This design comes from an exercise in tuning for small area on the open sky130 flow, not from production work.
At most, simulation tests tie the RTL to the original design; equivalence was not proved.
Not every run is shown, and edits may drop behaviour that the tests do not exercise.
No functional check of the RTL was part of run 6.

==> design.v <==
module lgn_l0(input [7:0] P, input a, input b, output reg st, output reg v);
  always @(*) begin
    st = 1'b0; v = a | b;
    case (P)
      8'd1: begin st = 1'b1; v = a | b; end
      8'd4: begin st = 1'b1; v = a | b; end
      8'd5: begin st = 1'b1; v = a | b; end
      8'd6: begin st = 1'b1; v = a | b; end
      8'd7: begin st = 1'b1; v = a; end
      8'd9: begin st = 1'b1; v = a | b; end
      8'd10: begin st = 1'b1; v = a | b; end
      8'd11: begin st = 1'b1; v = a & b; end
      8'd12: begin st = 1'b1; v = a & b; end
      8'd13: begin st = 1'b1; v = a & b; end
      8'd14: begin st = 1'b1; v = a | b; end
      8'd18: begin st = 1'b1; v = a | b; end
      8'd19: begin st = 1'b1; v = a | b; end
      8'd21: begin st = 1'b1; v = b; end
      8'd22: begin st = 1'b1; v = a | b; end
      8'd23: begin st = 1'b1; v = a & b; end
      8'd24: begin st = 1'b1; v = a | b; end
      8'd25: begin st = 1'b1; v = a; end
      8'd26: begin st = 1'b1; v = a; end
      8'd27: begin st = 1'b1; v = a | b; end
      8'd28: begin st = 1'b1; v = a | b; end
      8'd30: begin st = 1'b1; v = a | b; end
      8'd31: begin st = 1'b1; v = a | b; end
      8'd34: begin st = 1'b1; v = b; end
      8'd35: begin st = 1'b1; v = a | b; end
      8'd36: begin st = 1'b1; v = a | b; end
      8'd37: begin st = 1'b1; v = a | b; end
      8'd38: begin st = 1'b1; v = a | b; end
      8'd40: begin st = 1'b1; v = b; end
      8'd42: begin st = 1'b1; v = ~a & b; end
      8'd43: begin st = 1'b1; v = a | b; end
      8'd44: begin st = 1'b1; v = a; end
      8'd45: begin st = 1'b1; v = a; end
      8'd46: begin st = 1'b1; v = a | b; end
      8'd47: begin st = 1'b1; v = ~a & b; end
      8'd48: begin st = 1'b1; v = a | b; end
      8'd49: begin st = 1'b1; v = a | b; end
      8'd50: begin st = 1'b1; v = a | b; end
      8'd51: begin st = 1'b1; v = a | b; end
      8'd52: begin st = 1'b1; v = a | b; end
      8'd53: begin st = 1'b1; v = ~a & b; end
      8'd55: begin st = 1'b1; v = a | b; end
      8'd56: begin st = 1'b1; v = a | b; end
      8'd57: begin st = 1'b1; v = a | b; end
      8'd58: begin st = 1'b1; v = a | b; end
      8'd59: begin st = 1'b1; v = a | b; end
      8'd60: begin st = 1'b1; v = a; end
      8'd61: begin st = 1'b1; v = a | b; end
      8'd62: begin st = 1'b1; v = a | b; end
      8'd63: begin st = 1'b1; v = a | b; end
      8'd64: begin st = 1'b1; v = a | b; end
      8'd65: begin st = 1'b1; v = a | b; end
      8'd67: begin st = 1'b1; v = b; end
      8'd68: begin st = 1'b1; v = a | b; end
      8'd71: begin st = 1'b1; v = a | b; end
      8'd72: begin st = 1'b1; v = a | b; end
      8'd73: begin st = 1'b1; v = a | b; end
      8'd75: begin st = 1'b1; v = a | b; end
      8'd76: begin st = 1'b1; v = a | b; end
      8'd77: begin st = 1'b1; v = a | b; end
      8'd78: begin st = 1'b1; v = a | b; end
      8'd79: begin st = 1'b1; v = a | b; end
      8'd80: begin st = 1'b1; v = b; end
      8'd81: begin st = 1'b1; v = b; end
      8'd82: begin st = 1'b1; v = a | b; end
      8'd83: begin st = 1'b1; v = a | b; end
      8'd84: begin st = 1'b1; v = a | b; end
      8'd85: begin st = 1'b1; v = a; end
      8'd87: begin st = 1'b1; v = b; end
      8'd88: begin st = 1'b1; v = a | b; end
      8'd89: begin st = 1'b1; v = a | b; end
      8'd90: begin st = 1'b1; v = b; end
      8'd91: begin st = 1'b1; v = a | b; end
      8'd92: begin st = 1'b1; v = b; end
      8'd95: begin st = 1'b1; v = a | b; end
      8'd96: begin st = 1'b1; v = b; end
      8'd97: begin st = 1'b1; v = a | b; end
      8'd98: begin st = 1'b1; v = a | b; end
      8'd99: begin st = 1'b1; v = b; end
      8'd102: begin st = 1'b1; v = a | b; end
      8'd103: begin st = 1'b1; v = a | b; end
      8'd104: begin st = 1'b1; v = a | b; end
      8'd105: begin st = 1'b1; v = a | b; end
      8'd106: begin st = 1'b1; v = a | b; end
      8'd107: begin st = 1'b1; v = a; end
      8'd108: begin st = 1'b1; v = a | b; end
      8'd112: begin st = 1'b1; v = a; end
      8'd113: begin st = 1'b1; v = a | b; end
      8'd114: begin st = 1'b1; v = a; end
      8'd115: begin st = 1'b1; v = a | b; end
      8'd117: begin st = 1'b1; v = a | b; end
      8'd118: begin st = 1'b1; v = a | b; end
      8'd119: begin st = 1'b1; v = a | b; end
      8'd120: begin st = 1'b1; v = a | b; end
      8'd121: begin st = 1'b1; v = a | b; end
      8'd123: begin st = 1'b1; v = a | b; end
      8'd125: begin st = 1'b1; v = b; end
      8'd126: begin st = 1'b1; v = a; end
      8'd127: begin st = 1'b1; v = a | b; end
      8'd128: begin st = 1'b1; v = a | b; end
      8'd129: begin st = 1'b1; v = a; end
      8'd130: begin st = 1'b1; v = a & ~b; end
      8'd131: begin st = 1'b1; v = a | b; end
      8'd132: begin st = 1'b1; v = b; end
      8'd134: begin st = 1'b1; v = a | b; end
      8'd135: begin st = 1'b1; v = a | b; end
      8'd138: begin st = 1'b1; v = a | b; end
      8'd139: begin st = 1'b1; v = a; end
      8'd140: begin st = 1'b1; v = b; end
      8'd141: begin st = 1'b1; v = a | b; end
      8'd142: begin st = 1'b1; v = a | b; end
      8'd143: begin st = 1'b1; v = a ^ b; end
      8'd144: begin st = 1'b1; v = a | b; end
      8'd145: begin st = 1'b1; v = a | b; end
      8'd148: begin st = 1'b1; v = a | b; end
      8'd151: begin st = 1'b1; v = a; end
      8'd153: begin st = 1'b1; v = a | b; end
      8'd154: begin st = 1'b1; v = b; end
      8'd155: begin st = 1'b1; v = b; end
      8'd156: begin st = 1'b1; v = a & ~b; end
      8'd157: begin st = 1'b1; v = a ^ b; end
      8'd158: begin st = 1'b1; v = a; end
      8'd161: begin st = 1'b1; v = a | b; end
      8'd162: begin st = 1'b1; v = a | b; end
      8'd163: begin st = 1'b1; v = a | b; end
      8'd165: begin st = 1'b1; v = a | b; end
      8'd168: begin st = 1'b1; v = a | b; end
      8'd169: begin st = 1'b1; v = b; end
      8'd170: begin st = 1'b1; v = b; end
      8'd172: begin st = 1'b1; v = a; end
      8'd174: begin st = 1'b1; v = b; end
      8'd175: begin st = 1'b1; v = a | b; end
      8'd177: begin st = 1'b1; v = a & b; end
      8'd178: begin st = 1'b1; v = a | b; end
      8'd179: begin st = 1'b1; v = a | b; end
      8'd181: begin st = 1'b1; v = a & b; end
      8'd182: begin st = 1'b1; v = a | b; end
      8'd183: begin st = 1'b1; v = a | b; end
      8'd184: begin st = 1'b1; v = a | b; end
      8'd185: begin st = 1'b1; v = b; end
      8'd186: begin st = 1'b1; v = b; end
      8'd187: begin st = 1'b1; v = a | b; end
      8'd188: begin st = 1'b1; v = ~a & b; end
      8'd192: begin st = 1'b1; v = ~a & b; end
      8'd195: begin st = 1'b1; v = b; end
      8'd196: begin st = 1'b1; v = a ^ b; end
      8'd197: begin st = 1'b1; v = ~a & b; end
      8'd199: begin st = 1'b1; v = a & ~b; end
      default: ;
    endcase
  end
endmodule
module lgn_net(input [151:0] q, output [199:0] l3);
  wire [199:0] layer0_out, layer1_out, layer2_out, layer3_out;
  assign layer0_out[0] = ~q[14];
  assign layer0_out[1] = ~q[64];
  assign layer0_out[2] = ~q[44];
  assign layer0_out[3] = q[116];
  assign layer0_out[4] = q[13];
  assign layer0_out[5] = ~q[52];
  assign layer0_out[6] = ~q[137];
  assign layer0_out[7] = ~q[103];
  assign layer0_out[8] = 1'b0;
  assign layer0_out[9] = q[120];
  assign layer0_out[10] = q[146];
  assign layer0_out[11] = 1'b1;
  assign layer0_out[12] = ~q[99];
  assign layer0_out[13] = 1'b1;
  assign layer0_out[14] = 1'b1;
  assign layer0_out[15] = ~q[22];
  assign layer0_out[16] = q[3];
  assign layer0_out[17] = q[69];
  assign layer0_out[18] = 1'b1;
  assign layer0_out[19] = ~q[27];
  assign layer0_out[20] = 1'b0;
  assign layer0_out[21] = q[139];
  assign layer0_out[22] = 1'b1;
  assign layer0_out[23] = q[84];
  assign layer0_out[24] = 1'b0;
  assign layer0_out[25] = 1'b1;
  assign layer0_out[26] = q[105];
  assign layer0_out[27] = ~q[109];
  assign layer0_out[28] = ~q[65];
  assign layer0_out[29] = q[74];
  assign layer0_out[30] = 1'b1;
  assign layer0_out[31] = ~q[11];
  assign layer0_out[32] = q[60];
  assign layer0_out[33] = 1'b0;
  assign layer0_out[34] = 1'b1;
  assign layer0_out[35] = q[4];
  assign layer0_out[36] = ~q[145];
  assign layer0_out[37] = 1'b0;
  assign layer0_out[38] = q[10];
  assign layer0_out[39] = ~q[29];
  assign layer0_out[40] = q[0];
  assign layer0_out[41] = ~q[57];
  assign layer0_out[42] = q[35];
  assign layer0_out[43] = q[7];
  assign layer0_out[44] = q[101];
  assign layer0_out[45] = q[88];
  assign layer0_out[46] = 1'b0;
  assign layer0_out[47] = 1'b0;
  assign layer0_out[48] = q[54];
  assign layer0_out[49] = 1'b0;
  assign layer0_out[50] = q[31];
  assign layer0_out[51] = q[41];
  assign layer0_out[52] = q[15];
  assign layer0_out[53] = q[126];
  assign layer0_out[54] = ~q[56];
  assign layer0_out[55] = ~q[80];
  assign layer0_out[56] = ~q[110];
  assign layer0_out[57] = 1'b0;
  assign layer0_out[58] = 1'b0;
  assign layer0_out[59] = ~q[18];
  assign layer0_out[60] = 1'b0;
  assign layer0_out[61] = q[68];
  assign layer0_out[62] = q[140];
  assign layer0_out[63] = q[38];
  assign layer0_out[64] = q[97];
  assign layer0_out[65] = q[50];
  assign layer0_out[66] = q[36];
  assign layer0_out[67] = q[73];
  assign layer0_out[68] = 1'b1;
  assign layer0_out[69] = q[83];
  assign layer0_out[70] = q[104];
  assign layer0_out[71] = ~q[82];
  assign layer0_out[72] = 1'b0;
  assign layer0_out[73] = 1'b0;
  assign layer0_out[74] = ~q[96];
  assign layer0_out[75] = ~q[122];
  assign layer0_out[76] = ~q[144];
  assign layer0_out[77] = ~q[106];
  assign layer0_out[78] = 1'b0;
  assign layer0_out[79] = ~q[89];
  assign layer0_out[80] = ~q[43];
  assign layer0_out[81] = q[66];
  assign layer0_out[82] = q[138];
  assign layer0_out[83] = ~q[77];
  assign layer0_out[84] = q[123];
  assign layer0_out[85] = 1'b0;
  assign layer0_out[86] = ~q[85];
  assign layer0_out[87] = ~q[25];
  assign layer0_out[88] = ~q[81];
  assign layer0_out[89] = ~q[102];
  assign layer0_out[90] = ~q[134];
  assign layer0_out[91] = q[135];
  assign layer0_out[92] = 1'b1;
  assign layer0_out[93] = 1'b1;
  assign layer0_out[94] = ~q[141];
  assign layer0_out[95] = q[49];
  assign layer0_out[96] = 1'b0;
  assign layer0_out[97] = 1'b0;
  assign layer0_out[98] = 1'b0;
  assign layer0_out[99] = q[62];
  assign layer0_out[100] = q[55];
  assign layer0_out[101] = ~q[23];
  assign layer0_out[102] = 1'b0;
  assign layer0_out[103] = ~q[128];
  assign layer0_out[104] = ~q[151];
  assign layer0_out[105] = ~q[70];
  assign layer0_out[106] = ~q[143];
  assign layer0_out[107] = ~q[58];
  assign layer0_out[108] = q[51];
  assign layer0_out[109] = q[53];
  assign layer0_out[110] = 1'b1;
  assign layer0_out[111] = q[130];
  assign layer0_out[112] = 1'b1;
  assign layer0_out[113] = q[16];
  assign layer0_out[114] = 1'b0;
  assign layer0_out[115] = ~q[124];
  assign layer0_out[116] = q[8];
  assign layer0_out[117] = ~q[9];
  assign layer0_out[118] = ~q[149];
  assign layer0_out[119] = q[12];
  assign layer0_out[120] = q[21];
  assign layer0_out[121] = 1'b1;
  assign layer0_out[122] = q[108];
  assign layer0_out[123] = q[40];
  assign layer0_out[124] = ~q[59];
  assign layer0_out[125] = q[46];
  assign layer0_out[126] = ~q[26];
  assign layer0_out[127] = q[111];
  assign layer0_out[128] = ~q[94];
  assign layer0_out[129] = q[75];
  assign layer0_out[130] = ~q[78];
  assign layer0_out[131] = q[121];
  assign layer0_out[132] = ~q[131];
  assign layer0_out[133] = ~q[90];
  assign layer0_out[134] = ~q[34];
  assign layer0_out[135] = q[93];
  assign layer0_out[136] = ~q[87];
  assign layer0_out[137] = ~q[28];
  assign layer0_out[138] = 1'b1;
  assign layer0_out[139] = q[72];
  assign layer0_out[140] = q[6];
  assign layer0_out[141] = ~q[19];
  assign layer0_out[142] = ~q[2];
  assign layer0_out[143] = 1'b0;
  assign layer0_out[144] = q[48];
  assign layer0_out[145] = q[1];
  assign layer0_out[146] = ~q[132];
  assign layer0_out[147] = 1'b1;
  assign layer0_out[148] = ~q[63];
  assign layer0_out[149] = q[32];
  assign layer0_out[150] = 1'b1;
  assign layer0_out[151] = ~q[107];
  assign layer0_out[152] = q[129];
  assign layer0_out[153] = 1'b1;
  assign layer0_out[154] = 1'b1;
  assign layer0_out[155] = q[45];
  assign layer0_out[156] = 1'b0;
  assign layer0_out[157] = 1'b0;
  assign layer0_out[158] = q[33];
  assign layer0_out[159] = ~q[42];
  assign layer0_out[160] = ~q[30];
  assign layer0_out[161] = 1'b0;
  assign layer0_out[162] = 1'b0;
  assign layer0_out[163] = 1'b0;
  assign layer0_out[164] = ~q[39];
  assign layer0_out[165] = ~q[98];
  assign layer0_out[166] = ~q[71];
  assign layer0_out[167] = q[142];
  assign layer0_out[168] = ~q[150];
  assign layer0_out[169] = q[24];
  assign layer0_out[170] = q[118];
  assign layer0_out[171] = q[91];
  assign layer0_out[172] = ~q[5];
  assign layer0_out[173] = q[100];
  assign layer0_out[174] = ~q[115];
  assign layer0_out[175] = q[127];
  assign layer0_out[176] = q[125];
  assign layer0_out[177] = ~q[37];
  assign layer0_out[178] = q[117];
  assign layer0_out[179] = q[119];
  assign layer0_out[180] = ~q[136];
  assign layer0_out[181] = 1'b0;
  assign layer0_out[182] = ~q[147];
  assign layer0_out[183] = 1'b0;
  assign layer0_out[184] = q[148];
  assign layer0_out[185] = ~q[20];
  assign layer0_out[186] = 1'b1;
  assign layer0_out[187] = 1'b0;
  assign layer0_out[188] = q[113];
  assign layer0_out[189] = 1'b0;
  assign layer0_out[190] = 1'b0;
  assign layer0_out[191] = ~q[61];
  assign layer0_out[192] = q[47];
  assign layer0_out[193] = q[92];
  assign layer0_out[194] = 1'b0;
  assign layer0_out[195] = q[112];
  assign layer0_out[196] = ~q[86];
  assign layer0_out[197] = q[17];
  assign layer0_out[198] = q[79];
  assign layer0_out[199] = q[67];
  assign layer1_out[0] = layer0_out[188];
  assign layer1_out[1] = ~layer0_out[61];
  assign layer1_out[2] = layer0_out[4] & ~layer0_out[5];
  assign layer1_out[3] = layer0_out[15] & ~layer0_out[16];
  assign layer1_out[4] = 1'b0;
  assign layer1_out[5] = layer0_out[166];
  assign layer1_out[6] = layer0_out[139];
  assign layer1_out[7] = ~(layer0_out[52] | layer0_out[53]);
  assign layer1_out[8] = ~layer0_out[116] | layer0_out[117];
  assign layer1_out[9] = layer0_out[111];
  assign layer1_out[10] = ~layer0_out[174] | layer0_out[173];
  assign layer1_out[11] = 1'b0;
  assign layer1_out[12] = ~layer0_out[45];
  assign layer1_out[13] = ~layer0_out[135];
  assign layer1_out[14] = ~layer0_out[131];
  assign layer1_out[15] = layer0_out[155];
  assign layer1_out[16] = ~(layer0_out[89] | layer0_out[90]);
  assign layer1_out[17] = layer0_out[185];
  assign layer1_out[18] = ~(layer0_out[47] | layer0_out[48]);
  assign layer1_out[19] = ~(layer0_out[141] ^ layer0_out[142]);
  assign layer1_out[20] = ~(layer0_out[79] & layer0_out[80]);
  assign layer1_out[21] = layer0_out[94];
  assign layer1_out[22] = layer0_out[67];
  assign layer1_out[23] = ~layer0_out[135] | layer0_out[136];
  assign layer1_out[24] = 1'b1;
  assign layer1_out[25] = ~layer0_out[113];
  assign layer1_out[26] = 1'b1;
  assign layer1_out[27] = ~layer0_out[86];
  assign layer1_out[28] = ~layer0_out[7];
  assign layer1_out[29] = ~(layer0_out[69] | layer0_out[70]);
  assign layer1_out[30] = ~layer0_out[146];
  assign layer1_out[31] = layer0_out[95];
  assign layer1_out[32] = layer0_out[152];
  assign layer1_out[33] = ~layer0_out[91];
  assign layer1_out[34] = layer0_out[106] & ~layer0_out[107];
  assign layer1_out[35] = layer0_out[182];
  assign layer1_out[36] = layer0_out[19];
  assign layer1_out[37] = ~(layer0_out[49] & layer0_out[50]);
  assign layer1_out[38] = ~layer0_out[164] | layer0_out[165];
  assign layer1_out[39] = layer0_out[13] | layer0_out[14];
  assign layer1_out[40] = ~layer0_out[77];
  assign layer1_out[41] = layer0_out[102] | layer0_out[103];
  assign layer1_out[42] = layer0_out[142];
  assign layer1_out[43] = 1'b1;
  assign layer1_out[44] = 1'b0;
  assign layer1_out[45] = 1'b1;
  assign layer1_out[46] = layer0_out[17];
  assign layer1_out[47] = ~layer0_out[101];
  assign layer1_out[48] = ~layer0_out[133] | layer0_out[134];
  assign layer1_out[49] = layer0_out[51] & ~layer0_out[50];
  assign layer1_out[50] = layer0_out[148] & layer0_out[149];
  assign layer1_out[51] = ~layer0_out[66];
  assign layer1_out[52] = ~(layer0_out[190] | layer0_out[191]);
  assign layer1_out[53] = layer0_out[0];
  assign layer1_out[54] = ~layer0_out[122];
  assign layer1_out[55] = ~layer0_out[151];
  assign layer1_out[56] = layer0_out[191] & ~layer0_out[192];
  assign layer1_out[57] = ~layer0_out[79];
  assign layer1_out[58] = layer0_out[160];
  assign layer1_out[59] = layer0_out[132] & layer0_out[133];
  assign layer1_out[60] = layer0_out[55] ^ layer0_out[56];
  assign layer1_out[61] = ~(layer0_out[73] ^ layer0_out[74]);
  assign layer1_out[62] = layer0_out[185];
  assign layer1_out[63] = ~layer0_out[123];
  assign layer1_out[64] = 1'b0;
  assign layer1_out[65] = layer0_out[41] & ~layer0_out[42];
  assign layer1_out[66] = ~(layer0_out[37] & layer0_out[38]);
  assign layer1_out[67] = layer0_out[19];
  assign layer1_out[68] = layer0_out[172];
  assign layer1_out[69] = layer0_out[44] & layer0_out[45];
  assign layer1_out[70] = ~(layer0_out[0] & layer0_out[2]);
  assign layer1_out[71] = layer0_out[17] & layer0_out[18];
  assign layer1_out[72] = ~layer0_out[126] | layer0_out[127];
  assign layer1_out[73] = layer0_out[35];
  assign layer1_out[74] = layer0_out[36] | layer0_out[37];
  assign layer1_out[75] = ~layer0_out[65];
  assign layer1_out[76] = layer0_out[83] & ~layer0_out[82];
  assign layer1_out[77] = layer0_out[193];
  assign layer1_out[78] = 1'b1;
  assign layer1_out[79] = layer0_out[129] & layer0_out[130];
  assign layer1_out[80] = layer0_out[109];
  assign layer1_out[81] = ~layer0_out[163] | layer0_out[164];
  assign layer1_out[82] = layer0_out[166] & ~layer0_out[167];
  assign layer1_out[83] = layer0_out[48] & ~layer0_out[49];
  assign layer1_out[84] = ~layer0_out[130] | layer0_out[131];
  assign layer1_out[85] = layer0_out[186] | layer0_out[187];
  assign layer1_out[86] = layer0_out[27] & ~layer0_out[26];
  assign layer1_out[87] = ~layer0_out[5] | layer0_out[6];
  assign layer1_out[88] = layer0_out[62];
  assign layer1_out[89] = layer0_out[117] & ~layer0_out[118];
  assign layer1_out[90] = ~layer0_out[29];
  assign layer1_out[91] = ~(layer0_out[169] | layer0_out[170]);
  assign layer1_out[92] = ~layer0_out[27] | layer0_out[28];
  assign layer1_out[93] = layer0_out[107] & ~layer0_out[108];
  assign layer1_out[94] = ~layer0_out[21];
  assign layer1_out[95] = layer0_out[125];
  assign layer1_out[96] = layer0_out[9];
  assign layer1_out[97] = layer0_out[151] & ~layer0_out[152];
  assign layer1_out[98] = ~(layer0_out[179] | layer0_out[180]);
  assign layer1_out[99] = layer0_out[32];
  assign layer1_out[100] = layer0_out[64] & ~layer0_out[65];
  assign layer1_out[101] = layer0_out[137];
  assign layer1_out[102] = 1'b0;
  assign layer1_out[103] = layer0_out[10];
  assign layer1_out[104] = layer0_out[170] | layer0_out[171];
  assign layer1_out[105] = layer0_out[178] | layer0_out[179];
  assign layer1_out[106] = layer0_out[28] & ~layer0_out[29];
  assign layer1_out[107] = layer0_out[81];
  assign layer1_out[108] = layer0_out[193];
  assign layer1_out[109] = ~layer0_out[8] | layer0_out[9];
  assign layer1_out[110] = layer0_out[85];
  assign layer1_out[111] = layer0_out[149] & layer0_out[150];
  assign layer1_out[112] = ~layer0_out[92];
  assign layer1_out[113] = layer0_out[129];
  assign layer1_out[114] = layer0_out[182];
  assign layer1_out[115] = ~layer0_out[120];
  assign layer1_out[116] = ~layer0_out[43] | layer0_out[44];
  assign layer1_out[117] = layer0_out[162];
  assign layer1_out[118] = layer0_out[22] & ~layer0_out[23];
  assign layer1_out[119] = layer0_out[69];
  assign layer1_out[120] = ~(layer0_out[140] & layer0_out[141]);
  assign layer1_out[121] = layer0_out[71] & ~layer0_out[70];
  assign layer1_out[122] = layer0_out[197];
  assign layer1_out[123] = layer0_out[195];
  assign layer1_out[124] = layer0_out[61] | layer0_out[62];
  assign layer1_out[125] = ~layer0_out[58];
  assign layer1_out[126] = layer0_out[12];
  assign layer1_out[127] = ~layer0_out[72];
  assign layer1_out[128] = layer0_out[104] & layer0_out[105];
  assign layer1_out[129] = ~layer0_out[54] | layer0_out[53];
  assign layer1_out[130] = layer0_out[155];
  assign layer1_out[131] = layer0_out[91] & ~layer0_out[92];
  assign layer1_out[132] = ~layer0_out[78];
  assign layer1_out[133] = ~layer0_out[120] | layer0_out[119];
  assign layer1_out[134] = ~(layer0_out[153] | layer0_out[154]);
  assign layer1_out[135] = layer0_out[54] & layer0_out[55];
  assign layer1_out[136] = layer0_out[196];
  assign layer1_out[137] = layer0_out[59];
  assign layer1_out[138] = ~(layer0_out[72] | layer0_out[73]);
  assign layer1_out[139] = ~layer0_out[138] | layer0_out[139];
  assign layer1_out[140] = ~layer0_out[181] | layer0_out[180];
  assign layer1_out[141] = 1'b0;
  assign layer1_out[142] = ~(layer0_out[198] | layer0_out[199]);
  assign layer1_out[143] = ~layer0_out[3];
  assign layer1_out[144] = ~(layer0_out[35] | layer0_out[36]);
  assign layer1_out[145] = ~(layer0_out[105] & layer0_out[106]);
  assign layer1_out[146] = 1'b0;
  assign layer1_out[147] = layer0_out[6] & layer0_out[7];
  assign layer1_out[148] = ~(layer0_out[127] & layer0_out[128]);
  assign layer1_out[149] = ~(layer0_out[75] & layer0_out[76]);
  assign layer1_out[150] = layer0_out[58];
  assign layer1_out[151] = ~(layer0_out[158] & layer0_out[159]);
  assign layer1_out[152] = layer0_out[43];
  assign layer1_out[153] = layer0_out[51] & ~layer0_out[52];
  assign layer1_out[154] = layer0_out[167] & layer0_out[168];
  assign layer1_out[155] = layer0_out[23];
  assign layer1_out[156] = layer0_out[74] | layer0_out[75];
  assign layer1_out[157] = layer0_out[172];
  assign layer1_out[158] = ~layer0_out[144];
  assign layer1_out[159] = ~layer0_out[24] | layer0_out[25];
  assign layer1_out[160] = layer0_out[63] | layer0_out[64];
  assign layer1_out[161] = layer0_out[125] | layer0_out[126];
  assign layer1_out[162] = layer0_out[113];
  assign layer1_out[163] = layer0_out[12] | layer0_out[13];
  assign layer1_out[164] = layer0_out[100] & ~layer0_out[99];
  assign layer1_out[165] = layer0_out[147];
  assign layer1_out[166] = 1'b1;
  assign layer1_out[167] = layer0_out[158];
  assign layer1_out[168] = layer0_out[30];
  assign layer1_out[169] = ~layer0_out[177] | layer0_out[178];
  assign layer1_out[170] = layer0_out[168] & ~layer0_out[169];
  assign layer1_out[171] = ~layer0_out[159] | layer0_out[160];
  assign layer1_out[172] = layer0_out[144] & ~layer0_out[145];
  assign layer1_out[173] = 1'b0;
  assign layer1_out[174] = layer0_out[175];
  assign layer1_out[175] = ~(layer0_out[176] | layer0_out[177]);
  assign layer1_out[176] = layer0_out[146] & ~layer0_out[145];
  assign layer1_out[177] = ~layer0_out[88];
  assign layer1_out[178] = layer0_out[138] & ~layer0_out[137];
  assign layer1_out[179] = layer0_out[88] & layer0_out[89];
  assign layer1_out[180] = layer0_out[93] | layer0_out[94];
  assign layer1_out[181] = 1'b1;
  assign layer1_out[182] = layer0_out[184];
  assign layer1_out[183] = ~layer0_out[124] | layer0_out[123];
  assign layer1_out[184] = ~(layer0_out[196] | layer0_out[197]);
  assign layer1_out[185] = layer0_out[80] & ~layer0_out[81];
  assign layer1_out[186] = layer0_out[39] & ~layer0_out[38];
  assign layer1_out[187] = ~layer0_out[2] | layer0_out[1];
  assign layer1_out[188] = ~layer0_out[84] | layer0_out[83];
  assign layer1_out[189] = ~layer0_out[118] | layer0_out[119];
  assign layer1_out[190] = ~(layer0_out[39] & layer0_out[40]);
  assign layer1_out[191] = layer0_out[109] & layer0_out[110];
  assign layer1_out[192] = ~layer0_out[31];
  assign layer1_out[193] = ~layer0_out[115] | layer0_out[116];
  assign layer1_out[194] = ~layer0_out[87];
  assign layer1_out[195] = 1'b0;
  assign layer1_out[196] = ~layer0_out[111];
  assign layer1_out[197] = layer0_out[103] & layer0_out[104];
  assign layer1_out[198] = layer0_out[2];
  assign layer1_out[199] = 1'b1;
  assign layer2_out[0] = ~layer1_out[15];
  assign layer2_out[1] = ~layer1_out[113];
  assign layer2_out[2] = layer1_out[27];
  assign layer2_out[3] = layer1_out[25];
  assign layer2_out[4] = layer1_out[198];
  assign layer2_out[5] = ~layer1_out[198];
  assign layer2_out[6] = layer1_out[83];
  assign layer2_out[7] = ~layer1_out[120] | layer1_out[119];
  assign layer2_out[8] = layer1_out[194] & ~layer1_out[193];
  assign layer2_out[9] = layer1_out[14];
  assign layer2_out[10] = layer1_out[46];
  assign layer2_out[11] = layer1_out[167];
  assign layer2_out[12] = ~layer1_out[100];
  assign layer2_out[13] = layer1_out[17] | layer1_out[18];
  assign layer2_out[14] = layer1_out[188] & ~layer1_out[187];
  assign layer2_out[15] = 1'b1;
  assign layer2_out[16] = layer1_out[155] & ~layer1_out[154];
  assign layer2_out[17] = layer1_out[51];
  assign layer2_out[18] = layer1_out[79] | layer1_out[80];
  assign layer2_out[19] = layer1_out[96];
  assign layer2_out[20] = ~(layer1_out[108] ^ layer1_out[109]);
  assign layer2_out[21] = layer1_out[121];
  assign layer2_out[22] = layer1_out[91];
  assign layer2_out[23] = ~layer1_out[114];
  assign layer2_out[24] = layer1_out[182];
  assign layer2_out[25] = ~layer1_out[44] | layer1_out[45];
  assign layer2_out[26] = ~layer1_out[119];
  assign layer2_out[27] = ~(layer1_out[180] | layer1_out[181]);
  assign layer2_out[28] = ~layer1_out[153];
  assign layer2_out[29] = ~layer1_out[103];
  assign layer2_out[30] = ~layer1_out[41] | layer1_out[40];
  assign layer2_out[31] = ~(layer1_out[196] & layer1_out[197]);
  assign layer2_out[32] = layer1_out[186];
  assign layer2_out[33] = ~layer1_out[89];
  assign layer2_out[34] = layer1_out[126];
  assign layer2_out[35] = layer1_out[3] ^ layer1_out[4];
  assign layer2_out[36] = layer1_out[97];
  assign layer2_out[37] = ~layer1_out[20];
  assign layer2_out[38] = layer1_out[50];
  assign layer2_out[39] = layer1_out[141];
  assign layer2_out[40] = layer1_out[58];
  assign layer2_out[41] = ~(layer1_out[10] ^ layer1_out[11]);
  assign layer2_out[42] = layer1_out[12] | layer1_out[13];
  assign layer2_out[43] = ~layer1_out[109];
  assign layer2_out[44] = ~layer1_out[167];
  assign layer2_out[45] = layer1_out[156];
  assign layer2_out[46] = ~layer1_out[128];
  assign layer2_out[47] = layer1_out[7] & layer1_out[8];
  assign layer2_out[48] = layer1_out[29];
  assign layer2_out[49] = layer1_out[90] & ~layer1_out[89];
  assign layer2_out[50] = ~(layer1_out[173] & layer1_out[174]);
  assign layer2_out[51] = layer1_out[135];
  assign layer2_out[52] = 1'b0;
  assign layer2_out[53] = layer1_out[118];
  assign layer2_out[54] = layer1_out[57];
  assign layer2_out[55] = layer1_out[116];
  assign layer2_out[56] = layer1_out[121];
  assign layer2_out[57] = layer1_out[128];
  assign layer2_out[58] = layer1_out[72] | layer1_out[73];
  assign layer2_out[59] = ~layer1_out[46];
  assign layer2_out[60] = ~layer1_out[194];
  assign layer2_out[61] = ~(layer1_out[104] | layer1_out[105]);
  assign layer2_out[62] = layer1_out[151] & layer1_out[152];
  assign layer2_out[63] = ~layer1_out[6];
  assign layer2_out[64] = ~(layer1_out[150] & layer1_out[151]);
  assign layer2_out[65] = ~layer1_out[67];
  assign layer2_out[66] = layer1_out[92];
  assign layer2_out[67] = layer1_out[196];
  assign layer2_out[68] = layer1_out[154];
  assign layer2_out[69] = layer1_out[51] & ~layer1_out[50];
  assign layer2_out[70] = ~layer1_out[175];
  assign layer2_out[71] = ~layer1_out[174];
  assign layer2_out[72] = layer1_out[136] & ~layer1_out[135];
  assign layer2_out[73] = layer1_out[111];
  assign layer2_out[74] = ~layer1_out[53];
  assign layer2_out[75] = ~layer1_out[100] | layer1_out[99];
  assign layer2_out[76] = layer1_out[62];
  assign layer2_out[77] = layer1_out[64] & layer1_out[65];
  assign layer2_out[78] = layer1_out[144] & ~layer1_out[145];
  assign layer2_out[79] = layer1_out[186] & ~layer1_out[187];
  assign layer2_out[80] = layer1_out[38];
  assign layer2_out[81] = layer1_out[94] & layer1_out[95];
  assign layer2_out[82] = layer1_out[114] | layer1_out[115];
  assign layer2_out[83] = ~layer1_out[171] | layer1_out[172];
  assign layer2_out[84] = layer1_out[26] | layer1_out[27];
  assign layer2_out[85] = layer1_out[170];
  assign layer2_out[86] = ~layer1_out[111];
  assign layer2_out[87] = ~layer1_out[164];
  assign layer2_out[88] = ~(layer1_out[48] & layer1_out[49]);
  assign layer2_out[89] = layer1_out[144];
  assign layer2_out[90] = layer1_out[136] & layer1_out[137];
  assign layer2_out[91] = layer1_out[59] & layer1_out[60];
  assign layer2_out[92] = ~layer1_out[93];
  assign layer2_out[93] = ~(layer1_out[123] | layer1_out[124]);
  assign layer2_out[94] = ~layer1_out[67];
  assign layer2_out[95] = layer1_out[184] & ~layer1_out[185];
  assign layer2_out[96] = layer1_out[15] & ~layer1_out[16];
  assign layer2_out[97] = ~layer1_out[188] | layer1_out[189];
  assign layer2_out[98] = layer1_out[176] | layer1_out[177];
  assign layer2_out[99] = ~layer1_out[157];
  assign layer2_out[100] = ~layer1_out[183];
  assign layer2_out[101] = ~(layer1_out[34] | layer1_out[35]);
  assign layer2_out[102] = layer1_out[79];
  assign layer2_out[103] = layer1_out[54];
  assign layer2_out[104] = layer1_out[57];
  assign layer2_out[105] = layer1_out[88];
  assign layer2_out[106] = ~layer1_out[162];
  assign layer2_out[107] = layer1_out[98] ^ layer1_out[99];
  assign layer2_out[108] = ~layer1_out[193];
  assign layer2_out[109] = ~(layer1_out[41] & layer1_out[42]);
  assign layer2_out[110] = layer1_out[23];
  assign layer2_out[111] = layer1_out[162];
  assign layer2_out[112] = layer1_out[137];
  assign layer2_out[113] = layer1_out[179];
  assign layer2_out[114] = ~(layer1_out[158] ^ layer1_out[159]);
  assign layer2_out[115] = ~(layer1_out[190] & layer1_out[191]);
  assign layer2_out[116] = layer1_out[108] & ~layer1_out[107];
  assign layer2_out[117] = layer1_out[33] & layer1_out[34];
  assign layer2_out[118] = layer1_out[64];
  assign layer2_out[119] = ~layer1_out[65];
  assign layer2_out[120] = ~(layer1_out[18] & layer1_out[19]);
  assign layer2_out[121] = ~layer1_out[81] | layer1_out[80];
  assign layer2_out[122] = ~(layer1_out[141] & layer1_out[142]);
  assign layer2_out[123] = layer1_out[28];
  assign layer2_out[124] = ~(layer1_out[95] | layer1_out[96]);
  assign layer2_out[125] = layer1_out[139] ^ layer1_out[140];
  assign layer2_out[126] = 1'b1;
  assign layer2_out[127] = ~layer1_out[25];
  assign layer2_out[128] = 1'b0;
  assign layer2_out[129] = layer1_out[133] | layer1_out[134];
  assign layer2_out[130] = ~layer1_out[48] | layer1_out[47];
  assign layer2_out[131] = ~layer1_out[129] | layer1_out[130];
  assign layer2_out[132] = ~layer1_out[166] | layer1_out[165];
  assign layer2_out[133] = ~(layer1_out[55] | layer1_out[56]);
  assign layer2_out[134] = ~layer1_out[156];
  assign layer2_out[135] = ~layer1_out[169];
  assign layer2_out[136] = layer1_out[42] & ~layer1_out[43];
  assign layer2_out[137] = layer1_out[148] & layer1_out[149];
  assign layer2_out[138] = layer1_out[81] ^ layer1_out[82];
  assign layer2_out[139] = ~(layer1_out[147] ^ layer1_out[148]);
  assign layer2_out[140] = ~layer1_out[22] | layer1_out[21];
  assign layer2_out[141] = layer1_out[86];
  assign layer2_out[142] = ~(layer1_out[32] ^ layer1_out[33]);
  assign layer2_out[143] = ~(layer1_out[101] ^ layer1_out[102]);
  assign layer2_out[144] = ~layer1_out[178];
  assign layer2_out[145] = ~(layer1_out[142] & layer1_out[143]);
  assign layer2_out[146] = ~layer1_out[8] | layer1_out[9];
  assign layer2_out[147] = ~layer1_out[17];
  assign layer2_out[148] = layer1_out[37] & layer1_out[38];
  assign layer2_out[149] = layer1_out[76];
  assign layer2_out[150] = ~(layer1_out[70] | layer1_out[71]);
  assign layer2_out[151] = ~layer1_out[132] | layer1_out[133];
  assign layer2_out[152] = layer1_out[75];
  assign layer2_out[153] = ~layer1_out[106] | layer1_out[107];
  assign layer2_out[154] = layer1_out[105] | layer1_out[106];
  assign layer2_out[155] = layer1_out[83];
  assign layer2_out[156] = layer1_out[86];
  assign layer2_out[157] = layer1_out[61] & ~layer1_out[60];
  assign layer2_out[158] = layer1_out[11] ^ layer1_out[12];
  assign layer2_out[159] = ~layer1_out[44] | layer1_out[43];
  assign layer2_out[160] = layer1_out[70];
  assign layer2_out[161] = layer1_out[36];
  assign layer2_out[162] = ~layer1_out[0] | layer1_out[1];
  assign layer2_out[163] = layer1_out[74];
  assign layer2_out[164] = layer1_out[139];
  assign layer2_out[165] = layer1_out[7];
  assign layer2_out[166] = layer1_out[130];
  assign layer2_out[167] = ~layer1_out[93];
  assign layer2_out[168] = layer1_out[2];
  assign layer2_out[169] = layer1_out[177];
  assign layer2_out[170] = ~layer1_out[170];
  assign layer2_out[171] = ~(layer1_out[146] & layer1_out[147]);
  assign layer2_out[172] = layer1_out[10] & ~layer1_out[9];
  assign layer2_out[173] = ~layer1_out[116];
  assign layer2_out[174] = layer1_out[172] | layer1_out[173];
  assign layer2_out[175] = layer1_out[161] & ~layer1_out[160];
  assign layer2_out[176] = ~layer1_out[68];
  assign layer2_out[177] = ~layer1_out[72];
  assign layer2_out[178] = ~layer1_out[40];
  assign layer2_out[179] = layer1_out[145];
  assign layer2_out[180] = layer1_out[31] & ~layer1_out[32];
  assign layer2_out[181] = layer1_out[5];
  assign layer2_out[182] = layer1_out[124];
  assign layer2_out[183] = layer1_out[30];
  assign layer2_out[184] = layer1_out[123];
  assign layer2_out[185] = ~layer1_out[192] | layer1_out[191];
  assign layer2_out[186] = layer1_out[84] ^ layer1_out[85];
  assign layer2_out[187] = ~layer1_out[76];
  assign layer2_out[188] = ~layer1_out[20];
  assign layer2_out[189] = layer1_out[3];
  assign layer2_out[190] = layer1_out[36];
  assign layer2_out[191] = layer1_out[1] & ~layer1_out[2];
  assign layer2_out[192] = ~layer1_out[159] | layer1_out[160];
  assign layer2_out[193] = layer1_out[54] & layer1_out[55];
  assign layer2_out[194] = ~layer1_out[149] | layer1_out[150];
  assign layer2_out[195] = layer1_out[125];
  assign layer2_out[196] = ~layer1_out[23];
  assign layer2_out[197] = ~layer1_out[103];
  assign layer2_out[198] = layer1_out[61];
  assign layer2_out[199] = layer1_out[131] & ~layer1_out[132];
  assign layer3_out[0] = ~layer2_out[181] | layer2_out[180];
  assign layer3_out[1] = layer2_out[65];
  assign layer3_out[2] = layer2_out[31] & ~layer2_out[32];
  assign layer3_out[3] = layer2_out[121];
  assign layer3_out[4] = layer2_out[90] & ~layer2_out[89];
  assign layer3_out[5] = ~(layer2_out[122] ^ layer2_out[123]);
  assign layer3_out[6] = layer2_out[14];
  assign layer3_out[7] = layer2_out[144] & ~layer2_out[143];
  assign layer3_out[8] = layer2_out[68];
  assign layer3_out[9] = ~layer2_out[156];
  assign layer3_out[10] = layer2_out[111];
  assign layer3_out[11] = ~layer2_out[99];
  assign layer3_out[12] = ~layer2_out[86];
  assign layer3_out[13] = layer2_out[182];
  assign layer3_out[14] = ~layer2_out[106];
  assign layer3_out[15] = layer2_out[146];
  assign layer3_out[16] = layer2_out[127];
  assign layer3_out[17] = ~layer2_out[21];
  assign layer3_out[18] = layer2_out[164] & ~layer2_out[165];
  assign layer3_out[19] = ~(layer2_out[114] & layer2_out[115]);
  assign layer3_out[20] = layer2_out[91];
  assign layer3_out[21] = layer2_out[177];
  assign layer3_out[22] = layer2_out[78];
  assign layer3_out[23] = layer2_out[98] & ~layer2_out[97];
  assign layer3_out[24] = layer2_out[22] & layer2_out[23];
  assign layer3_out[25] = layer2_out[48];
  assign layer3_out[26] = layer2_out[143];
  assign layer3_out[27] = layer2_out[47] & layer2_out[48];
  assign layer3_out[28] = layer2_out[125];
  assign layer3_out[29] = layer2_out[194];
  assign layer3_out[30] = layer2_out[61];
  assign layer3_out[31] = layer2_out[23] & ~layer2_out[24];
  assign layer3_out[32] = layer2_out[188];
  assign layer3_out[33] = layer2_out[41] & layer2_out[42];
  assign layer3_out[34] = ~layer2_out[92];
  assign layer3_out[35] = layer2_out[21] & layer2_out[22];
  assign layer3_out[36] = layer2_out[160] & layer2_out[161];
  assign layer3_out[37] = ~layer2_out[145];
  assign layer3_out[38] = layer2_out[101];
  assign layer3_out[39] = ~layer2_out[58];
  assign layer3_out[40] = layer2_out[55] & layer2_out[56];
  assign layer3_out[41] = layer2_out[184];
  assign layer3_out[42] = layer2_out[124] & ~layer2_out[125];
  assign layer3_out[43] = ~layer2_out[158];
  assign layer3_out[44] = ~(layer2_out[102] | layer2_out[103]);
  assign layer3_out[45] = ~layer2_out[33];
  assign layer3_out[46] = layer2_out[116];
  assign layer3_out[47] = layer2_out[53];
  assign layer3_out[48] = layer2_out[66] & ~layer2_out[65];
  assign layer3_out[49] = layer2_out[117];
  assign layer3_out[50] = layer2_out[133];
  assign layer3_out[51] = ~layer2_out[137];
  assign layer3_out[52] = layer2_out[41];
  assign layer3_out[53] = ~layer2_out[175];
  assign layer3_out[54] = layer2_out[66] & ~layer2_out[67];
  assign layer3_out[55] = ~layer2_out[115] | layer2_out[116];
  assign layer3_out[56] = layer2_out[119];
  assign layer3_out[57] = ~layer2_out[178];
  assign layer3_out[58] = ~layer2_out[154];
  assign layer3_out[59] = ~(layer2_out[2] | layer2_out[3]);
  assign layer3_out[60] = layer2_out[193];
  assign layer3_out[61] = layer2_out[62];
  assign layer3_out[62] = layer2_out[0] & ~layer2_out[2];
  assign layer3_out[63] = layer2_out[50] ^ layer2_out[51];
  assign layer3_out[64] = layer2_out[71];
  assign layer3_out[65] = ~(layer2_out[10] | layer2_out[11]);
  assign layer3_out[66] = ~(layer2_out[12] & layer2_out[13]);
  assign layer3_out[67] = ~layer2_out[14];
  assign layer3_out[68] = layer2_out[167] & ~layer2_out[166];
  assign layer3_out[69] = layer2_out[193];
  assign layer3_out[70] = layer2_out[73] & ~layer2_out[74];
  assign layer3_out[71] = ~layer2_out[69];
  assign layer3_out[72] = ~layer2_out[87];
  assign layer3_out[73] = ~(layer2_out[29] | layer2_out[30]);
  assign layer3_out[74] = layer2_out[5];
  assign layer3_out[75] = layer2_out[114] & ~layer2_out[113];
  assign layer3_out[76] = ~layer2_out[140];
  assign layer3_out[77] = layer2_out[37];
  assign layer3_out[78] = layer2_out[120];
  assign layer3_out[79] = layer2_out[185];
  assign layer3_out[80] = ~layer2_out[190];
  assign layer3_out[81] = ~layer2_out[18];
  assign layer3_out[82] = layer2_out[63];
  assign layer3_out[83] = ~(layer2_out[198] ^ layer2_out[199]);
  assign layer3_out[84] = layer2_out[95] | layer2_out[96];
  assign layer3_out[85] = layer2_out[17] & ~layer2_out[18];
  assign layer3_out[86] = layer2_out[44];
  assign layer3_out[87] = layer2_out[36] & ~layer2_out[35];
  assign layer3_out[88] = layer2_out[57] & ~layer2_out[56];
  assign layer3_out[89] = ~layer2_out[0];
  assign layer3_out[90] = layer2_out[169];
  assign layer3_out[91] = layer2_out[51];
  assign layer3_out[92] = layer2_out[171] & layer2_out[172];
  assign layer3_out[93] = ~layer2_out[198];
  assign layer3_out[94] = ~layer2_out[155];
  assign layer3_out[95] = layer2_out[126] & ~layer2_out[127];
  assign layer3_out[96] = ~(layer2_out[49] ^ layer2_out[50]);
  assign layer3_out[97] = ~layer2_out[167];
  assign layer3_out[98] = layer2_out[81];
  assign layer3_out[99] = ~layer2_out[158];
  assign layer3_out[100] = ~(layer2_out[75] & layer2_out[76]);
  assign layer3_out[101] = ~layer2_out[170];
  assign layer3_out[102] = layer2_out[147];
  assign layer3_out[103] = layer2_out[185] & ~layer2_out[184];
  assign layer3_out[104] = ~layer2_out[141] | layer2_out[142];
  assign layer3_out[105] = layer2_out[103] & ~layer2_out[104];
  assign layer3_out[106] = layer2_out[32];
  assign layer3_out[107] = layer2_out[59] & ~layer2_out[60];
  assign layer3_out[108] = layer2_out[191] & ~layer2_out[190];
  assign layer3_out[109] = ~layer2_out[99];
  assign layer3_out[110] = layer2_out[72];
  assign layer3_out[111] = layer2_out[94];
  assign layer3_out[112] = layer2_out[163] & layer2_out[164];
  assign layer3_out[113] = layer2_out[36] & ~layer2_out[37];
  assign layer3_out[114] = layer2_out[130];
  assign layer3_out[115] = ~layer2_out[76];
  assign layer3_out[116] = layer2_out[96];
  assign layer3_out[117] = ~(layer2_out[105] | layer2_out[106]);
  assign layer3_out[118] = layer2_out[79];
  assign layer3_out[119] = layer2_out[9] & ~layer2_out[10];
  assign layer3_out[120] = layer2_out[100];
  assign layer3_out[121] = layer2_out[38];
  assign layer3_out[122] = ~layer2_out[1];
  assign layer3_out[123] = ~layer2_out[110];
  assign layer3_out[124] = ~layer2_out[192];
  assign layer3_out[125] = ~(layer2_out[169] | layer2_out[170]);
  assign layer3_out[126] = layer2_out[83] & layer2_out[84];
  assign layer3_out[127] = layer2_out[85];
  assign layer3_out[128] = layer2_out[129];
  assign layer3_out[129] = layer2_out[179] ^ layer2_out[180];
  assign layer3_out[130] = ~layer2_out[5];
  assign layer3_out[131] = layer2_out[113];
  assign layer3_out[132] = layer2_out[6];
  assign layer3_out[133] = ~layer2_out[42];
  assign layer3_out[134] = ~layer2_out[40];
  assign layer3_out[135] = layer2_out[174] & ~layer2_out[173];
  assign layer3_out[136] = ~layer2_out[16];
  assign layer3_out[137] = layer2_out[34] & layer2_out[35];
  assign layer3_out[138] = layer2_out[148] & layer2_out[149];
  assign layer3_out[139] = ~layer2_out[152];
  assign layer3_out[140] = ~(layer2_out[24] & layer2_out[25]);
  assign layer3_out[141] = layer2_out[107] & layer2_out[108];
  assign layer3_out[142] = layer2_out[140];
  assign layer3_out[143] = layer2_out[45];
  assign layer3_out[144] = ~layer2_out[160];
  assign layer3_out[145] = ~(layer2_out[27] | layer2_out[28]);
  assign layer3_out[146] = ~(layer2_out[137] | layer2_out[138]);
  assign layer3_out[147] = layer2_out[156] & layer2_out[157];
  assign layer3_out[148] = ~layer2_out[94];
  assign layer3_out[149] = layer2_out[178] & ~layer2_out[179];
  assign layer3_out[150] = ~(layer2_out[72] | layer2_out[73]);
  assign layer3_out[151] = ~layer2_out[88];
  assign layer3_out[152] = layer2_out[165];
  assign layer3_out[153] = layer2_out[26];
  assign layer3_out[154] = layer2_out[3] & layer2_out[4];
  assign layer3_out[155] = ~(layer2_out[128] ^ layer2_out[129]);
  assign layer3_out[156] = ~layer2_out[151] | layer2_out[150];
  assign layer3_out[157] = ~layer2_out[12];
  assign layer3_out[158] = layer2_out[152] & ~layer2_out[153];
  assign layer3_out[159] = ~layer2_out[146];
  assign layer3_out[160] = ~layer2_out[131];
  assign layer3_out[161] = layer2_out[162] ^ layer2_out[163];
  assign layer3_out[162] = ~layer2_out[135];
  assign layer3_out[163] = layer2_out[29];
  assign layer3_out[164] = layer2_out[54] & ~layer2_out[55];
  assign layer3_out[165] = ~(layer2_out[149] | layer2_out[150]);
  assign layer3_out[166] = layer2_out[108] & layer2_out[109];
  assign layer3_out[167] = ~layer2_out[110];
  assign layer3_out[168] = layer2_out[92];
  assign layer3_out[169] = layer2_out[62] & ~layer2_out[63];
  assign layer3_out[170] = ~layer2_out[26];
  assign layer3_out[171] = layer2_out[69] & ~layer2_out[70];
  assign layer3_out[172] = layer2_out[8];
  assign layer3_out[173] = layer2_out[16];
  assign layer3_out[174] = layer2_out[196] & layer2_out[197];
  assign layer3_out[175] = ~layer2_out[188];
  assign layer3_out[176] = layer2_out[104];
  assign layer3_out[177] = layer2_out[81];
  assign layer3_out[178] = layer2_out[196];
  assign layer3_out[179] = ~layer2_out[47] | layer2_out[46];
  assign layer3_out[180] = ~(layer2_out[45] | layer2_out[46]);
  assign layer3_out[181] = layer2_out[172];
  assign layer3_out[182] = ~(layer2_out[182] | layer2_out[183]);
  assign layer3_out[183] = layer2_out[134];
  assign layer3_out[184] = layer2_out[187];
  assign layer3_out[185] = ~layer2_out[85];
  assign layer3_out[186] = ~layer2_out[119];
  assign layer3_out[187] = ~layer2_out[80];
  assign layer3_out[188] = ~layer2_out[161];
  assign layer3_out[189] = ~(layer2_out[30] | layer2_out[31]);
  assign layer3_out[190] = layer2_out[134];
  assign layer3_out[191] = ~layer2_out[54];
  assign layer3_out[192] = ~layer2_out[74];
  assign layer3_out[193] = ~(layer2_out[82] | layer2_out[83]);
  assign layer3_out[194] = layer2_out[19];
  assign layer3_out[195] = layer2_out[139] & ~layer2_out[138];
  assign layer3_out[196] = layer2_out[7];
  assign layer3_out[197] = layer2_out[176];
  assign layer3_out[198] = ~layer2_out[124];
  assign layer3_out[199] = layer2_out[57] & layer2_out[58];
  assign l3 = layer3_out;
endmodule
module logicGateNet(
    input clk,
    input rst,
    input rx,
    output tx
);
    localparam NR = 8, RL = 19;
    reg [NR*RL-1:0] ring;
    reg [4:0] ph;        
    reg [8:0] T;         
    reg [8:0] n;         
    reg [7:0] s;         
    reg [1:0] st;        
    reg txm;             
    reg pend;            
    reg a, b;            
    reg rxq;
    reg txq;
    reg [4:0] cnt;       
    reg [4:0] si;        
    localparam S_IDLE = 2'd0, S_START = 2'd1, S_DATA = 2'd2, S_STOP = 2'd3;
    assign tx = txq;
    wire l0_st, l0_v;
    lgn_l0 l0 (.P(n[8:1]), .a(a), .b(b), .st(l0_st), .v(l0_v));
    wire [199:0] l3;
    lgn_net nw (.q(ring), .l3(l3));
    reg [3:0] cc;
    reg [2:0] pp;
    reg vv;
    always @(*) begin
        cc = 4'd0; pp = 3'd0; vv = 1'b0;
        case ({n[6:4], n[2:0]})
      6'd0: begin cc = 4'd1; pp = 3'd2; vv = 1'b1; end
      6'd1: begin cc = 4'd1; pp = 3'd3; vv = 1'b1; end
      6'd2: begin cc = 4'd1; pp = 3'd4; vv = 1'b1; end
      6'd3: begin cc = 4'd0; pp = 3'd0; vv = 1'b1; end
      6'd4: begin cc = 4'd0; pp = 3'd1; vv = 1'b1; end
      6'd5: begin cc = 4'd0; pp = 3'd2; vv = 1'b1; end
      6'd6: begin cc = 4'd0; pp = 3'd3; vv = 1'b1; end
      6'd7: begin cc = 4'd0; pp = 3'd4; vv = 1'b1; end
      6'd8: begin cc = 4'd3; pp = 3'd4; vv = 1'b1; end
      6'd9: begin cc = 4'd2; pp = 3'd0; vv = 1'b1; end
      6'd10: begin cc = 4'd2; pp = 3'd1; vv = 1'b1; end
      6'd11: begin cc = 4'd2; pp = 3'd2; vv = 1'b1; end
      6'd12: begin cc = 4'd2; pp = 3'd3; vv = 1'b1; end
      6'd13: begin cc = 4'd2; pp = 3'd4; vv = 1'b1; end
      6'd14: begin cc = 4'd1; pp = 3'd0; vv = 1'b1; end
      6'd15: begin cc = 4'd1; pp = 3'd1; vv = 1'b1; end
      6'd16: begin cc = 4'd4; pp = 3'd1; vv = 1'b1; end
      6'd17: begin cc = 4'd4; pp = 3'd2; vv = 1'b1; end
      6'd18: begin cc = 4'd4; pp = 3'd3; vv = 1'b1; end
      6'd19: begin cc = 4'd4; pp = 3'd4; vv = 1'b1; end
      6'd20: begin cc = 4'd3; pp = 3'd0; vv = 1'b1; end
      6'd21: begin cc = 4'd3; pp = 3'd1; vv = 1'b1; end
      6'd22: begin cc = 4'd3; pp = 3'd2; vv = 1'b1; end
      6'd23: begin cc = 4'd3; pp = 3'd3; vv = 1'b1; end
      6'd24: begin cc = 4'd6; pp = 3'd3; vv = 1'b1; end
      6'd25: begin cc = 4'd6; pp = 3'd4; vv = 1'b1; end
      6'd26: begin cc = 4'd5; pp = 3'd0; vv = 1'b1; end
      6'd27: begin cc = 4'd5; pp = 3'd1; vv = 1'b1; end
      6'd28: begin cc = 4'd5; pp = 3'd2; vv = 1'b1; end
      6'd29: begin cc = 4'd5; pp = 3'd3; vv = 1'b1; end
      6'd30: begin cc = 4'd5; pp = 3'd4; vv = 1'b1; end
      6'd31: begin cc = 4'd4; pp = 3'd0; vv = 1'b1; end
      6'd32: begin cc = 4'd7; pp = 3'd0; vv = 1'b1; end
      6'd33: begin cc = 4'd7; pp = 3'd1; vv = 1'b1; end
      6'd34: begin cc = 4'd7; pp = 3'd2; vv = 1'b1; end
      6'd35: begin cc = 4'd7; pp = 3'd3; vv = 1'b1; end
      6'd36: begin cc = 4'd7; pp = 3'd4; vv = 1'b1; end
      6'd37: begin cc = 4'd6; pp = 3'd0; vv = 1'b1; end
      6'd38: begin cc = 4'd6; pp = 3'd1; vv = 1'b1; end
      6'd39: begin cc = 4'd6; pp = 3'd2; vv = 1'b1; end
      6'd40: begin cc = 4'd9; pp = 3'd2; vv = 1'b1; end
      6'd41: begin cc = 4'd9; pp = 3'd3; vv = 1'b1; end
      6'd42: begin cc = 4'd9; pp = 3'd4; vv = 1'b1; end
      6'd43: begin cc = 4'd8; pp = 3'd0; vv = 1'b1; end
      6'd44: begin cc = 4'd8; pp = 3'd1; vv = 1'b1; end
      6'd45: begin cc = 4'd8; pp = 3'd2; vv = 1'b1; end
      6'd46: begin cc = 4'd8; pp = 3'd3; vv = 1'b1; end
      6'd47: begin cc = 4'd8; pp = 3'd4; vv = 1'b1; end
      6'd54: begin cc = 4'd9; pp = 3'd0; vv = 1'b1; end
      6'd55: begin cc = 4'd9; pp = 3'd1; vv = 1'b1; end
            default: ;
        endcase
    end
    wire [19:0] cls = l3[20*cc +: 20];
    wire smp = cls[si];
    wire ph0 = (ph == 5'd0);
    wire tend = (T == 9'd437);
    wire ins = pend && (ph == s[7:3]);
    integer r;
    always @(posedge clk) begin
        for (r = 0; r < NR; r = r + 1)
            ring[r*RL +: RL] <= {ring[r*RL +: RL-1],
                (ins && s[2:0] == r) ? l0_v : ring[r*RL + RL-1]};
    end
    always @(posedge clk) begin
        rxq <= rx;
        ph <= (ph == RL-1) ? 5'd0 : ph + 5'd1;
        T <= tend ? 9'd0 : T + 9'd1;
        if (ins) begin
            pend <= 1'b0;
            n <= n + 9'd1;
            s <= s + 8'd1;
        end
        if (txm) begin
            if (tend) begin
                cnt <= 5'd0;
                si <= 5'd0;
                if (n[3:0] == 4'd9) begin
                    n[3:0] <= 4'd0;
                    n[6:4] <= n[6:4] + 3'd1;
                    if (n[6:4] == 3'd6) begin
                        txm <= 1'b0;
                        n <= 9'd0;
                        s <= 8'd0;
                    end else
                        txq <= 1'b0;
                end else begin
                    n[3:0] <= n[3:0] + 4'd1;
                    txq <= (n[3:0] == 4'd8) | (vv & cnt[pp]);
                end
            end else if (ph0 && si != 5'd20) begin
                cnt <= cnt + smp;
                si <= si + 5'd1;
            end
        end else begin
            case (st)
                S_IDLE: begin
                    T <= 9'd219;
                    if (!rxq) st <= S_START;
                end
                S_START: if (tend) st <= rxq ? S_IDLE : S_DATA;
                S_DATA: if (tend) begin
                    a <= b;
                    b <= rxq;
                    if (!n[0]) n <= n + 9'd1;
                    else if (l0_st) pend <= 1'b1;
                    else n <= n + 9'd1;
                    if (n[2:0] == 3'd7) st <= S_STOP;
                end
                S_STOP: if (tend) begin
                    st <= S_IDLE;
                    if (n == 9'd400) begin
                        txm <= 1'b1;
                        txq <= 1'b0;
                        n <= 9'd0;
                        cnt <= 5'd0;
                        si <= 5'd0;
                    end
                end
            endcase
        end
        if (rst) begin
            ph <= 5'd0;
            n <= 9'd0;
            s <= 8'd0;
            st <= S_IDLE;
            txm <= 1'b0;
            pend <= 1'b0;
            txq <= 1'b1;
        end
    end
endmodule
==> run.sh <==
#!/bin/bash
# synth_recipe.tcl (not shown) runs the flow's synth.tcl, then flattens the netlist and writes it again
# the make line also repeats each setting of config.mk as NAME=value (left out here)
make -C /OpenROAD-flow-scripts/flow DESIGN_CONFIG=/design/flow/config.mk WORK_HOME=/design/flow/orfs CLKGATE_MAP_FILE= SYNTH_SCRIPT=/design/flow/synth_recipe.tcl finish
==> config.mk <==
export PLATFORM = sky130hd
export DESIGN_NAME = logicGateNet
export DESIGN_NICKNAME = logicGateNet
export VERILOG_FILES = /design/flow/design.v
export SDC_FILE = /design/flow/constraint.sdc
export NUM_CORES = 4
export LEC_CHECK = 0
export CAP_MARGIN = 20
export CORE_MARGIN = 2
export CORE_UTILIZATION = 40
export SLEW_MARGIN = 20
==> constraint.sdc <==
create_clock -name core_clock -period 20.0 [get_ports {clk}]
set_input_delay 4.0000 -clock core_clock [delete_from_list [all_inputs] [get_ports {clk}]]
set_output_delay 4.0000 -clock core_clock [all_outputs]
set_load 0.01 [all_outputs]
==> results.py, run 1 <==
metrics = {
    "status": {
        "status": "finished clean",
    },
    "clocking": {
        "cts_hold_buf": 0,
        "cts.clk_slew.worst_paths_ps": 70,
        "insertion_delay_ps": 520,
        "root_buffer": "clkbuf_16",
        "cts-resized-gates": 0,
        "cts_tree": "yes",
        "cts_made_buffers": 23,
        "postCtsSetupBuffers": 0,
    },
    "hold_path": {
        "hp-class": "reg -> reg",
        "min-delay-start": "ring[114]$_DFF_P_",
        "whs_path_depth": 0,
    },
    "critical_path": {
        "path_class": "in -> reg",
        "slowest_stage": "clkdlybuf4s50_1",
        "r2r-end": "pp[2]$_DFF_P_",
        "worstPathMaxFanout": 17,
        "arrival_ps": 7230,
        "max_stage_delay_ps": 760,
        "critical_path.most_common_cell": "mux2i_1",
        "path_cells": "clkdlybuf4s50_1 > nand2b_1 > a2111o_1 > a311oi_4 > inv_2 > ha_1 > inv_1 > mux2i_1 > mux2i_1 > mux2i_1 > a211o_1",
        "timing.critical_path.buf_inv": 3,
        "worstReg2RegStart": "n[8]$_SDFF_PP0_",
        "critPathRequiredTime_ps": 20390,
    },
    "final_layout": {
        "largest_registers": "ring (152), T (9), n (9)",
        "most-common-layout-cells": "dfxtp_1, nor2_1, nand2_1",
        "top_register": "ring",
        "nFlopsAndLatches": 209,
        "final_cells": 1563,
        "final_area_um2": 11760,
        "multi_input_area_um2": 5977,
        "largest_reg_flops": 152,
        "multi_input_cells": 914,
        "n_fill_cell": 2598,
        "area_growth_pct": 8.469,
        "buffer_area_share_pct": 1.149,
        "num-clock-buffers": 29,
        "mostFrequentLayoutCell": "dfxtp_1",
        "largest_cell_class": "multi-input combinational cells",
        "multi_input_area_share_pct": 50.81,
        "n_all_inverters": 41,
        "drive_above_1_share_pct": 8.681,
        "regArea_um2": 4309,
    },
    "sta": {
        "finClkSkew_ps": 24.71,
        "hold_ws_ps": 323.6,
        "max_freq_mhz": 146.3,
        "worst_pin_slew_ps": 844.2,
        "rsz0062_at_grt": "false",
        "fin_crit_sh_pct": 34.18,
        "fin_ws_ps": 13160,
        "finalCriticalPeriod_ps": 6837,
        "slew_violations": 0,
    },
    "grt": {
        "grt_pass1_vias": 8937,
        "grt_pass1_wl_mm": 53.32,
        "grt_antenna_before_repair": 1,
        "grt_overflow_total": 0,
        "grt_max_degree": 82,
    },
    "synthesis": {
        "syn_area_um2": 10840,
        "synth_edf_count": 12,
        "synth_compound_area_share_pct": 21.07,
        "ys_warn_count": 2,
        "syn_area_per_cell_um2": 8.696,
        "synth_seq_area_share_pct": 39.69,
        "synth_flop_cell": "dfxtp_1",
        "synth_top_family_by_area": "simple AND/OR/NAND/NOR gates",
        "syn_nets": 1276,
        "synthDistinctLibCells": 99,
        "syn_inst": 1247,
        "synth_xor_area_share_pct": 2.908,
    },
    "die": {
        "chipWidth_um": 168.7,
        "die_y_um": 168.7,
        "initial_utilization_pct": 40.46,
    },
    "route": {
        "drc": 0,
        "drtAntennaViolNets": 0,
    },
    "run": {
        "drv_cap": 0,
    },
    "placement": {
        "place_area_um2": 11000,
        "place_inst": 1522,
        "dpl_worst_slack_ps": 12680,
    },
}
==> run 1: how the worst max path moves through the flow <==
| stage | from | endpoint | slack, ps |
|---|---|---|---|
| after global routing | rst | pp[2]$_DFF_P_ | 12980 |
| after global placement | rst | pp[2]$_DFF_P_ | 12740 |
| after floorplan | rst | pp[0]$_DFF_P_ | 13810 |
| final | rst | pp[0]$_DFF_P_ | 13160 |
| after detailed placement | rst | pp[0]$_DFF_P_ | 12680 |
| after CTS | rst | pp[0]$_DFF_P_ | 13210 |
==> run 1: per-layer routing <==
layer  vias to the layer above  part of all wire (%)  track usage (%)  wire length, um
met1                      4563                    42            33.76            14730
met2                       555                    42            35.19            14580
met4                         0                   4.7            9.708             1625
met3                       121                    11            5.915             3834
met5                         -                     0                0                0
li1                       4522                     -                -                -
==> run 1: cell usage after synthesis, types with 25 or more instances <==
cell / number / area share, %
nand2b_1: 25 / 1.4
a21oi_1: 69 / 3.2
nor2_1: 125 / 4.3
nand3_1: 46 / 2.1
clkbuf_1: 44 / 1.5
o21ai_0: 74 / 3.4
nand2_1: 104 / 3.6
inv_1: 34 / 1.2
ha_1: 26 / 3.0
dfxtp_1: 197 / 36
nor3_1: 46 / 2.1
a31oi_1: 25 / 1.4
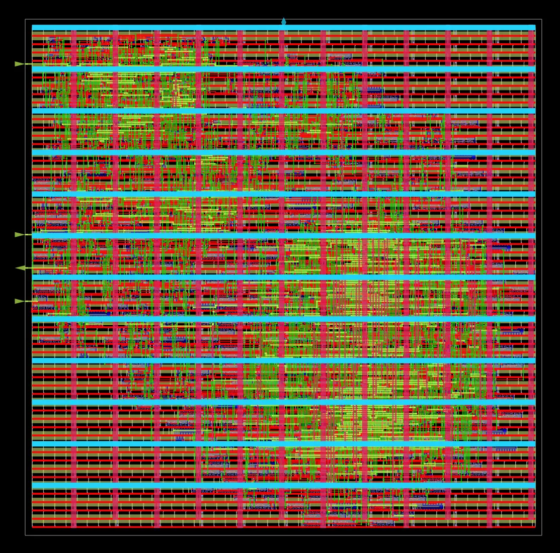
Figure 1: run 1, final layout.
drt total wl: 34.76 mm
Rows: 60
Ports: 4
die area: 28,440 um2
final design utilization: 43.89%

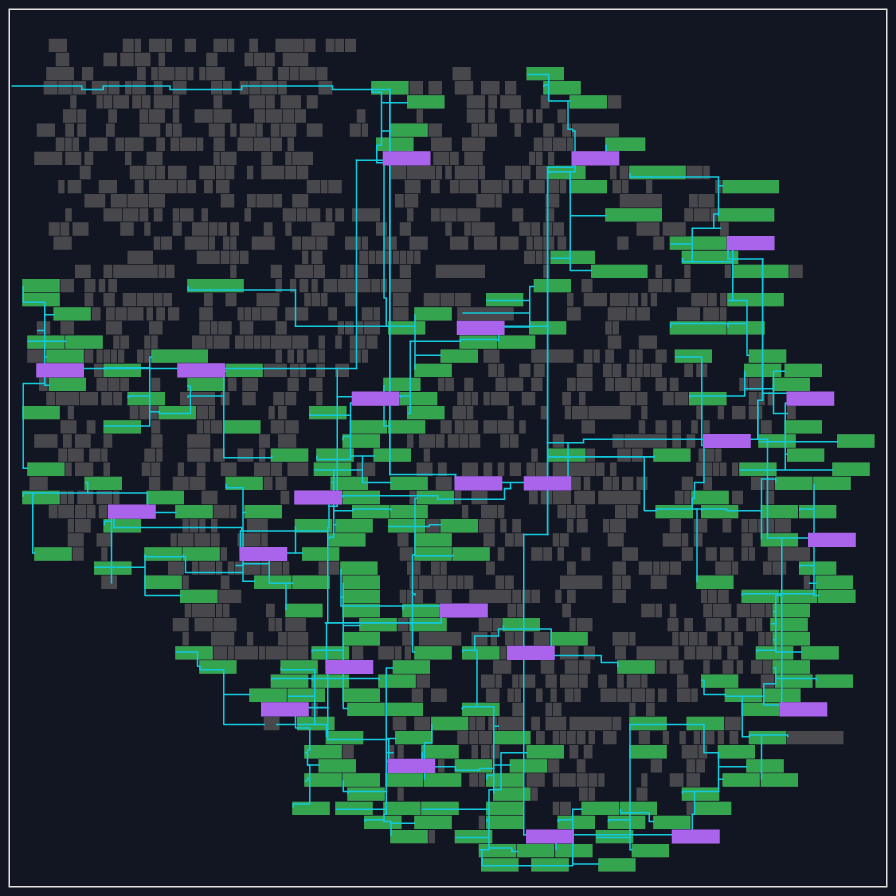
Figure 2: run 1, clock distribution.
[flip-flops] green | count: 209
[clock wires] cyan | length: 2,640 um
[cells driving clock nets] purple | count: 23
routed clock nets: 24

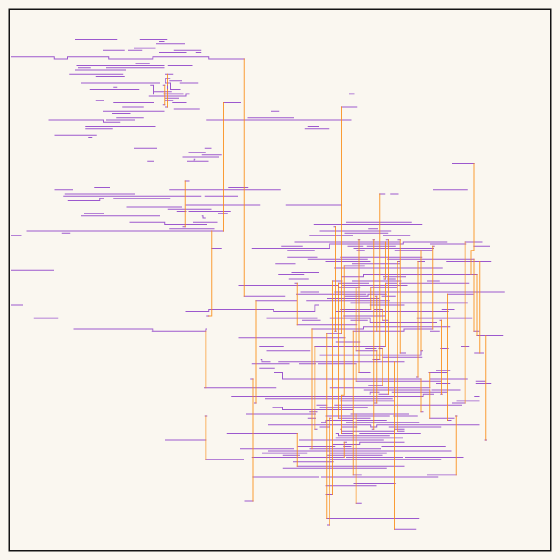
Figure 3: run 1, signal wires by layer.
Two of the layers only.
[met4] orange | wire length: 1,630 um
[met3] purple | wire length: 3,830 um
Total GRT Usage: 23.99%
DR vias: 9,761
wire per inst: 22.24 um

Figure 4. Nets reached from selected ports (run 1).
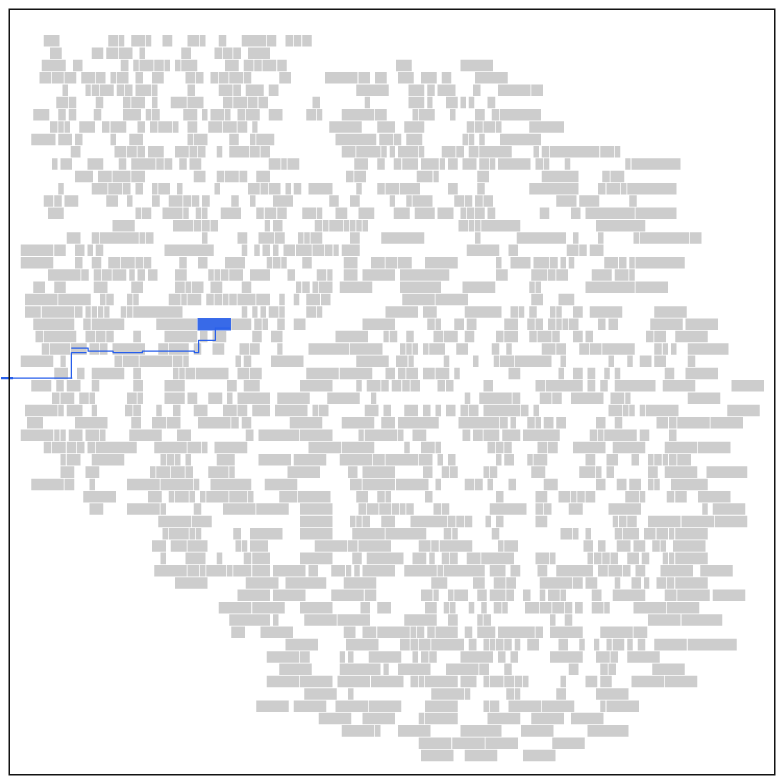

## Run 2: what changed since run 1
--- a/config.mk
+++ b/config.mk
@@ -7,2 +7,3 @@
 export LEC_CHECK = 0
+export ABC_AREA = 1
 export CAP_MARGIN = 20
@@ -10,2 +11,4 @@
 export CORE_UTILIZATION = 40
+export CTS_BUF_LIST = sky130_fd_sc_hd__clkbuf_4
+export CTS_CLUSTER_SIZE = 30
 export SLEW_MARGIN = 20
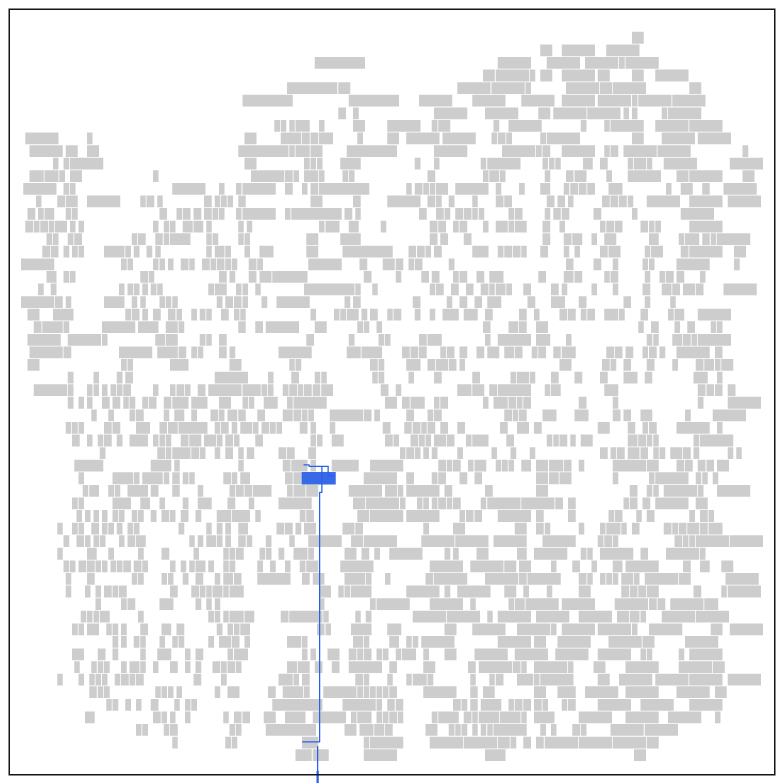
Figure 5: run 2, nets reached from selected ports.
[`tx`] blue | direction: output | edge: bottom | end cells: 1 | buffers: 1 | wire: 78.3 um

==> run 2 against run 1 <==
Setup slack better by 980 ps. First-iteration DRC count is 15% lower. Cell count is 18% higher. Register-to-register slack better by 540 ps. Sequential cell count stayed put. Clock-buffer cell count is 44 higher. Still clean. Critical endpoint unchanged. Synthesized cell count is 16% higher. Die area is 4.1% lower. Clock skew is 54 ps higher.
==> results.py, run 2 <==
metrics = {
    "clocking": {
        "postCtsSetupBuffers": 0,
        "cts_hold_buf": 0,
        "clock_sinks": 209,
        "root_buffer": "clkbuf_4",
        "cts.clk_slew.worst_paths_ps": 70,
        "cts_tree": "yes",
        "cts_made_buffers": 54,
        "cts-resized-gates": 0,
    },
    "synthesis": {
        "synth_top_area_share_pct": 37.98,
        "synth_flop_cell": "dfxtp_1",
        "synthDistinctLibCells": 54,
        "synth_seq_area_share_pct": 41.45,
        "ys_warn_count": 2,
        "syn_nets": 1481,
        "syn_area_um2": 10380,
        "synth_top_area_cell": "dfxtp_1",
        "syn_area_per_cell_um2": 7.151,
        "synthTopCellsByArea": "dfxtp_1, nand2_1, o21ai_0",
        "syn_inst": 1452,
        "synth_most_common_cell": "nand2_1",
        "synth_edf_count": 12,
        "async_reset_ff_share_pct": 0,
        "synth_commonest_cells": "nand2_1, dfxtp_1, nor2_1",
        "ys_ff_latch": 209,
    },
    "sta": {
        "worst_pin_slew_ps": 801.8,
        "fin_crit_sh_pct": 29.28,
        "setup-violations-final": 0,
        "max_freq_mhz": 170.8,
        "finalCriticalPeriod_ps": 5856,
        "fin_setup_tns_ps": 0,
        "hold_ws_ps": 309.2,
        "fin_ws_ps": 14140,
        "slew_violations": 0,
        "rsz0062_at_grt": "false",
    },
    "placement": {
        "place_inst": 1739,
        "numPortBuffers": 3,
        "place_area_um2": 10620,
        "hpwl_mm": 28.04,
        "dpl_worst_slack_ps": 13530,
    },
    "critical_path": {
        "crit_family": "buffers and inverters",
        "arrival_ps": 6450,
        "critical_path.most_common_cell": "nand2_1",
        "path_cells": "clkdlybuf4s50_1 > inv_1 > nand2_1 > a21oi_1 > ha_1 > or2_2 > a21oi_1 > nor2_1 > nand2_1 > nand2_1 > inv_1",
        "path_class": "in -> reg",
        "worstPathMaxFanout": 8,
        "crit_start": "rst",
        "max_stage_delay_ps": 600,
        "slowest_stage": "clkdlybuf4s50_1",
        "worstReg2RegStart": "n[4]$_SDFF_PP0_",
        "timing.critical_path.buf_inv": 3,
        "critPathRequiredTime_ps": 20590,
    },
    "final_layout": {
        "multi_input_area_share_pct": 46.51,
        "final_area_um2": 11290,
        "final_nets": 1494,
        "regArea_um2": 4305,
        "most-common-layout-cells": "nand2_1, dfxtp_1, nor2_1",
        "buffer_area_share_pct": 0.7314,
        "clock_area_share_pct": 5.895,
        "nFlopsAndLatches": 209,
        "num-clock-buffers": 73,
        "multi_input_cells": 1038,
        "drive_above_1_share_pct": 8.964,
        "area_growth_pct": 8.736,
        "final_cells": 1837,
        "multi_input_area_um2": 5251,
        "utilization_pct": 44.58,
        "top_register": "ring",
        "seq_share_pct": 38.13,
        "n_all_inverters": 152,
        "largest_registers": "ring (152), T (9), n (9)",
        "largest_reg_flops": 152,
        "mostFrequentLayoutCell": "nand2_1",
        "n_fill_cell": 2722,
        "largest_cell_class": "multi-input combinational cells",
    },
    "die": {
        "core-area_um2": 25330,
        "initial_utilization_pct": 41.00,
        "ios": 4,
        "fp-row-count": 58,
        "chipWidth_um": 165.1,
        "die_y_um": 165.1,
        "dieArea_um2": 27260,
    },
    "grt": {
        "grt_pass1_wl_mm": 56.71,
        "track_usage_pct": 27.53,
        "grt_antenna_before_repair": 1,
        "grt_overflow_total": 0,
        "grt_max_degree": 70,
        "grt_pass1_vias": 10020,
    },
    "status": {
        "status": "finished clean",
    },
    "route": {
        "dr_total_vias": 10260,
        "drc": 0,
        "routedWlPerCell_um": 20.16,
        "drtAntennaViolNets": 0,
        "viasPerCell": 5.583,
        "drt-pass1-iter-count": 6,
        "wl_mm": 37.03,
    },
    "run": {
        "drv_cap": 0,
    },
    "hold_path": {
        "hp-class": "reg -> reg",
        "min-delay-start": "ring[91]$_DFF_P_",
    },
}
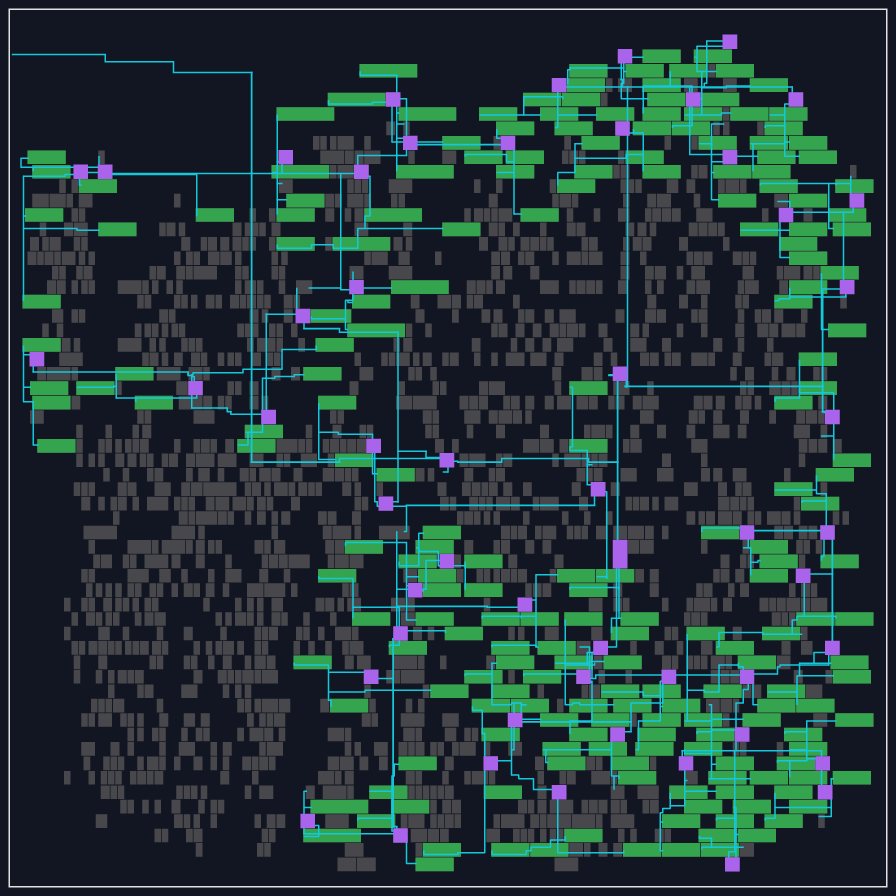
Figure 6: run 2, clock distribution.
worst skew pair latency: 720 ps
Fin Clk Skew: 78.86 ps

run 2: cell count changes after synthesis, sizes merged, moves of 14 or more:
cell,delta
inv,+113
nor3,-14
mux2i,-17
nor2,+43
nand2,+233
nor2b,-23
o21ai,+58
a211oi,-18
xnor2,-17
a21oi,+27
mux2,-15
nand3,+59
nand2b,-25
buf,-25
run 2: cells by family after synthesis:
group | share of synthesized area (%)
AO/OA/AOI/OAI | 17.50
flip-flops | 41.45
XOR/XNOR | 1.518
multiplexers | 0.2048
adder cells (fa/ha/maj) | 3.133
AND/OR/NAND/NOR | 28.22
buffers and inverters | 7.977
run 2: per-layer routing:
layer	vias up	global-route usage, %	wire length (um)
met1	4691	32.47	14550
met2	507	45.34	16870
met3	151	5.544	2900
li1	4907	-	-
met4	0	18.38	2708
met5	-	0	0
run 2: worst paths after layout:
path	to	slack [ps]	cells after the start
max	pp[0]$_DFF_P_	14140	11
min	ring[92]$_DFF_P_	310	0
max reg2reg	pp[1]$_DFF_P_	16020	17
min reg2reg	ring[92]$_DFF_P_	310	0
Figure 7. Signal wires by layer (run 2).
Two of the layers only.
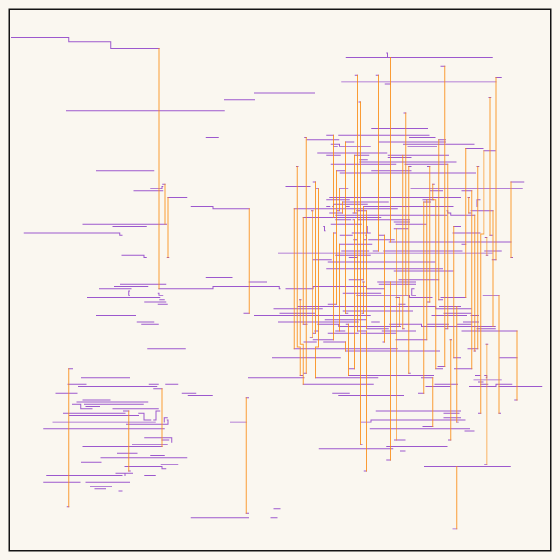

## Run 3: what changed since run 2
--- a/design.v
+++ b/design.v
@@ -967,2 +967,3 @@
     localparam NR = 8, RL = 19;
+    localparam [8:0] T_0 = 9'd1, T_HALF = 9'd347, T_END = 9'd419;
     reg [NR*RL-1:0] ring;
@@ -978,6 +979,6 @@
     reg txq;
-    reg [4:0] cnt;       
-    reg [4:0] si;        
     localparam S_IDLE = 2'd0, S_START = 2'd1, S_DATA = 2'd2, S_STOP = 2'd3;
     assign tx = txq;
+    wire [4:0] cnt = {b, a, s[7:5]};
+    wire [4:0] si = s[4:0];
     wire l0_st, l0_v;
@@ -1048,3 +1049,3 @@
     wire ph0 = (ph == 5'd0);
-    wire tend = (T == 9'd437);
+    wire tend = (T == T_END);
     wire ins = pend && (ph == s[7:3]);
@@ -1059,3 +1060,3 @@
         ph <= (ph == RL-1) ? 5'd0 : ph + 5'd1;
-        T <= tend ? 9'd0 : T + 9'd1;
+        T <= tend ? T_0 : {T[7:0], T[8] ^ T[4]};
         if (ins) begin
@@ -1067,4 +1068,5 @@
             if (tend) begin
-                cnt <= 5'd0;
-                si <= 5'd0;
+                s <= 8'd0;
+                a <= 1'b0;
+                b <= 1'b0;
                 if (n[3:0] == 4'd9) begin
@@ -1075,3 +1077,2 @@
                         n <= 9'd0;
-                        s <= 8'd0;
                     end else
@@ -1083,4 +1084,4 @@
             end else if (ph0 && si != 5'd20) begin
-                cnt <= cnt + smp;
-                si <= si + 5'd1;
+                {b, a, s[7:5]} <= cnt + {4'd0, smp};
+                s[4:0] <= si + 5'd1;
             end
@@ -1089,3 +1090,3 @@
                 S_IDLE: begin
-                    T <= 9'd219;
+                    T <= T_HALF;
                     if (!rxq) st <= S_START;
@@ -1107,4 +1108,5 @@
                         n <= 9'd0;
-                        cnt <= 5'd0;
-                        si <= 5'd0;
+                        s <= 8'd0;
+                        a <= 1'b0;
+                        b <= 1'b0;
                     end
==> flow/run.sh (new file) <==
#!/bin/bash
# Layout flow: the standard synthesis, then the combinational logic is
# re-mapped for area with ABC (flip-flops untouched), then the standard
# layout with a smaller clock tree (no dummy loads, fewer leaf buffers).
set -euo pipefail
W=$(pwd)
R=$W/orfs/results/$FLOW_PLATFORM/logicGateNet/base
LIB=$FLOW_HOME/platforms/$FLOW_PLATFORM/lib/sky130_fd_sc_hd__tt_025C_1v80.lib

bash standard.sh synth > $W/log_1_standard_synth.log 2>&1

# re-map combinational logic of the standard netlist
cp $R/1_2_yosys.v $W/std_1_2_yosys.v
DU=$(sed -n '/DONT_USE_CELLS/,/^$/p' $FLOW_HOME/platforms/$FLOW_PLATFORM/config.mk \
     | grep -o 'sky130_fd_sc_hd__[a-z0-9_]*' | sed 's/^/-dont_use /' | tr '\n' ' ')
sed -e "s#@LIB@#$LIB#g" -e "s#@DU@#$DU#g" -e "s#@IN@#$W/std_1_2_yosys.v#g" \
    -e "s#@OUT@#$W/remap_1_2_yosys.v#g" -e "s#@ABC@#$W/flow/area.abc#g" \
    -e "s#@TOP@#$FLOW_TOP#g" $W/flow/remap.ys > $W/remap.ys
yosys -l $W/log_2_remap.log $W/remap.ys > /dev/null 2>&1
cp $W/remap_1_2_yosys.v $R/1_2_yosys.v
rm -f $R/1_synth.odb $R/1_synth.sdc

export CTS_ARGS="-sink_clustering_enable -repair_clock_nets -dont_use_dummy_load -sink_clustering_size 40 -sink_clustering_max_diameter 80 -buf_list sky130_fd_sc_hd__clkbuf_8 -root_buf sky130_fd_sc_hd__clkbuf_8"
bash standard.sh > $W/log_3_standard_layout.log 2>&1
==> flow/area.abc (new file) <==
strash
&get -n
&deepsyn -T 120
&put
dch -f
amap
topo
==> flow/remap.ys (new file) <==
read_liberty -ignore_miss_func @LIB@
blackbox sky130_fd_sc_hd__*df* sky130_fd_sc_hd__*dl* sky130_fd_sc_hd__conb_1
read_verilog @IN@
hierarchy -top @TOP@
tee -o remap_stat_in.txt stat -liberty @LIB@
flatten
opt_clean -purge
abc -script @ABC@ -liberty @LIB@ @DU@
opt_clean -purge
hilomap -singleton -hicell sky130_fd_sc_hd__conb_1 HI -locell sky130_fd_sc_hd__conb_1 LO
insbuf -buf sky130_fd_sc_hd__buf_4 A X
splitnets
opt_clean -purge
hierarchy -top @TOP@
tee -o remap_stat_out.txt stat -liberty @LIB@
write_verilog -noattr -nohex -nodec @OUT@
==> standard.sh (new file) <==
#!/bin/bash
# synth_recipe.tcl (not shown) runs the flow's synth.tcl, then flattens the netlist and writes it again
# the make line also repeats each setting of config.mk as NAME=value (left out here)
make -C /OpenROAD-flow-scripts/flow DESIGN_CONFIG=/design/flow/config.mk WORK_HOME=/design/flow/orfs CLKGATE_MAP_FILE= SYNTH_SCRIPT=/design/flow/synth_recipe.tcl "${@:-finish}"
--- a/config.mk
+++ b/config.mk
@@ -7,3 +7,2 @@
 export LEC_CHECK = 0
-export ABC_AREA = 1
 export CAP_MARGIN = 20
@@ -11,4 +10,2 @@
 export CORE_UTILIZATION = 40
-export CTS_BUF_LIST = sky130_fd_sc_hd__clkbuf_4
-export CTS_CLUSTER_SIZE = 30
 export SLEW_MARGIN = 20
removed: run.sh
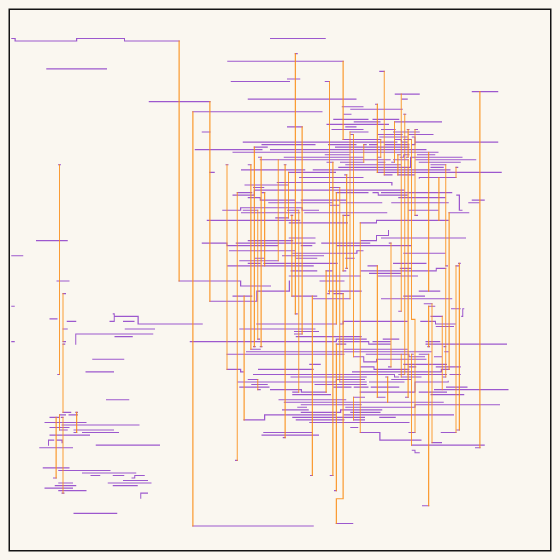
Figure 8: run 3, signal wires by layer.
Two of the layers only.
[met4] orange | wire length: 2,610 um
[met3] purple | wire length: 3,220 um

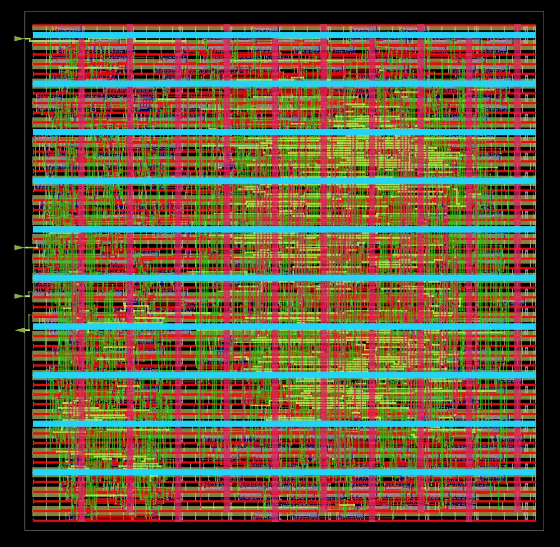
Figure 9: run 3, final layout.
chip height: 145.4 um
die area: 21,140 um2

==> run 3 against run 2 <==
Still clean on timing, DRC and antenna. Die area decreased by 22%. Synthesized area decreased by 23%. Clock skew decreased by 43 ps. Global-route usage increased by 5.3 points. Setup slack got worse by 1500 ps. Cell area decreased by 23%. Critical path depth increased by 8. Clock-buffer cell count decreased by 56. Worst hold slack improved by 4.4 ps. Wire length decreased by 5.3%. Critical endpoint is now pp[1]$_DFF_P_. Largest cell class is now flip-flops and latches.
==> results.py, run 3 <==
metrics = {
    "critical_path": {
        "worstPathMaxFanout": 9,
        "rrSetupSlack_ps": 13630,
        "timing.critical_path.buf_inv": 5,
        "arrival_ps": 7740,
        "reg2reg_depth": 29,
        "endpoint": "pp[1]$_DFF_P_",
        "path_cells": "clkdlybuf4s50_1 > clkinv_1 > nand2_1 > o31ai_1 > clkinv_1 > nor3_1 > clkinv_1 > nor2_1 > nor2_1 > a21oi_1 > o22ai_1 > a31oi_1 > clkinv_1 > o22ai_1 > nand3b_1 > a21oi_1 > nor2_1 > nor2_1 > a211oi_1",
        "cp_num_cells": 19,
        "path_class": "in -> reg",
        "critPathRequiredTime_ps": 20370,
        "slowest_stage": "clkdlybuf4s50_1",
        "r2r-end": "pp[1]$_DFF_P_",
        "crit_family": "buffers and inverters",
        "crit_start": "rst",
    },
    "grt": {
        "grt_overflow_total": 0,
        "grt_max_degree": 21,
        "grt_antenna_before_repair": 1,
        "track_usage_pct": 32.87,
        "grt_pass1_vias": 7754,
    },
    "final_layout": {
        "largest_registers": "ring (152), T (9), n (9)",
        "largest_reg_flops": 152,
        "multi_input_area_um2": 3528,
        "area_growth_pct": 8.451,
        "most-common-layout-cells": "nor2_1, dfxtp_1, clkinv_1",
        "drive_above_1_share_pct": 2.759,
    },
    "hold_path": {
        "whs_path_depth": 0,
        "min_to": "ring[106]$_DFF_P_",
        "min-delay-start": "ring[105]$_DFF_P_",
    },
    "placement": {
        "hpwl_mm": 26.53,
        "place_area_um2": 8434,
    },
    "clocking": {
        "cts-resized-gates": 0,
        "cts_hold_buf": 0,
        "cts.clk_slew.worst_paths_ps": 110,
        "clock_sinks": 199,
        "cts_made_buffers": 17,
    },
    "synthesis": {
        "syn_nets": 988,
        "syn_inst": 985,
        "ys_warn_count": 2,
    },
    "status": {
        "status": "finished clean",
    },
    "route": {
        "viasPerCell": 6.245,
        "dr_total_vias": 8000,
        "drt-pass1-iter-count": 16,
        "wl_met1_mm": 13.29,
        "met2_length_mm": 15.94,
        "drc": 0,
    },
    "sta": {
        "rsz0062_at_grt": "false",
        "worst_pin_slew_ps": 1191,
        "fin_setup_tns_ps": 0,
        "slew_violations": 0,
        "finClkSkew_ps": 35.48,
    },
    "run": {
        "drv_cap": 0,
    },
    "die": {
        "ios": 4,
        "initial_utilization_pct": 40.95,
        "core-area_um2": 19530,
    },
}
## run 3: layout make-up
cell class / count / area share, %
flip-flops and latches: 199 / 46.18
multi-input cells: 662 / 40.69
inverters: 124 / 5.368
well taps: 265 / 3.824
clock buffers: 17 / 2.698
repair buffers: 13 / 1.212
diodes: 1 / 0.02886
## run 3: per-layer routing
metal | track usage [%] | vias to the layer above
li1 | - | 3572
met1 | 39.18 | 3713
met2 | 53.36 | 565
met3 | 7.774 | 150
met4 | 21.13 | 0
met5 | 0 | -
## run 3: per-stage QoR
| step | hold WS, ps | setup WS [ps] | std cells |
|---|---|---|---|
| floorplan | 309.6 | 13400 | 985 |
| global placement | 311.0 | 12330 | 1263 |
| detailed placement | 312.1 | 12260 | 1263 |
| CTS | 314.6 | 12690 | 1280 |
| global route | 324.9 | 12170 | 1280 |
| finish | 313.6 | 12630 | 1281 |
Figure 10. Sequential cells grouped by signal name (run 3).
Other sequential cells in the stronger gray, the rest of the logic in the fainter gray.
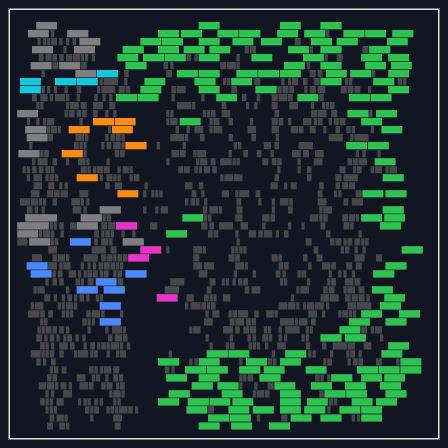

--- run 4: outline of the changes from run 3 ---
design.v: 1126 -> 1076 lines; modules unchanged: 0
  lgn_l0: edited, 156 -> 156 lines
  lgn_net: edited, 804 -> 804 lines
  logicGateNet: edited, 166 -> 116 lines
==> module lgn_l0 as of run 4 <==
module lgn_l0(input [7:0] P, input a, input b, input o, output reg st, output reg adv, output reg v);
  always @(*) begin
    st = 1'b0; adv = 1'b1; v = a | b;
    case (P)
      8'd1: begin st = 1'b1; v = a | b; end
      8'd4: begin st = 1'b1; v = a | b; end
      8'd5: begin st = 1'b1; v = a | b; end
      8'd6: begin st = 1'b1; v = a | b; end
      8'd7: begin st = 1'b1; v = a; end
      8'd9: begin st = 1'b1; v = a | b; end
      8'd10: begin st = 1'b1; v = a | b; end
      8'd11: begin st = 1'b1; v = a & b; end
      8'd12: begin st = 1'b1; v = a & b; end
      8'd13: begin st = 1'b1; v = a & b; end
      8'd14: begin st = 1'b1; v = a | b; end
      8'd18: begin st = 1'b1; v = a | b; end
      8'd19: begin st = 1'b1; v = a | b; end
      8'd21: begin st = 1'b1; v = b; end
      8'd22: begin st = 1'b1; v = a | b; end
      8'd23: begin st = 1'b1; v = a & b; end
      8'd24: begin st = 1'b1; v = a | b; end
      8'd25: begin st = 1'b1; v = a; end
      8'd26: begin st = 1'b1; v = a; end
      8'd27: begin st = 1'b1; v = a | b; end
      8'd28: begin st = 1'b1; v = a | b; end
      8'd30: begin st = 1'b1; v = a | b; end
      8'd31: begin st = 1'b1; v = a | b; end
      8'd34: begin st = 1'b1; v = b; end
      8'd35: begin st = 1'b1; v = a | b; end
      8'd36: begin st = 1'b1; v = a | b; end
      8'd37: begin st = 1'b1; v = a | b; end
      8'd38: begin st = 1'b1; v = a | b; end
      8'd40: begin st = 1'b1; v = b; end
      8'd42: begin st = 1'b1; v = ~a & b; end
      8'd43: begin st = 1'b1; v = a | b; end
      8'd44: begin st = 1'b1; v = a; end
      8'd45: begin st = 1'b1; v = a; end
      8'd46: begin st = 1'b1; v = a | b; end
      8'd47: begin st = 1'b1; v = ~a & b; end
      8'd48: begin st = 1'b1; v = a | b; end
      8'd49: begin st = 1'b1; v = a | b; end
      8'd50: begin st = 1'b1; v = a | b; end
      8'd51: begin st = 1'b1; v = a | b; end
      8'd52: begin st = 1'b1; v = a | b; end
      8'd53: begin st = 1'b1; v = ~a & b; end
      8'd55: begin st = 1'b1; v = a | b; end
      8'd56: begin st = 1'b1; v = a | b; end
      8'd57: begin st = 1'b1; v = a | b; end
      8'd58: begin st = 1'b1; v = a | b; end
      8'd59: begin st = 1'b1; v = a | b; end
      8'd60: begin st = 1'b1; v = a; end
      8'd61: begin st = 1'b1; v = a | b; end
      8'd62: begin st = 1'b1; v = a | b; end
      8'd63: begin st = 1'b1; v = a | b; end
      8'd64: begin st = 1'b1; v = a | b; end
      8'd65: begin st = 1'b1; v = a | b; end
      8'd67: begin st = 1'b1; v = b; end
      8'd68: begin st = 1'b1; v = a | b; end
      8'd71: begin st = 1'b1; v = a | b; end
      8'd72: begin st = 1'b1; v = a | b; end
      8'd73: begin st = 1'b1; v = a | b; end
      8'd75: begin st = 1'b1; v = a | b; end
      8'd76: begin st = 1'b1; v = a | b; end
      8'd77: begin st = 1'b1; v = a | b; end
      8'd78: begin st = 1'b1; v = a | b; end
      8'd79: begin st = 1'b1; v = a | b; end
      8'd80: begin st = 1'b1; v = b; end
      8'd81: begin st = 1'b1; v = b; end
      8'd82: begin st = 1'b1; v = a | b; end
      8'd83: begin st = 1'b1; v = a | b; end
      8'd84: begin st = 1'b1; v = a | b; end
      8'd85: begin st = 1'b1; v = a; end
      8'd87: begin st = 1'b1; v = b; end
      8'd88: begin st = 1'b1; v = a | b; end
      8'd89: begin st = 1'b1; v = a | b; end
      8'd90: begin st = 1'b1; v = b; end
      8'd91: begin st = 1'b1; v = a | b; end
      8'd92: begin st = 1'b1; v = b; end
      8'd95: begin st = 1'b1; v = a | b; end
      8'd96: begin st = 1'b1; v = b; end
      8'd97: begin st = 1'b1; v = a | b; end
      8'd98: begin st = 1'b1; v = a | b; end
      8'd99: begin st = 1'b1; v = b; end
      8'd102: begin st = 1'b1; v = a | b; end
      8'd103: begin st = 1'b1; v = a | b; end
      8'd104: begin st = 1'b1; v = a | b; end
      8'd105: begin st = 1'b1; v = a | b; end
      8'd106: begin st = 1'b1; v = a | b; end
      8'd107: begin st = 1'b1; v = a; end
      8'd108: begin st = 1'b1; v = a | b; end
      8'd112: begin st = 1'b1; v = a; end
      8'd113: begin st = 1'b1; v = a | b; end
      8'd114: begin st = 1'b1; v = a; end
      8'd115: begin st = 1'b1; v = a | b; end
      8'd117: begin st = 1'b1; v = a | b; end
      8'd118: begin st = 1'b1; v = a | b; end
      8'd119: begin st = 1'b1; v = a | b; end
      8'd120: begin st = 1'b1; v = a | b; end
      8'd121: begin st = 1'b1; v = a | b; end
      8'd123: begin st = 1'b1; v = a | b; end
      8'd125: begin st = 1'b1; v = b; end
      8'd126: begin st = 1'b1; v = a; end
      8'd127: begin st = 1'b1; v = a | b; end
      8'd128: begin st = 1'b1; v = a | b; end
      8'd129: begin st = 1'b1; v = a; end
      8'd130: begin st = 1'b1; v = a & ~b; end
      8'd131: begin st = 1'b1; v = a | b; end
      8'd132: begin st = 1'b1; v = b; end
      8'd134: begin st = 1'b1; v = a | b; end
      8'd135: begin st = 1'b1; v = a | b; end
      8'd138: begin st = 1'b1; v = a | b; end
      8'd139: begin st = 1'b1; v = a; end
      8'd140: begin st = 1'b1; v = b; end
      8'd141: begin st = 1'b1; v = a | b; end
      8'd142: begin st = 1'b1; v = a | b; end
      8'd143: begin st = 1'b1; v = a ^ b; end
      8'd144: begin st = 1'b1; v = a | b; end
      8'd145: begin st = 1'b1; v = a | b; end
      8'd148: begin st = 1'b1; v = a | b; end
      8'd151: begin st = 1'b1; v = a; end
      8'd153: begin st = 1'b1; v = a | b; end
      8'd154: begin st = 1'b1; v = b; end
      8'd155: begin st = 1'b1; v = b; end
      8'd156: begin st = 1'b1; v = a & ~b; end
      8'd157: begin st = 1'b1; adv = 1'b0; v = a ^ b; end
      8'd158: begin st = 1'b1; v = ((a) ^ 1'b1) & ~(o ^ 1'b0); end
      8'd161: begin st = 1'b1; v = a | b; end
      8'd162: begin st = 1'b1; v = a | b; end
      8'd163: begin st = 1'b1; v = a | b; end
      8'd165: begin st = 1'b1; v = a | b; end
      8'd168: begin st = 1'b1; v = a | b; end
      8'd169: begin st = 1'b1; v = b; end
      8'd170: begin st = 1'b1; v = b; end
      8'd172: begin st = 1'b1; v = a; end
      8'd174: begin st = 1'b1; adv = 1'b0; v = b; end
      8'd175: begin st = 1'b1; v = ~((a | b) ^ 1'b1) | (o ^ 1'b0); end
      8'd177: begin st = 1'b1; v = a & b; end
      8'd178: begin st = 1'b1; v = a | b; end
      8'd179: begin st = 1'b1; v = a | b; end
      8'd181: begin st = 1'b1; v = a & b; end
      8'd182: begin st = 1'b1; v = a | b; end
      8'd183: begin st = 1'b1; v = a | b; end
      8'd184: begin st = 1'b1; v = a | b; end
      8'd185: begin st = 1'b1; v = b; end
      8'd186: begin st = 1'b1; v = b; end
      8'd187: begin st = 1'b1; v = a | b; end
      8'd188: begin st = 1'b1; v = ~a & b; end
      8'd192: begin st = 1'b1; v = ~a & b; end
      8'd195: begin st = 1'b1; v = b; end
      8'd196: begin st = 1'b1; v = a ^ b; end
      8'd197: begin st = 1'b1; v = ~a & b; end
      8'd199: begin st = 1'b1; v = a & ~b; end
      default: ;
    endcase
  end
endmodule
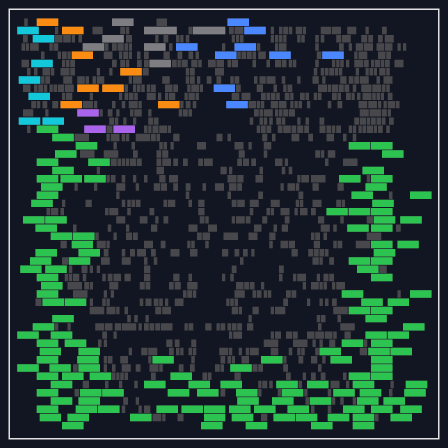
Figure 11: run 4, sequential cells grouped by signal name.
Other sequential cells in the stronger gray, the rest of the logic in the fainter gray.
[`s`] orange | flops: 8 | where: upper left
[`ring`] green | flops: 146
[`E`] purple | flops: 3
[`n`] blue | flops: 9 | where: top center
[`ph`] cyan | flops: 7 | where: upper left
not colored: 7
fraction of area in registers: 44.26%
final design utilization: 43.91%
register area: 3623 um2

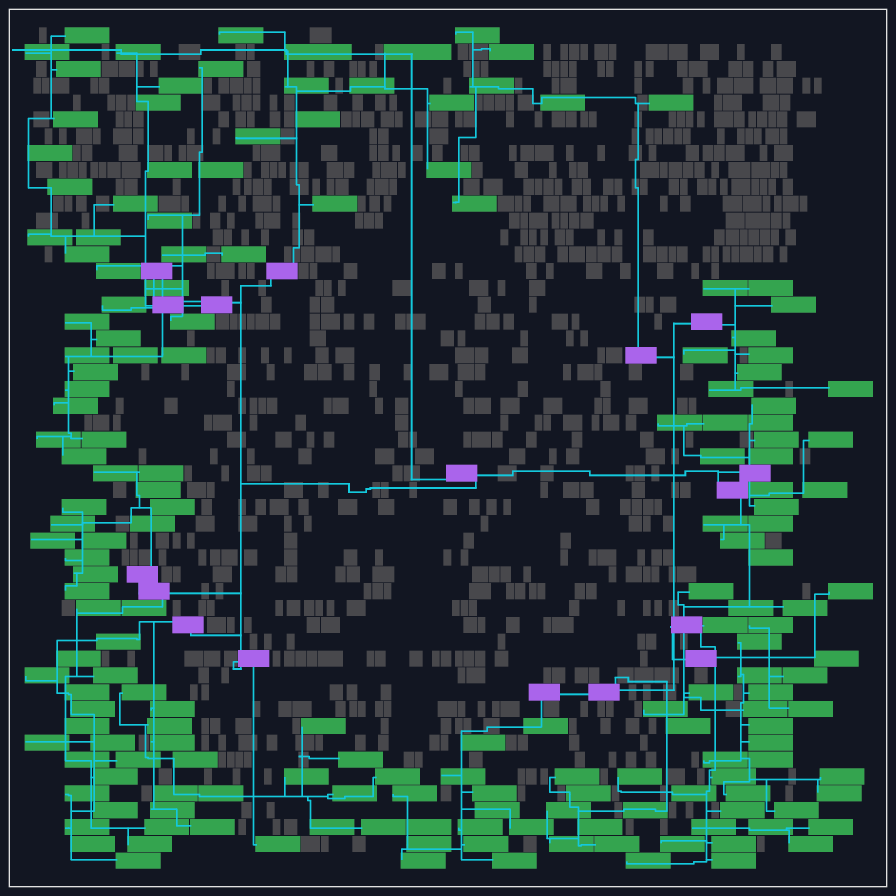
Figure 12: run 4, clock distribution.
worst skew pair latency: 470 ps
Fin Clk Skew: 36.89 ps

==> run 4 against run 3 <==
Via count down 0.94%. Setup slack worse by 570 ps. Sequential cell count is 19 lower. Clock-buffer cell count unchanged. Cell count is 4.7% lower. Clock skew is 1.4 ps higher. Highest routed layer unchanged. Fmax fell by 7.2%. Still clean.
==> results.py, run 4 <==
metrics = {
    "route": {
        "first_iter_violations": 1323,
        "drt-pass1-iter-count": 7,
        "routedWlPerCell_um": 28.34,
        "drc": 0,
        "viasPerCell": 6.491,
        "wl_met1_mm": 15.25,
        "dr_total_vias": 7925,
        "drtAntennaViolNets": 0,
        "route.met3.wl_mm": 3.826,
        "wl_mm": 34.60,
        "top_layer_used": "met4",
        "met2_length_mm": 13.86,
    },
    "sta": {
        "fin_setup_tns_ps": 0,
        "rsz0062_at_grt": "false",
        "setup-violations-final": 0,
        "fin_ws_ps": 12060,
        "hold_ws_ps": 322.5,
        "worst_pin_slew_ps": 881.8,
        "finalHoldViolations": 0,
        "finalCriticalPeriod_ps": 7942,
        "fin_crit_sh_pct": 39.71,
        "slew_violations": 0,
        "max_freq_mhz": 125.9,
        "slew_headroom_pct": 39.69,
    },
    "critical_path": {
        "reg2reg_depth": 26,
        "crit_path_end_kind": "flip-flop",
        "slowest_stage": "dfxtp_1",
        "arrival_ps": 8330,
        "critical_path.most_common_cell": "nor2_1",
        "worstPathMaxFanout": 15,
        "timing.critical_path.buf_inv": 6,
        "cp_num_cells": 26,
        "critPathRequiredTime_ps": 20380,
        "crit_family": "simple AND/OR/NAND/NOR gates",
        "path_class": "reg -> reg",
        "cp-start-kind": "flip-flop",
        "max_stage_delay_ps": 690,
    },
    "synthesis": {
        "ys_warn_count": 2,
        "syn_area_um2": 7555,
        "syn_inst": 957,
        "syn_nets": 960,
        "syn_area_per_cell_um2": 7.894,
    },
    "final_layout": {
        "drive_above_1_share_pct": 2.736,
        "final_cells": 1221,
        "final_nets": 992,
        "mostFrequentLayoutCell": "nor2_1",
        "largest_reg_flops": 146,
        "n_fill_cell": 1909,
        "top_register": "ring",
        "most-common-layout-cells": "nor2_1, dfxtp_1, clkinv_1",
        "area_growth_pct": 8.364,
        "final_area_um2": 8187,
        "antenna_cells": 0,
        "largest_registers": "ring (146), n (9), s (8)",
    },
    "hold_path": {
        "hp-class": "reg -> reg",
        "whs_path_depth": 0,
    },
    "placement": {
        "dpl_worst_slack_ps": 12480,
        "hpwl_mm": 27.26,
        "numPortBuffers": 3,
        "place_inst": 1204,
        "place_area_um2": 7953,
        "gp_congestion": 1.082,
    },
    "die": {
        "chipWidth_um": 141.4,
        "initial_utilization_pct": 40.52,
        "die_y_um": 141.4,
        "core-area_um2": 18640,
        "ios": 4,
        "fp-row-count": 50,
        "dieArea_um2": 20000,
    },
    "grt": {
        "grt_overflow_total": 0,
        "track_usage_pct": 35.01,
        "grt_antenna_before_repair": 3,
        "met2_usage_pct": 48.88,
        "grt_pass1_wl_mm": 50.44,
        "use_met3_pct": 8.032,
        "grt_max_degree": 21,
        "grt-busiest-layer": "met1",
        "grt_util_met1_pct": 51.48,
        "grt_pass1_vias": 7378,
    },
    "status": {
        "status": "finished clean",
    },
    "clocking": {
        "cts_made_buffers": 17,
        "clockBufferDepth": 2,
        "postCtsSetupBuffers": 0,
        "cts_max_level": 4,
        "cts_hold_buf": 0,
        "root_buffer": "clkbuf_8",
        "cts_tree": "yes",
        "clock_sinks": 180,
        "cts-resized-gates": 0,
        "cts.clk_slew.worst_paths_ps": 100,
    },
    "run": {
        "drv_cap": 0,
    },
}
-- run 4: layout make-up --
class / count / area (um2) / area share [%]
sequential: 180 / 3623 / 44.26
timing repair buffer: 13 / 105.1 / 1.284
multi-input combinational: 674 / 3545 / 43.30
inverter: 103 / 386.6 / 4.723
clock buffer: 17 / 234.0 / 2.858
tap: 234 / 292.8 / 3.576
-- run 4: final timing paths --
| check | start | to | slack (ps) |
|---|---|---|---|
| max | n[2]$_SDFF_PP0_ | s[4]$_SDFF_PP0_ | 12060 |
| min | ring[100]$_DFF_P_ | ring[101]$_DFF_P_ | 320 |
| max reg2reg | n[2]$_SDFF_PP0_ | s[4]$_SDFF_PP0_ | 12060 |
| min reg2reg | ring[100]$_DFF_P_ | ring[101]$_DFF_P_ | 320 |
Figure 13. Final layout (run 4).
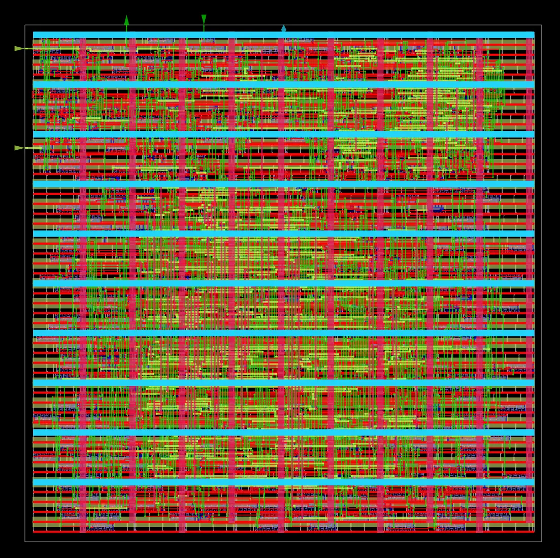

## Run 5: large edit since run 4, in outline
design.v: 1076 -> 1076 lines; modules unchanged: 0
  lgn_l0: edited, 156 -> 166 lines
  lgn_net: edited, 804 -> 804 lines
  logicGateNet: edited, 116 -> 106 lines
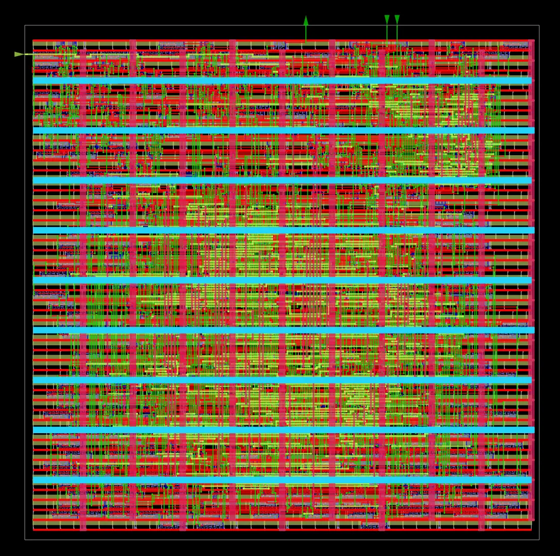
Figure 14: run 5, final layout.
cell area after layout: 8026 um2
drt total wl: 35.08 mm
die area: 19,640 um2
Rows: 49

==> run 5 against run 4 <==
Setup slack worse by 370 ps. Critical path depth grew 3. Die area is 1.8% lower. Fmax down 4.4%.
==> results.py, run 5 <==
metrics = {
    "status": {
        "status": "finished clean",
    },
    "die": {
        "chipWidth_um": 140.2,
        "die_y_um": 140.2,
        "initial_utilization_pct": 41.00,
    },
    "hold_path": {
        "whs_path_depth": 0,
        "min-delay-start": "ring[69]$_DFF_P_",
    },
    "final_layout": {
        "antenna_cells": 0,
        "seq_share_pct": 44.15,
        "largest_reg_flops": 146,
        "clock_area_share_pct": 2.915,
        "final_cells": 1196,
        "n_fill_cell": 1853,
        "top_register": "ring",
        "n_all_buffers": 11,
        "utilization_pct": 44.38,
        "multi_input_area_um2": 3490,
        "largest_registers": "ring (146), n (9), s (8)",
    },
    "sta": {
        "rsz0062_at_grt": "false",
        "worst_pin_slew_ps": 1025,
        "finClkSkew_ps": 39.79,
        "setup-violations-final": 0,
        "slew_violations": 0,
        "fin_ws_ps": 11690,
    },
    "critical_path": {
        "worstPathMaxFanout": 14,
        "rrSetupSlack_ps": 11690,
        "worstReg2RegStart": "n[2]$_SDFF_PP0_",
        "arrival_ps": 8700,
        "slowest_stage": "o2111ai_1",
        "critPathRequiredTime_ps": 20390,
    },
    "placement": {
        "place_inst": 1179,
        "dpl_worst_slack_ps": 12200,
        "numPortBuffers": 3,
    },
    "clocking": {
        "cts_hold_buf": 0,
        "cts_tree": "yes",
        "clock_sinks": 177,
        "cts-resized-gates": 0,
        "cts_max_level": 4,
        "cts_made_buffers": 17,
        "clockBufferDepth": 2,
    },
    "route": {
        "drc": 0,
        "drt-pass1-iter-count": 6,
        "first_iter_violations": 1547,
        "viasPerCell": 6.628,
    },
    "synthesis": {
        "ys_warn_count": 2,
        "syn_inst": 939,
    },
    "grt": {
        "grt_antenna_before_repair": 1,
        "grt_max_degree": 20,
        "grt_pass1_vias": 7268,
    },
}
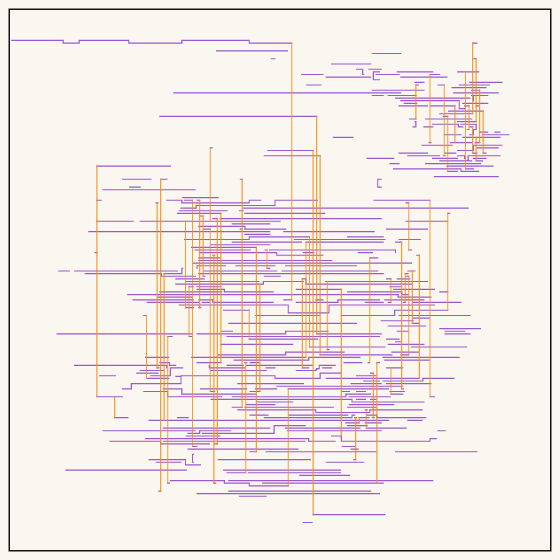
Figure 15: run 5, signal wires by layer.
Two of the layers only.
[met3] purple | wire length: 4,290 um
[met4] orange | wire length: 1,730 um
DR vias: 7,927
wire per inst: 29.33 um
Total GRT Usage: 36.00%

[run 5: worst max-delay path, delay by kind of cell (launching register included)]
family / cells / cell delay [ps]
AND/OR/NAND/NOR: 15 / 3290
flip-flops: 1 / 530
AO/OA/AOI/OAI: 9 / 2080
buffers and inverters: 5 / 2340
[run 5: metal layers]
metal	GRT usage [%]	share of wire (%)	up-vias
li1	-	-	3433
met1	51.78	44	3749
met2	50.05	39	606
met3	10.67	12	139
met4	14.94	4.9	0
met5	0	0	-
[run 5: how the worst max path moves through the flow]
stage                     slack, ps         endpoint  depth (start not counted)             from
final                         11690  s[4]$_SDFF_PP0_                         29  n[2]$_SDFF_PP0_
after global routing          11140  s[4]$_SDFF_PP0_                         27  n[4]$_SDFF_PP0_
after CTS                     12180  s[4]$_SDFF_PP0_                         29  n[2]$_SDFF_PP0_
after detailed placement      12200  s[4]$_SDFF_PP0_                         29  n[2]$_SDFF_PP0_
after global placement        12540  s[4]$_SDFF_PP0_                         27  n[4]$_SDFF_PP0_
after floorplan               14300  s[4]$_SDFF_PP0_                         29  n[5]$_SDFF_PP0_
Figure 16. Sequential cells grouped by signal name (run 5).
Other sequential cells in the stronger gray, the rest of the logic in the fainter gray.
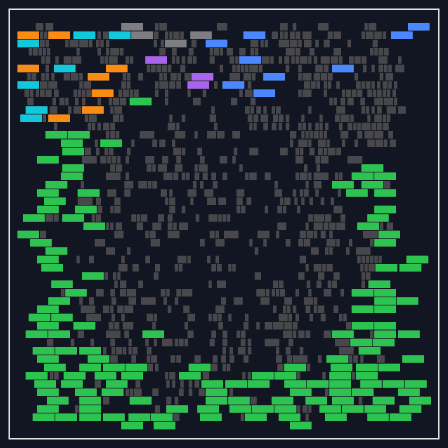

## Run 6: what changed since run 5
--- a/design.v
+++ b/design.v
@@ -978,3 +978,4 @@
     reg [NR*RL-1:0] ring;
-    reg [6:0] ph;        
+    localparam [6:0] PH_FIRST = 7'd1, PH_LAST = 7'd109;
+    reg [6:0] ph;
     reg [2:0] E;         
@@ -1011,3 +1012,3 @@
     wire [3:0] smp = cls[4*E +: 4];
-    wire ev = (ph == 7'd0);
+    wire ev = (ph == PH_LAST);
     wire bnd = ev && (E == 3'd5);
@@ -1022,5 +1023,8 @@
     always @(posedge clk) begin
-        ph <= (ph == 7'd0) ? RL-1 : ph - 7'd1;
+        ph <= ev ? PH_FIRST : {ph[5:0], ph[6] ^ ph[5]};
         if (ev) E <= (E == 3'd5) ? 3'd0 : E + 3'd1;
-        if (ins && l0_adv) s <= s + 8'd1;
+        if (ins && l0_adv) begin
+            s[0] <= ~s[0];
+            if (s[0]) s[7:1] <= {s[1] ^ s[7], s[7:2]};    
+        end
         if (win && ev) n <= n + 9'd1;
@@ -1035,2 +1039,3 @@
                         n <= 9'd0;
+                        s <= {PH_LAST, 1'b0};
                     end else
@@ -1067,5 +1072,5 @@
         if (rst) begin
-            ph <= 7'd0;
+            ph <= PH_LAST;
             n <= 9'd0;
-            s <= 8'd0;
+            s <= {PH_LAST, 1'b0};
             st <= S_IDLE;
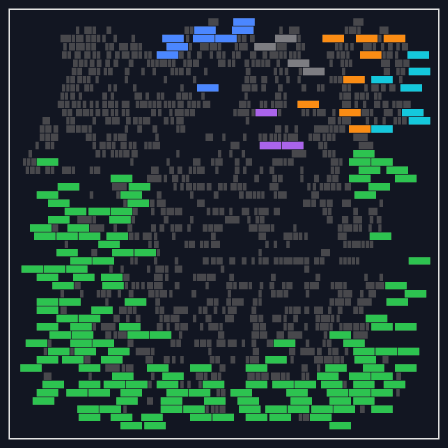
Figure 17: run 6, sequential cells grouped by signal name.
Other sequential cells in the stronger gray, the rest of the logic in the fainter gray.
[`ring`] green | flops: 146
[`E`] purple | flops: 3
[`n`] blue | flops: 9 | where: top center
[`ph`] cyan | flops: 7 | where: upper right
[`s`] orange | flops: 8 | where: upper right
not colored: 4

==> run 6 against run 5 <==
Clock skew is 4.4 ps higher. Worst hold slack worse by 2.5 ps. Cell count is 3.1% higher. Via count is 1.6% higher. Fmax is 18% higher.
==> results.py, run 6 <==
metrics = {
    "critical_path": {
        "worstPathMaxFanout": 19,
        "critPathRequiredTime_ps": 20360,
        "arrival_ps": 7420,
        "worstReg2RegStart": "n[5]$_SDFF_PP0_",
        "slowest_stage": "dfxtp_1",
        "rrSetupSlack_ps": 12940,
        "crit_family": "simple AND/OR/NAND/NOR gates",
        "cp_num_cells": 28,
        "crit_path_end_kind": "flip-flop",
        "timing.critical_path.buf_inv": 5,
    },
    "placement": {
        "dpl_worst_slack_ps": 13260,
        "numPortBuffers": 3,
    },
    "route": {
        "first_iter_violations": 1295,
        "route.met3.wl_mm": 4.302,
        "viasPerCell": 6.532,
        "drt-pass1-iter-count": 6,
        "top_layer_used": "met5",
        "routedWlPerCell_um": 26.94,
        "wl_mm": 33.22,
        "drc": 0,
        "wl_met1_mm": 14.23,
        "dr_total_vias": 8054,
        "met2_length_mm": 12.85,
    },
    "final_layout": {
        "largest_reg_flops": 146,
        "largest_registers": "ring (146), n (9), s (8)",
        "utilization_pct": 44.01,
        "area_growth_pct": 8.411,
        "n_fill_cell": 1907,
        "top_register": "ring",
    },
    "grt": {
        "track_usage_pct": 33.70,
        "grt-busiest-layer": "met1",
        "grt_overflow_total": 0,
        "use_met3_pct": 10.36,
        "met2_usage_pct": 45.35,
        "grt_max_degree": 25,
        "grt_pass1_vias": 7490,
        "grt_util_met1_pct": 48.76,
    },
    "clocking": {
        "cts_hold_buf": 0,
        "cts_made_buffers": 17,
        "cts-resized-gates": 0,
        "clock_sinks": 177,
        "clockBufferDepth": 2,
        "cts_max_level": 4,
        "cts_tree": "yes",
    },
    "status": {
        "status": "finished clean",
    },
    "die": {
        "initial_utilization_pct": 40.59,
        "fp-row-count": 50,
        "dieArea_um2": 19970,
        "die_y_um": 141.3,
        "chipWidth_um": 141.3,
    },
    "synthesis": {
        "syn_inst": 968,
        "ys_warn_count": 2,
    },
    "sta": {
        "fin_ws_ps": 12940,
        "fin_crit_sh_pct": 35.32,
        "setup-violations-final": 0,
        "rsz0062_at_grt": "false",
        "worst_pin_slew_ps": 907.5,
        "finClkSkew_ps": 44.15,
        "slew_violations": 0,
    },
    "hold_path": {
        "min-delay-start": "ring[9]$_DFF_P_",
        "whs_path_depth": 0,
    },
}
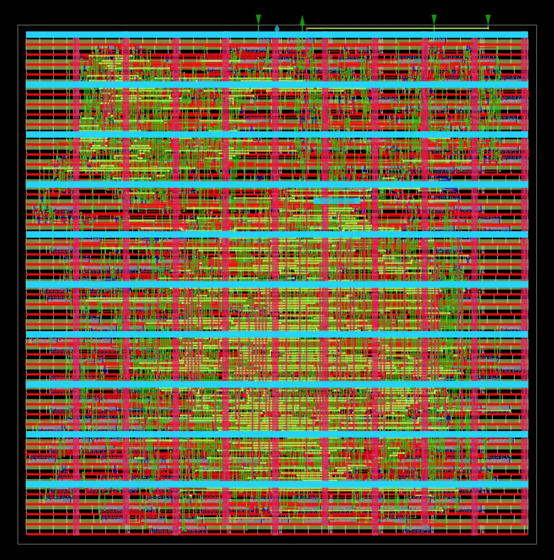
Figure 18: run 6, final layout.
cell area after layout: 8177 um2
post-route insts no fill: 1,233

[run 6: layout make-up]
type | instances | area share [%]
timing repair buffer | 13 | 1.285
multi-input combinational | 687 | 44.13
tap | 234 | 3.581
sequential | 177 | 43.34
antenna | 1 | 0.03060
inverter | 104 | 4.774
clock buffer | 17 | 2.862
[run 6: worst max path at each step]
stage / slack [ps] / endpoint / from
finish: 12940 / s[3]$_SDFF_PP1_ / n[5]$_SDFF_PP0_
global route: 12340 / s[4]$_SDFF_PP1_ / n[5]$_SDFF_PP0_
CTS: 13250 / s[3]$_SDFF_PP1_ / n[5]$_SDFF_PP0_
detailed placement: 13260 / s[3]$_SDFF_PP1_ / n[5]$_SDFF_PP0_
global placement: 13170 / s[3]$_SDFF_PP1_ / n[6]$_SDFF_PP0_
floorplan: 14390 / s[3]$_SDFF_PP1_ / n[5]$_SDFF_PP0_
[run 6: metrics by stage]
step	hold WS, ps	instances
final	329.5	1233
after floorplan	322.4	968
after global placement	326.8	1215
after global routing	349.5	1232
after CTS	333.6	1232
after detailed placement	330.1	1215

==> screenshots <==
Clock distribution.
image #1
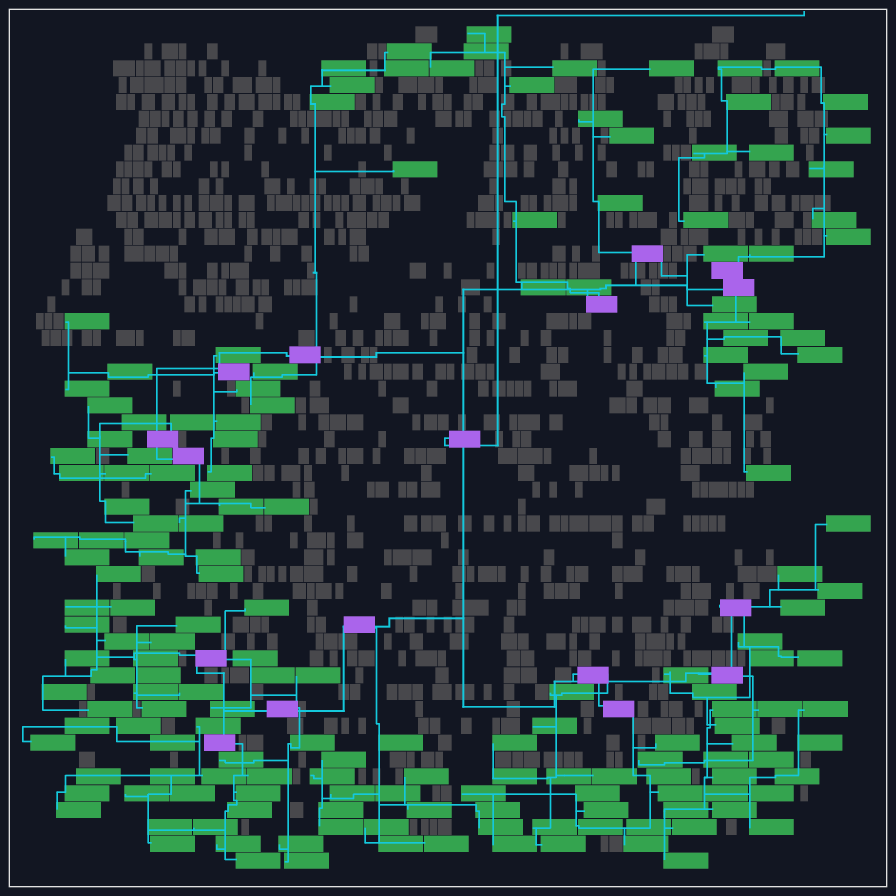
image #2
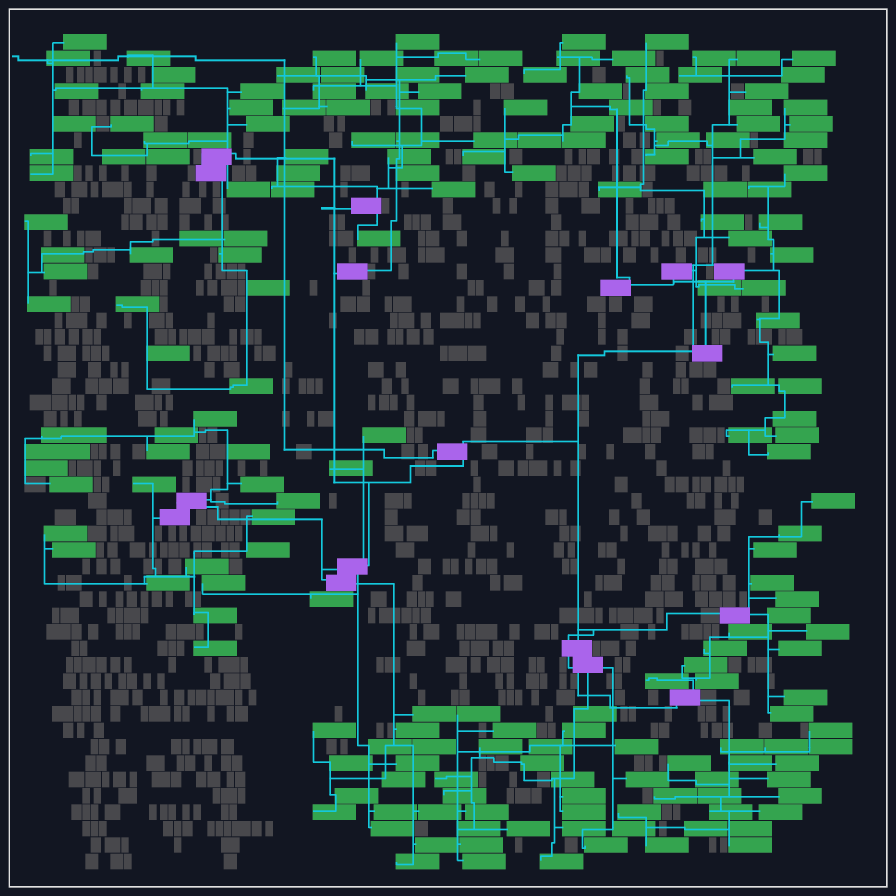
image #3
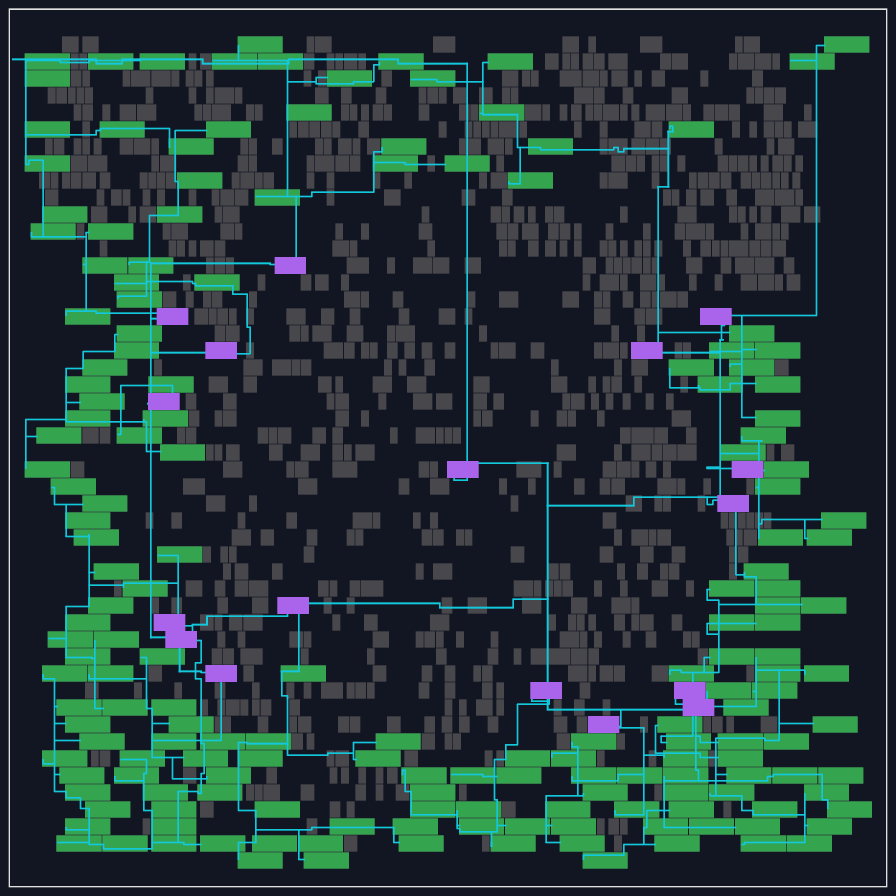
image #3: run 5
image #1: run 6
image #2: run 3

Key to image #2:
[flip-flops] green | count: 199
[clock wires] cyan | length: 2,280 um
[cells driving clock nets] purple | count: 17
routed clock nets: 18
flops lie: spread over the die


## Gallery

Nets reached from selected ports.
shot_01.png
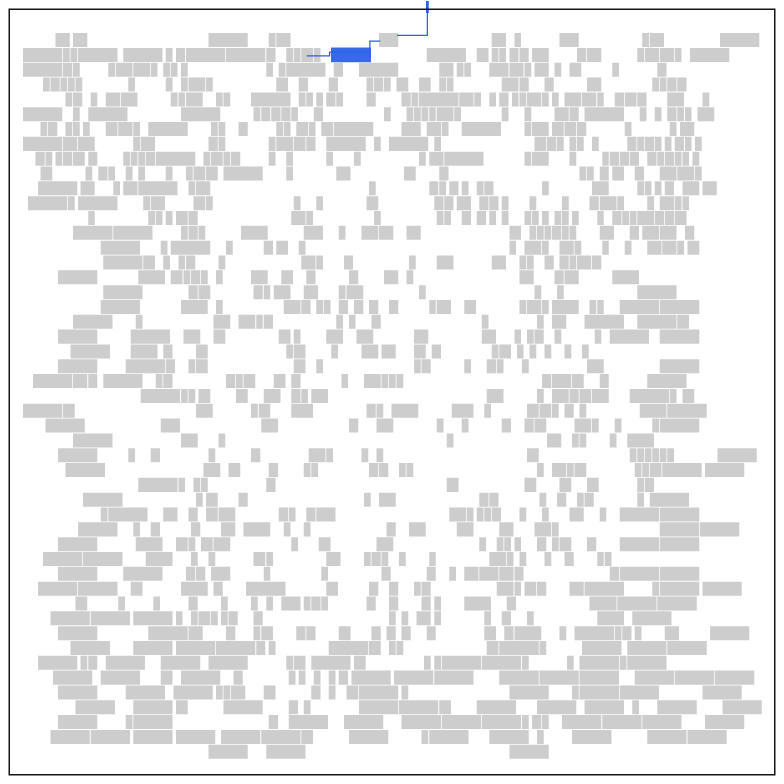
shot_02.png
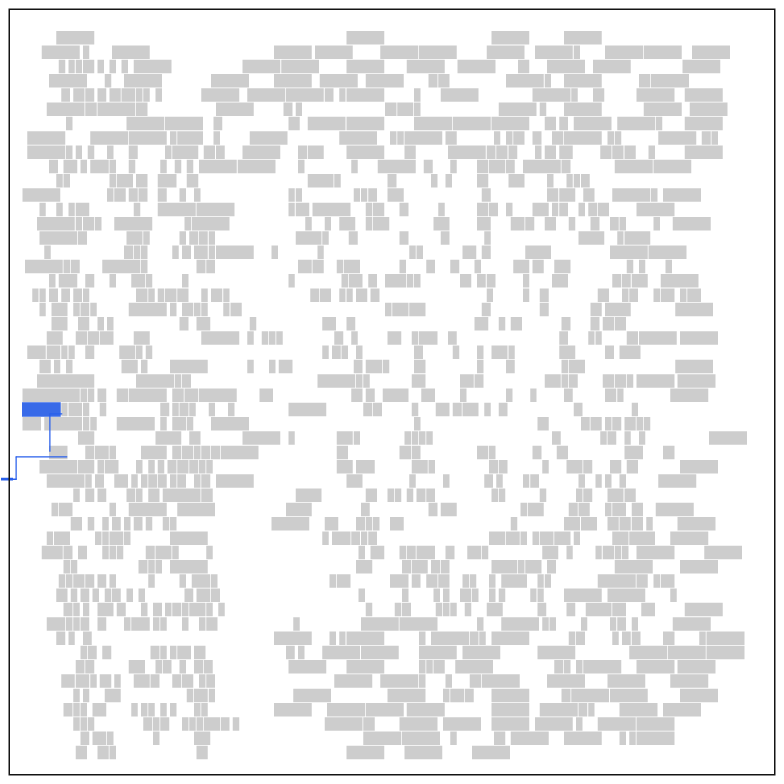
shot_03.png
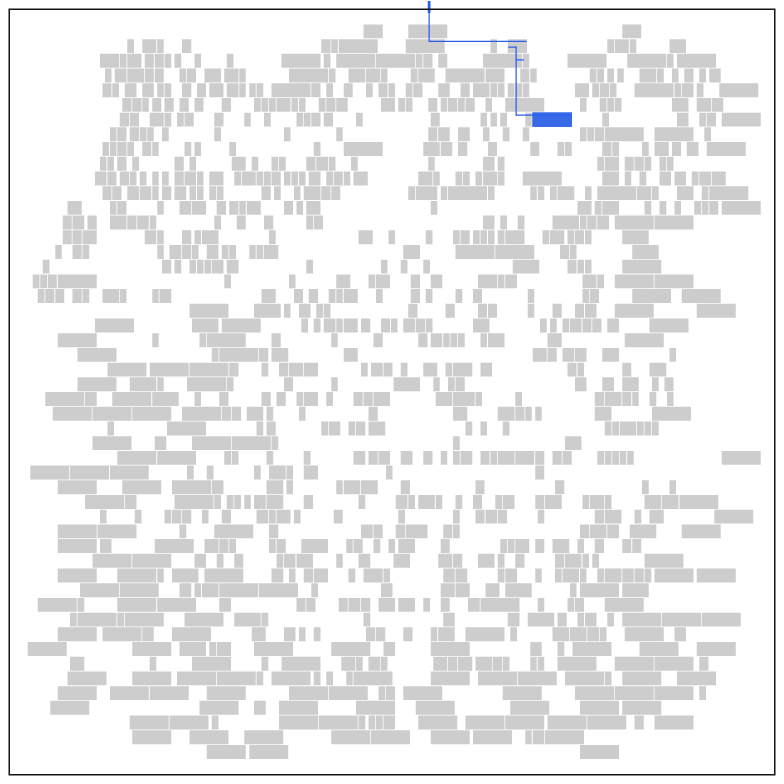
| picture | from |
|---|---|
| shot_02.png | run 3 |
| shot_03.png | run 6 |
| shot_01.png | run 5 |

Key to shot_03.png:
[`tx`] blue | direction: output | edge: top | end cells: 1 | buffers: 1 | wire: 49.0 um

## afterwards: timing with drivers on the ports
No port has a modelled driver above. Below, the same layouts with a new extraction and two added sets of constraints.
Step 1 assumes that a clkbuf_16 drives the clock port and a buf_2 every other input.
Step 2 times the ports against the registers' clock, not the clock port: input delays grow and output delays shrink by t, the midpoint of the rising clock arrivals with the driver on.
Three values: no drivers, after step 1, after step 2; two values: the first two.
| run | shift t [ns] | setup slack, ns | hold WS [ns] | worst register clock-pin slew, ns |
|---|---|---|---|---|
| run 1 | 0.557 | 13.163 / 13.195 / 12.638 | 0.324 / 0.324 / 0.324 | 0.07 / 0.07 |
| run 2 | 0.722 | 14.144 / 14.154 / 13.433 | 0.309 / 0.309 / 0.309 | 0.08 / 0.08 |
| run 3 | 0.517 | 12.629 / 12.651 / 12.134 | 0.314 / 0.314 / 0.314 | 0.11 / 0.11 |
| run 4 | 0.497 | 12.058 / 12.058 / 12.058 | 0.323 / 0.323 / 0.323 | 0.11 / 0.11 |
| run 5 | 0.510 | 11.690 / 11.690 / 11.690 | 0.332 / 0.332 / 0.332 | 0.11 / 0.11 |
| run 6 | 0.500 | 12.935 / 12.935 / 12.935 | 0.330 / 0.330 / 0.330 | 0.11 / 0.11 |
After both steps setup and hold are still met in every run listed. For run 2, which loses most, drivers alone change the setup slack by +0.010 ns; drivers and shift together by -0.711 ns.
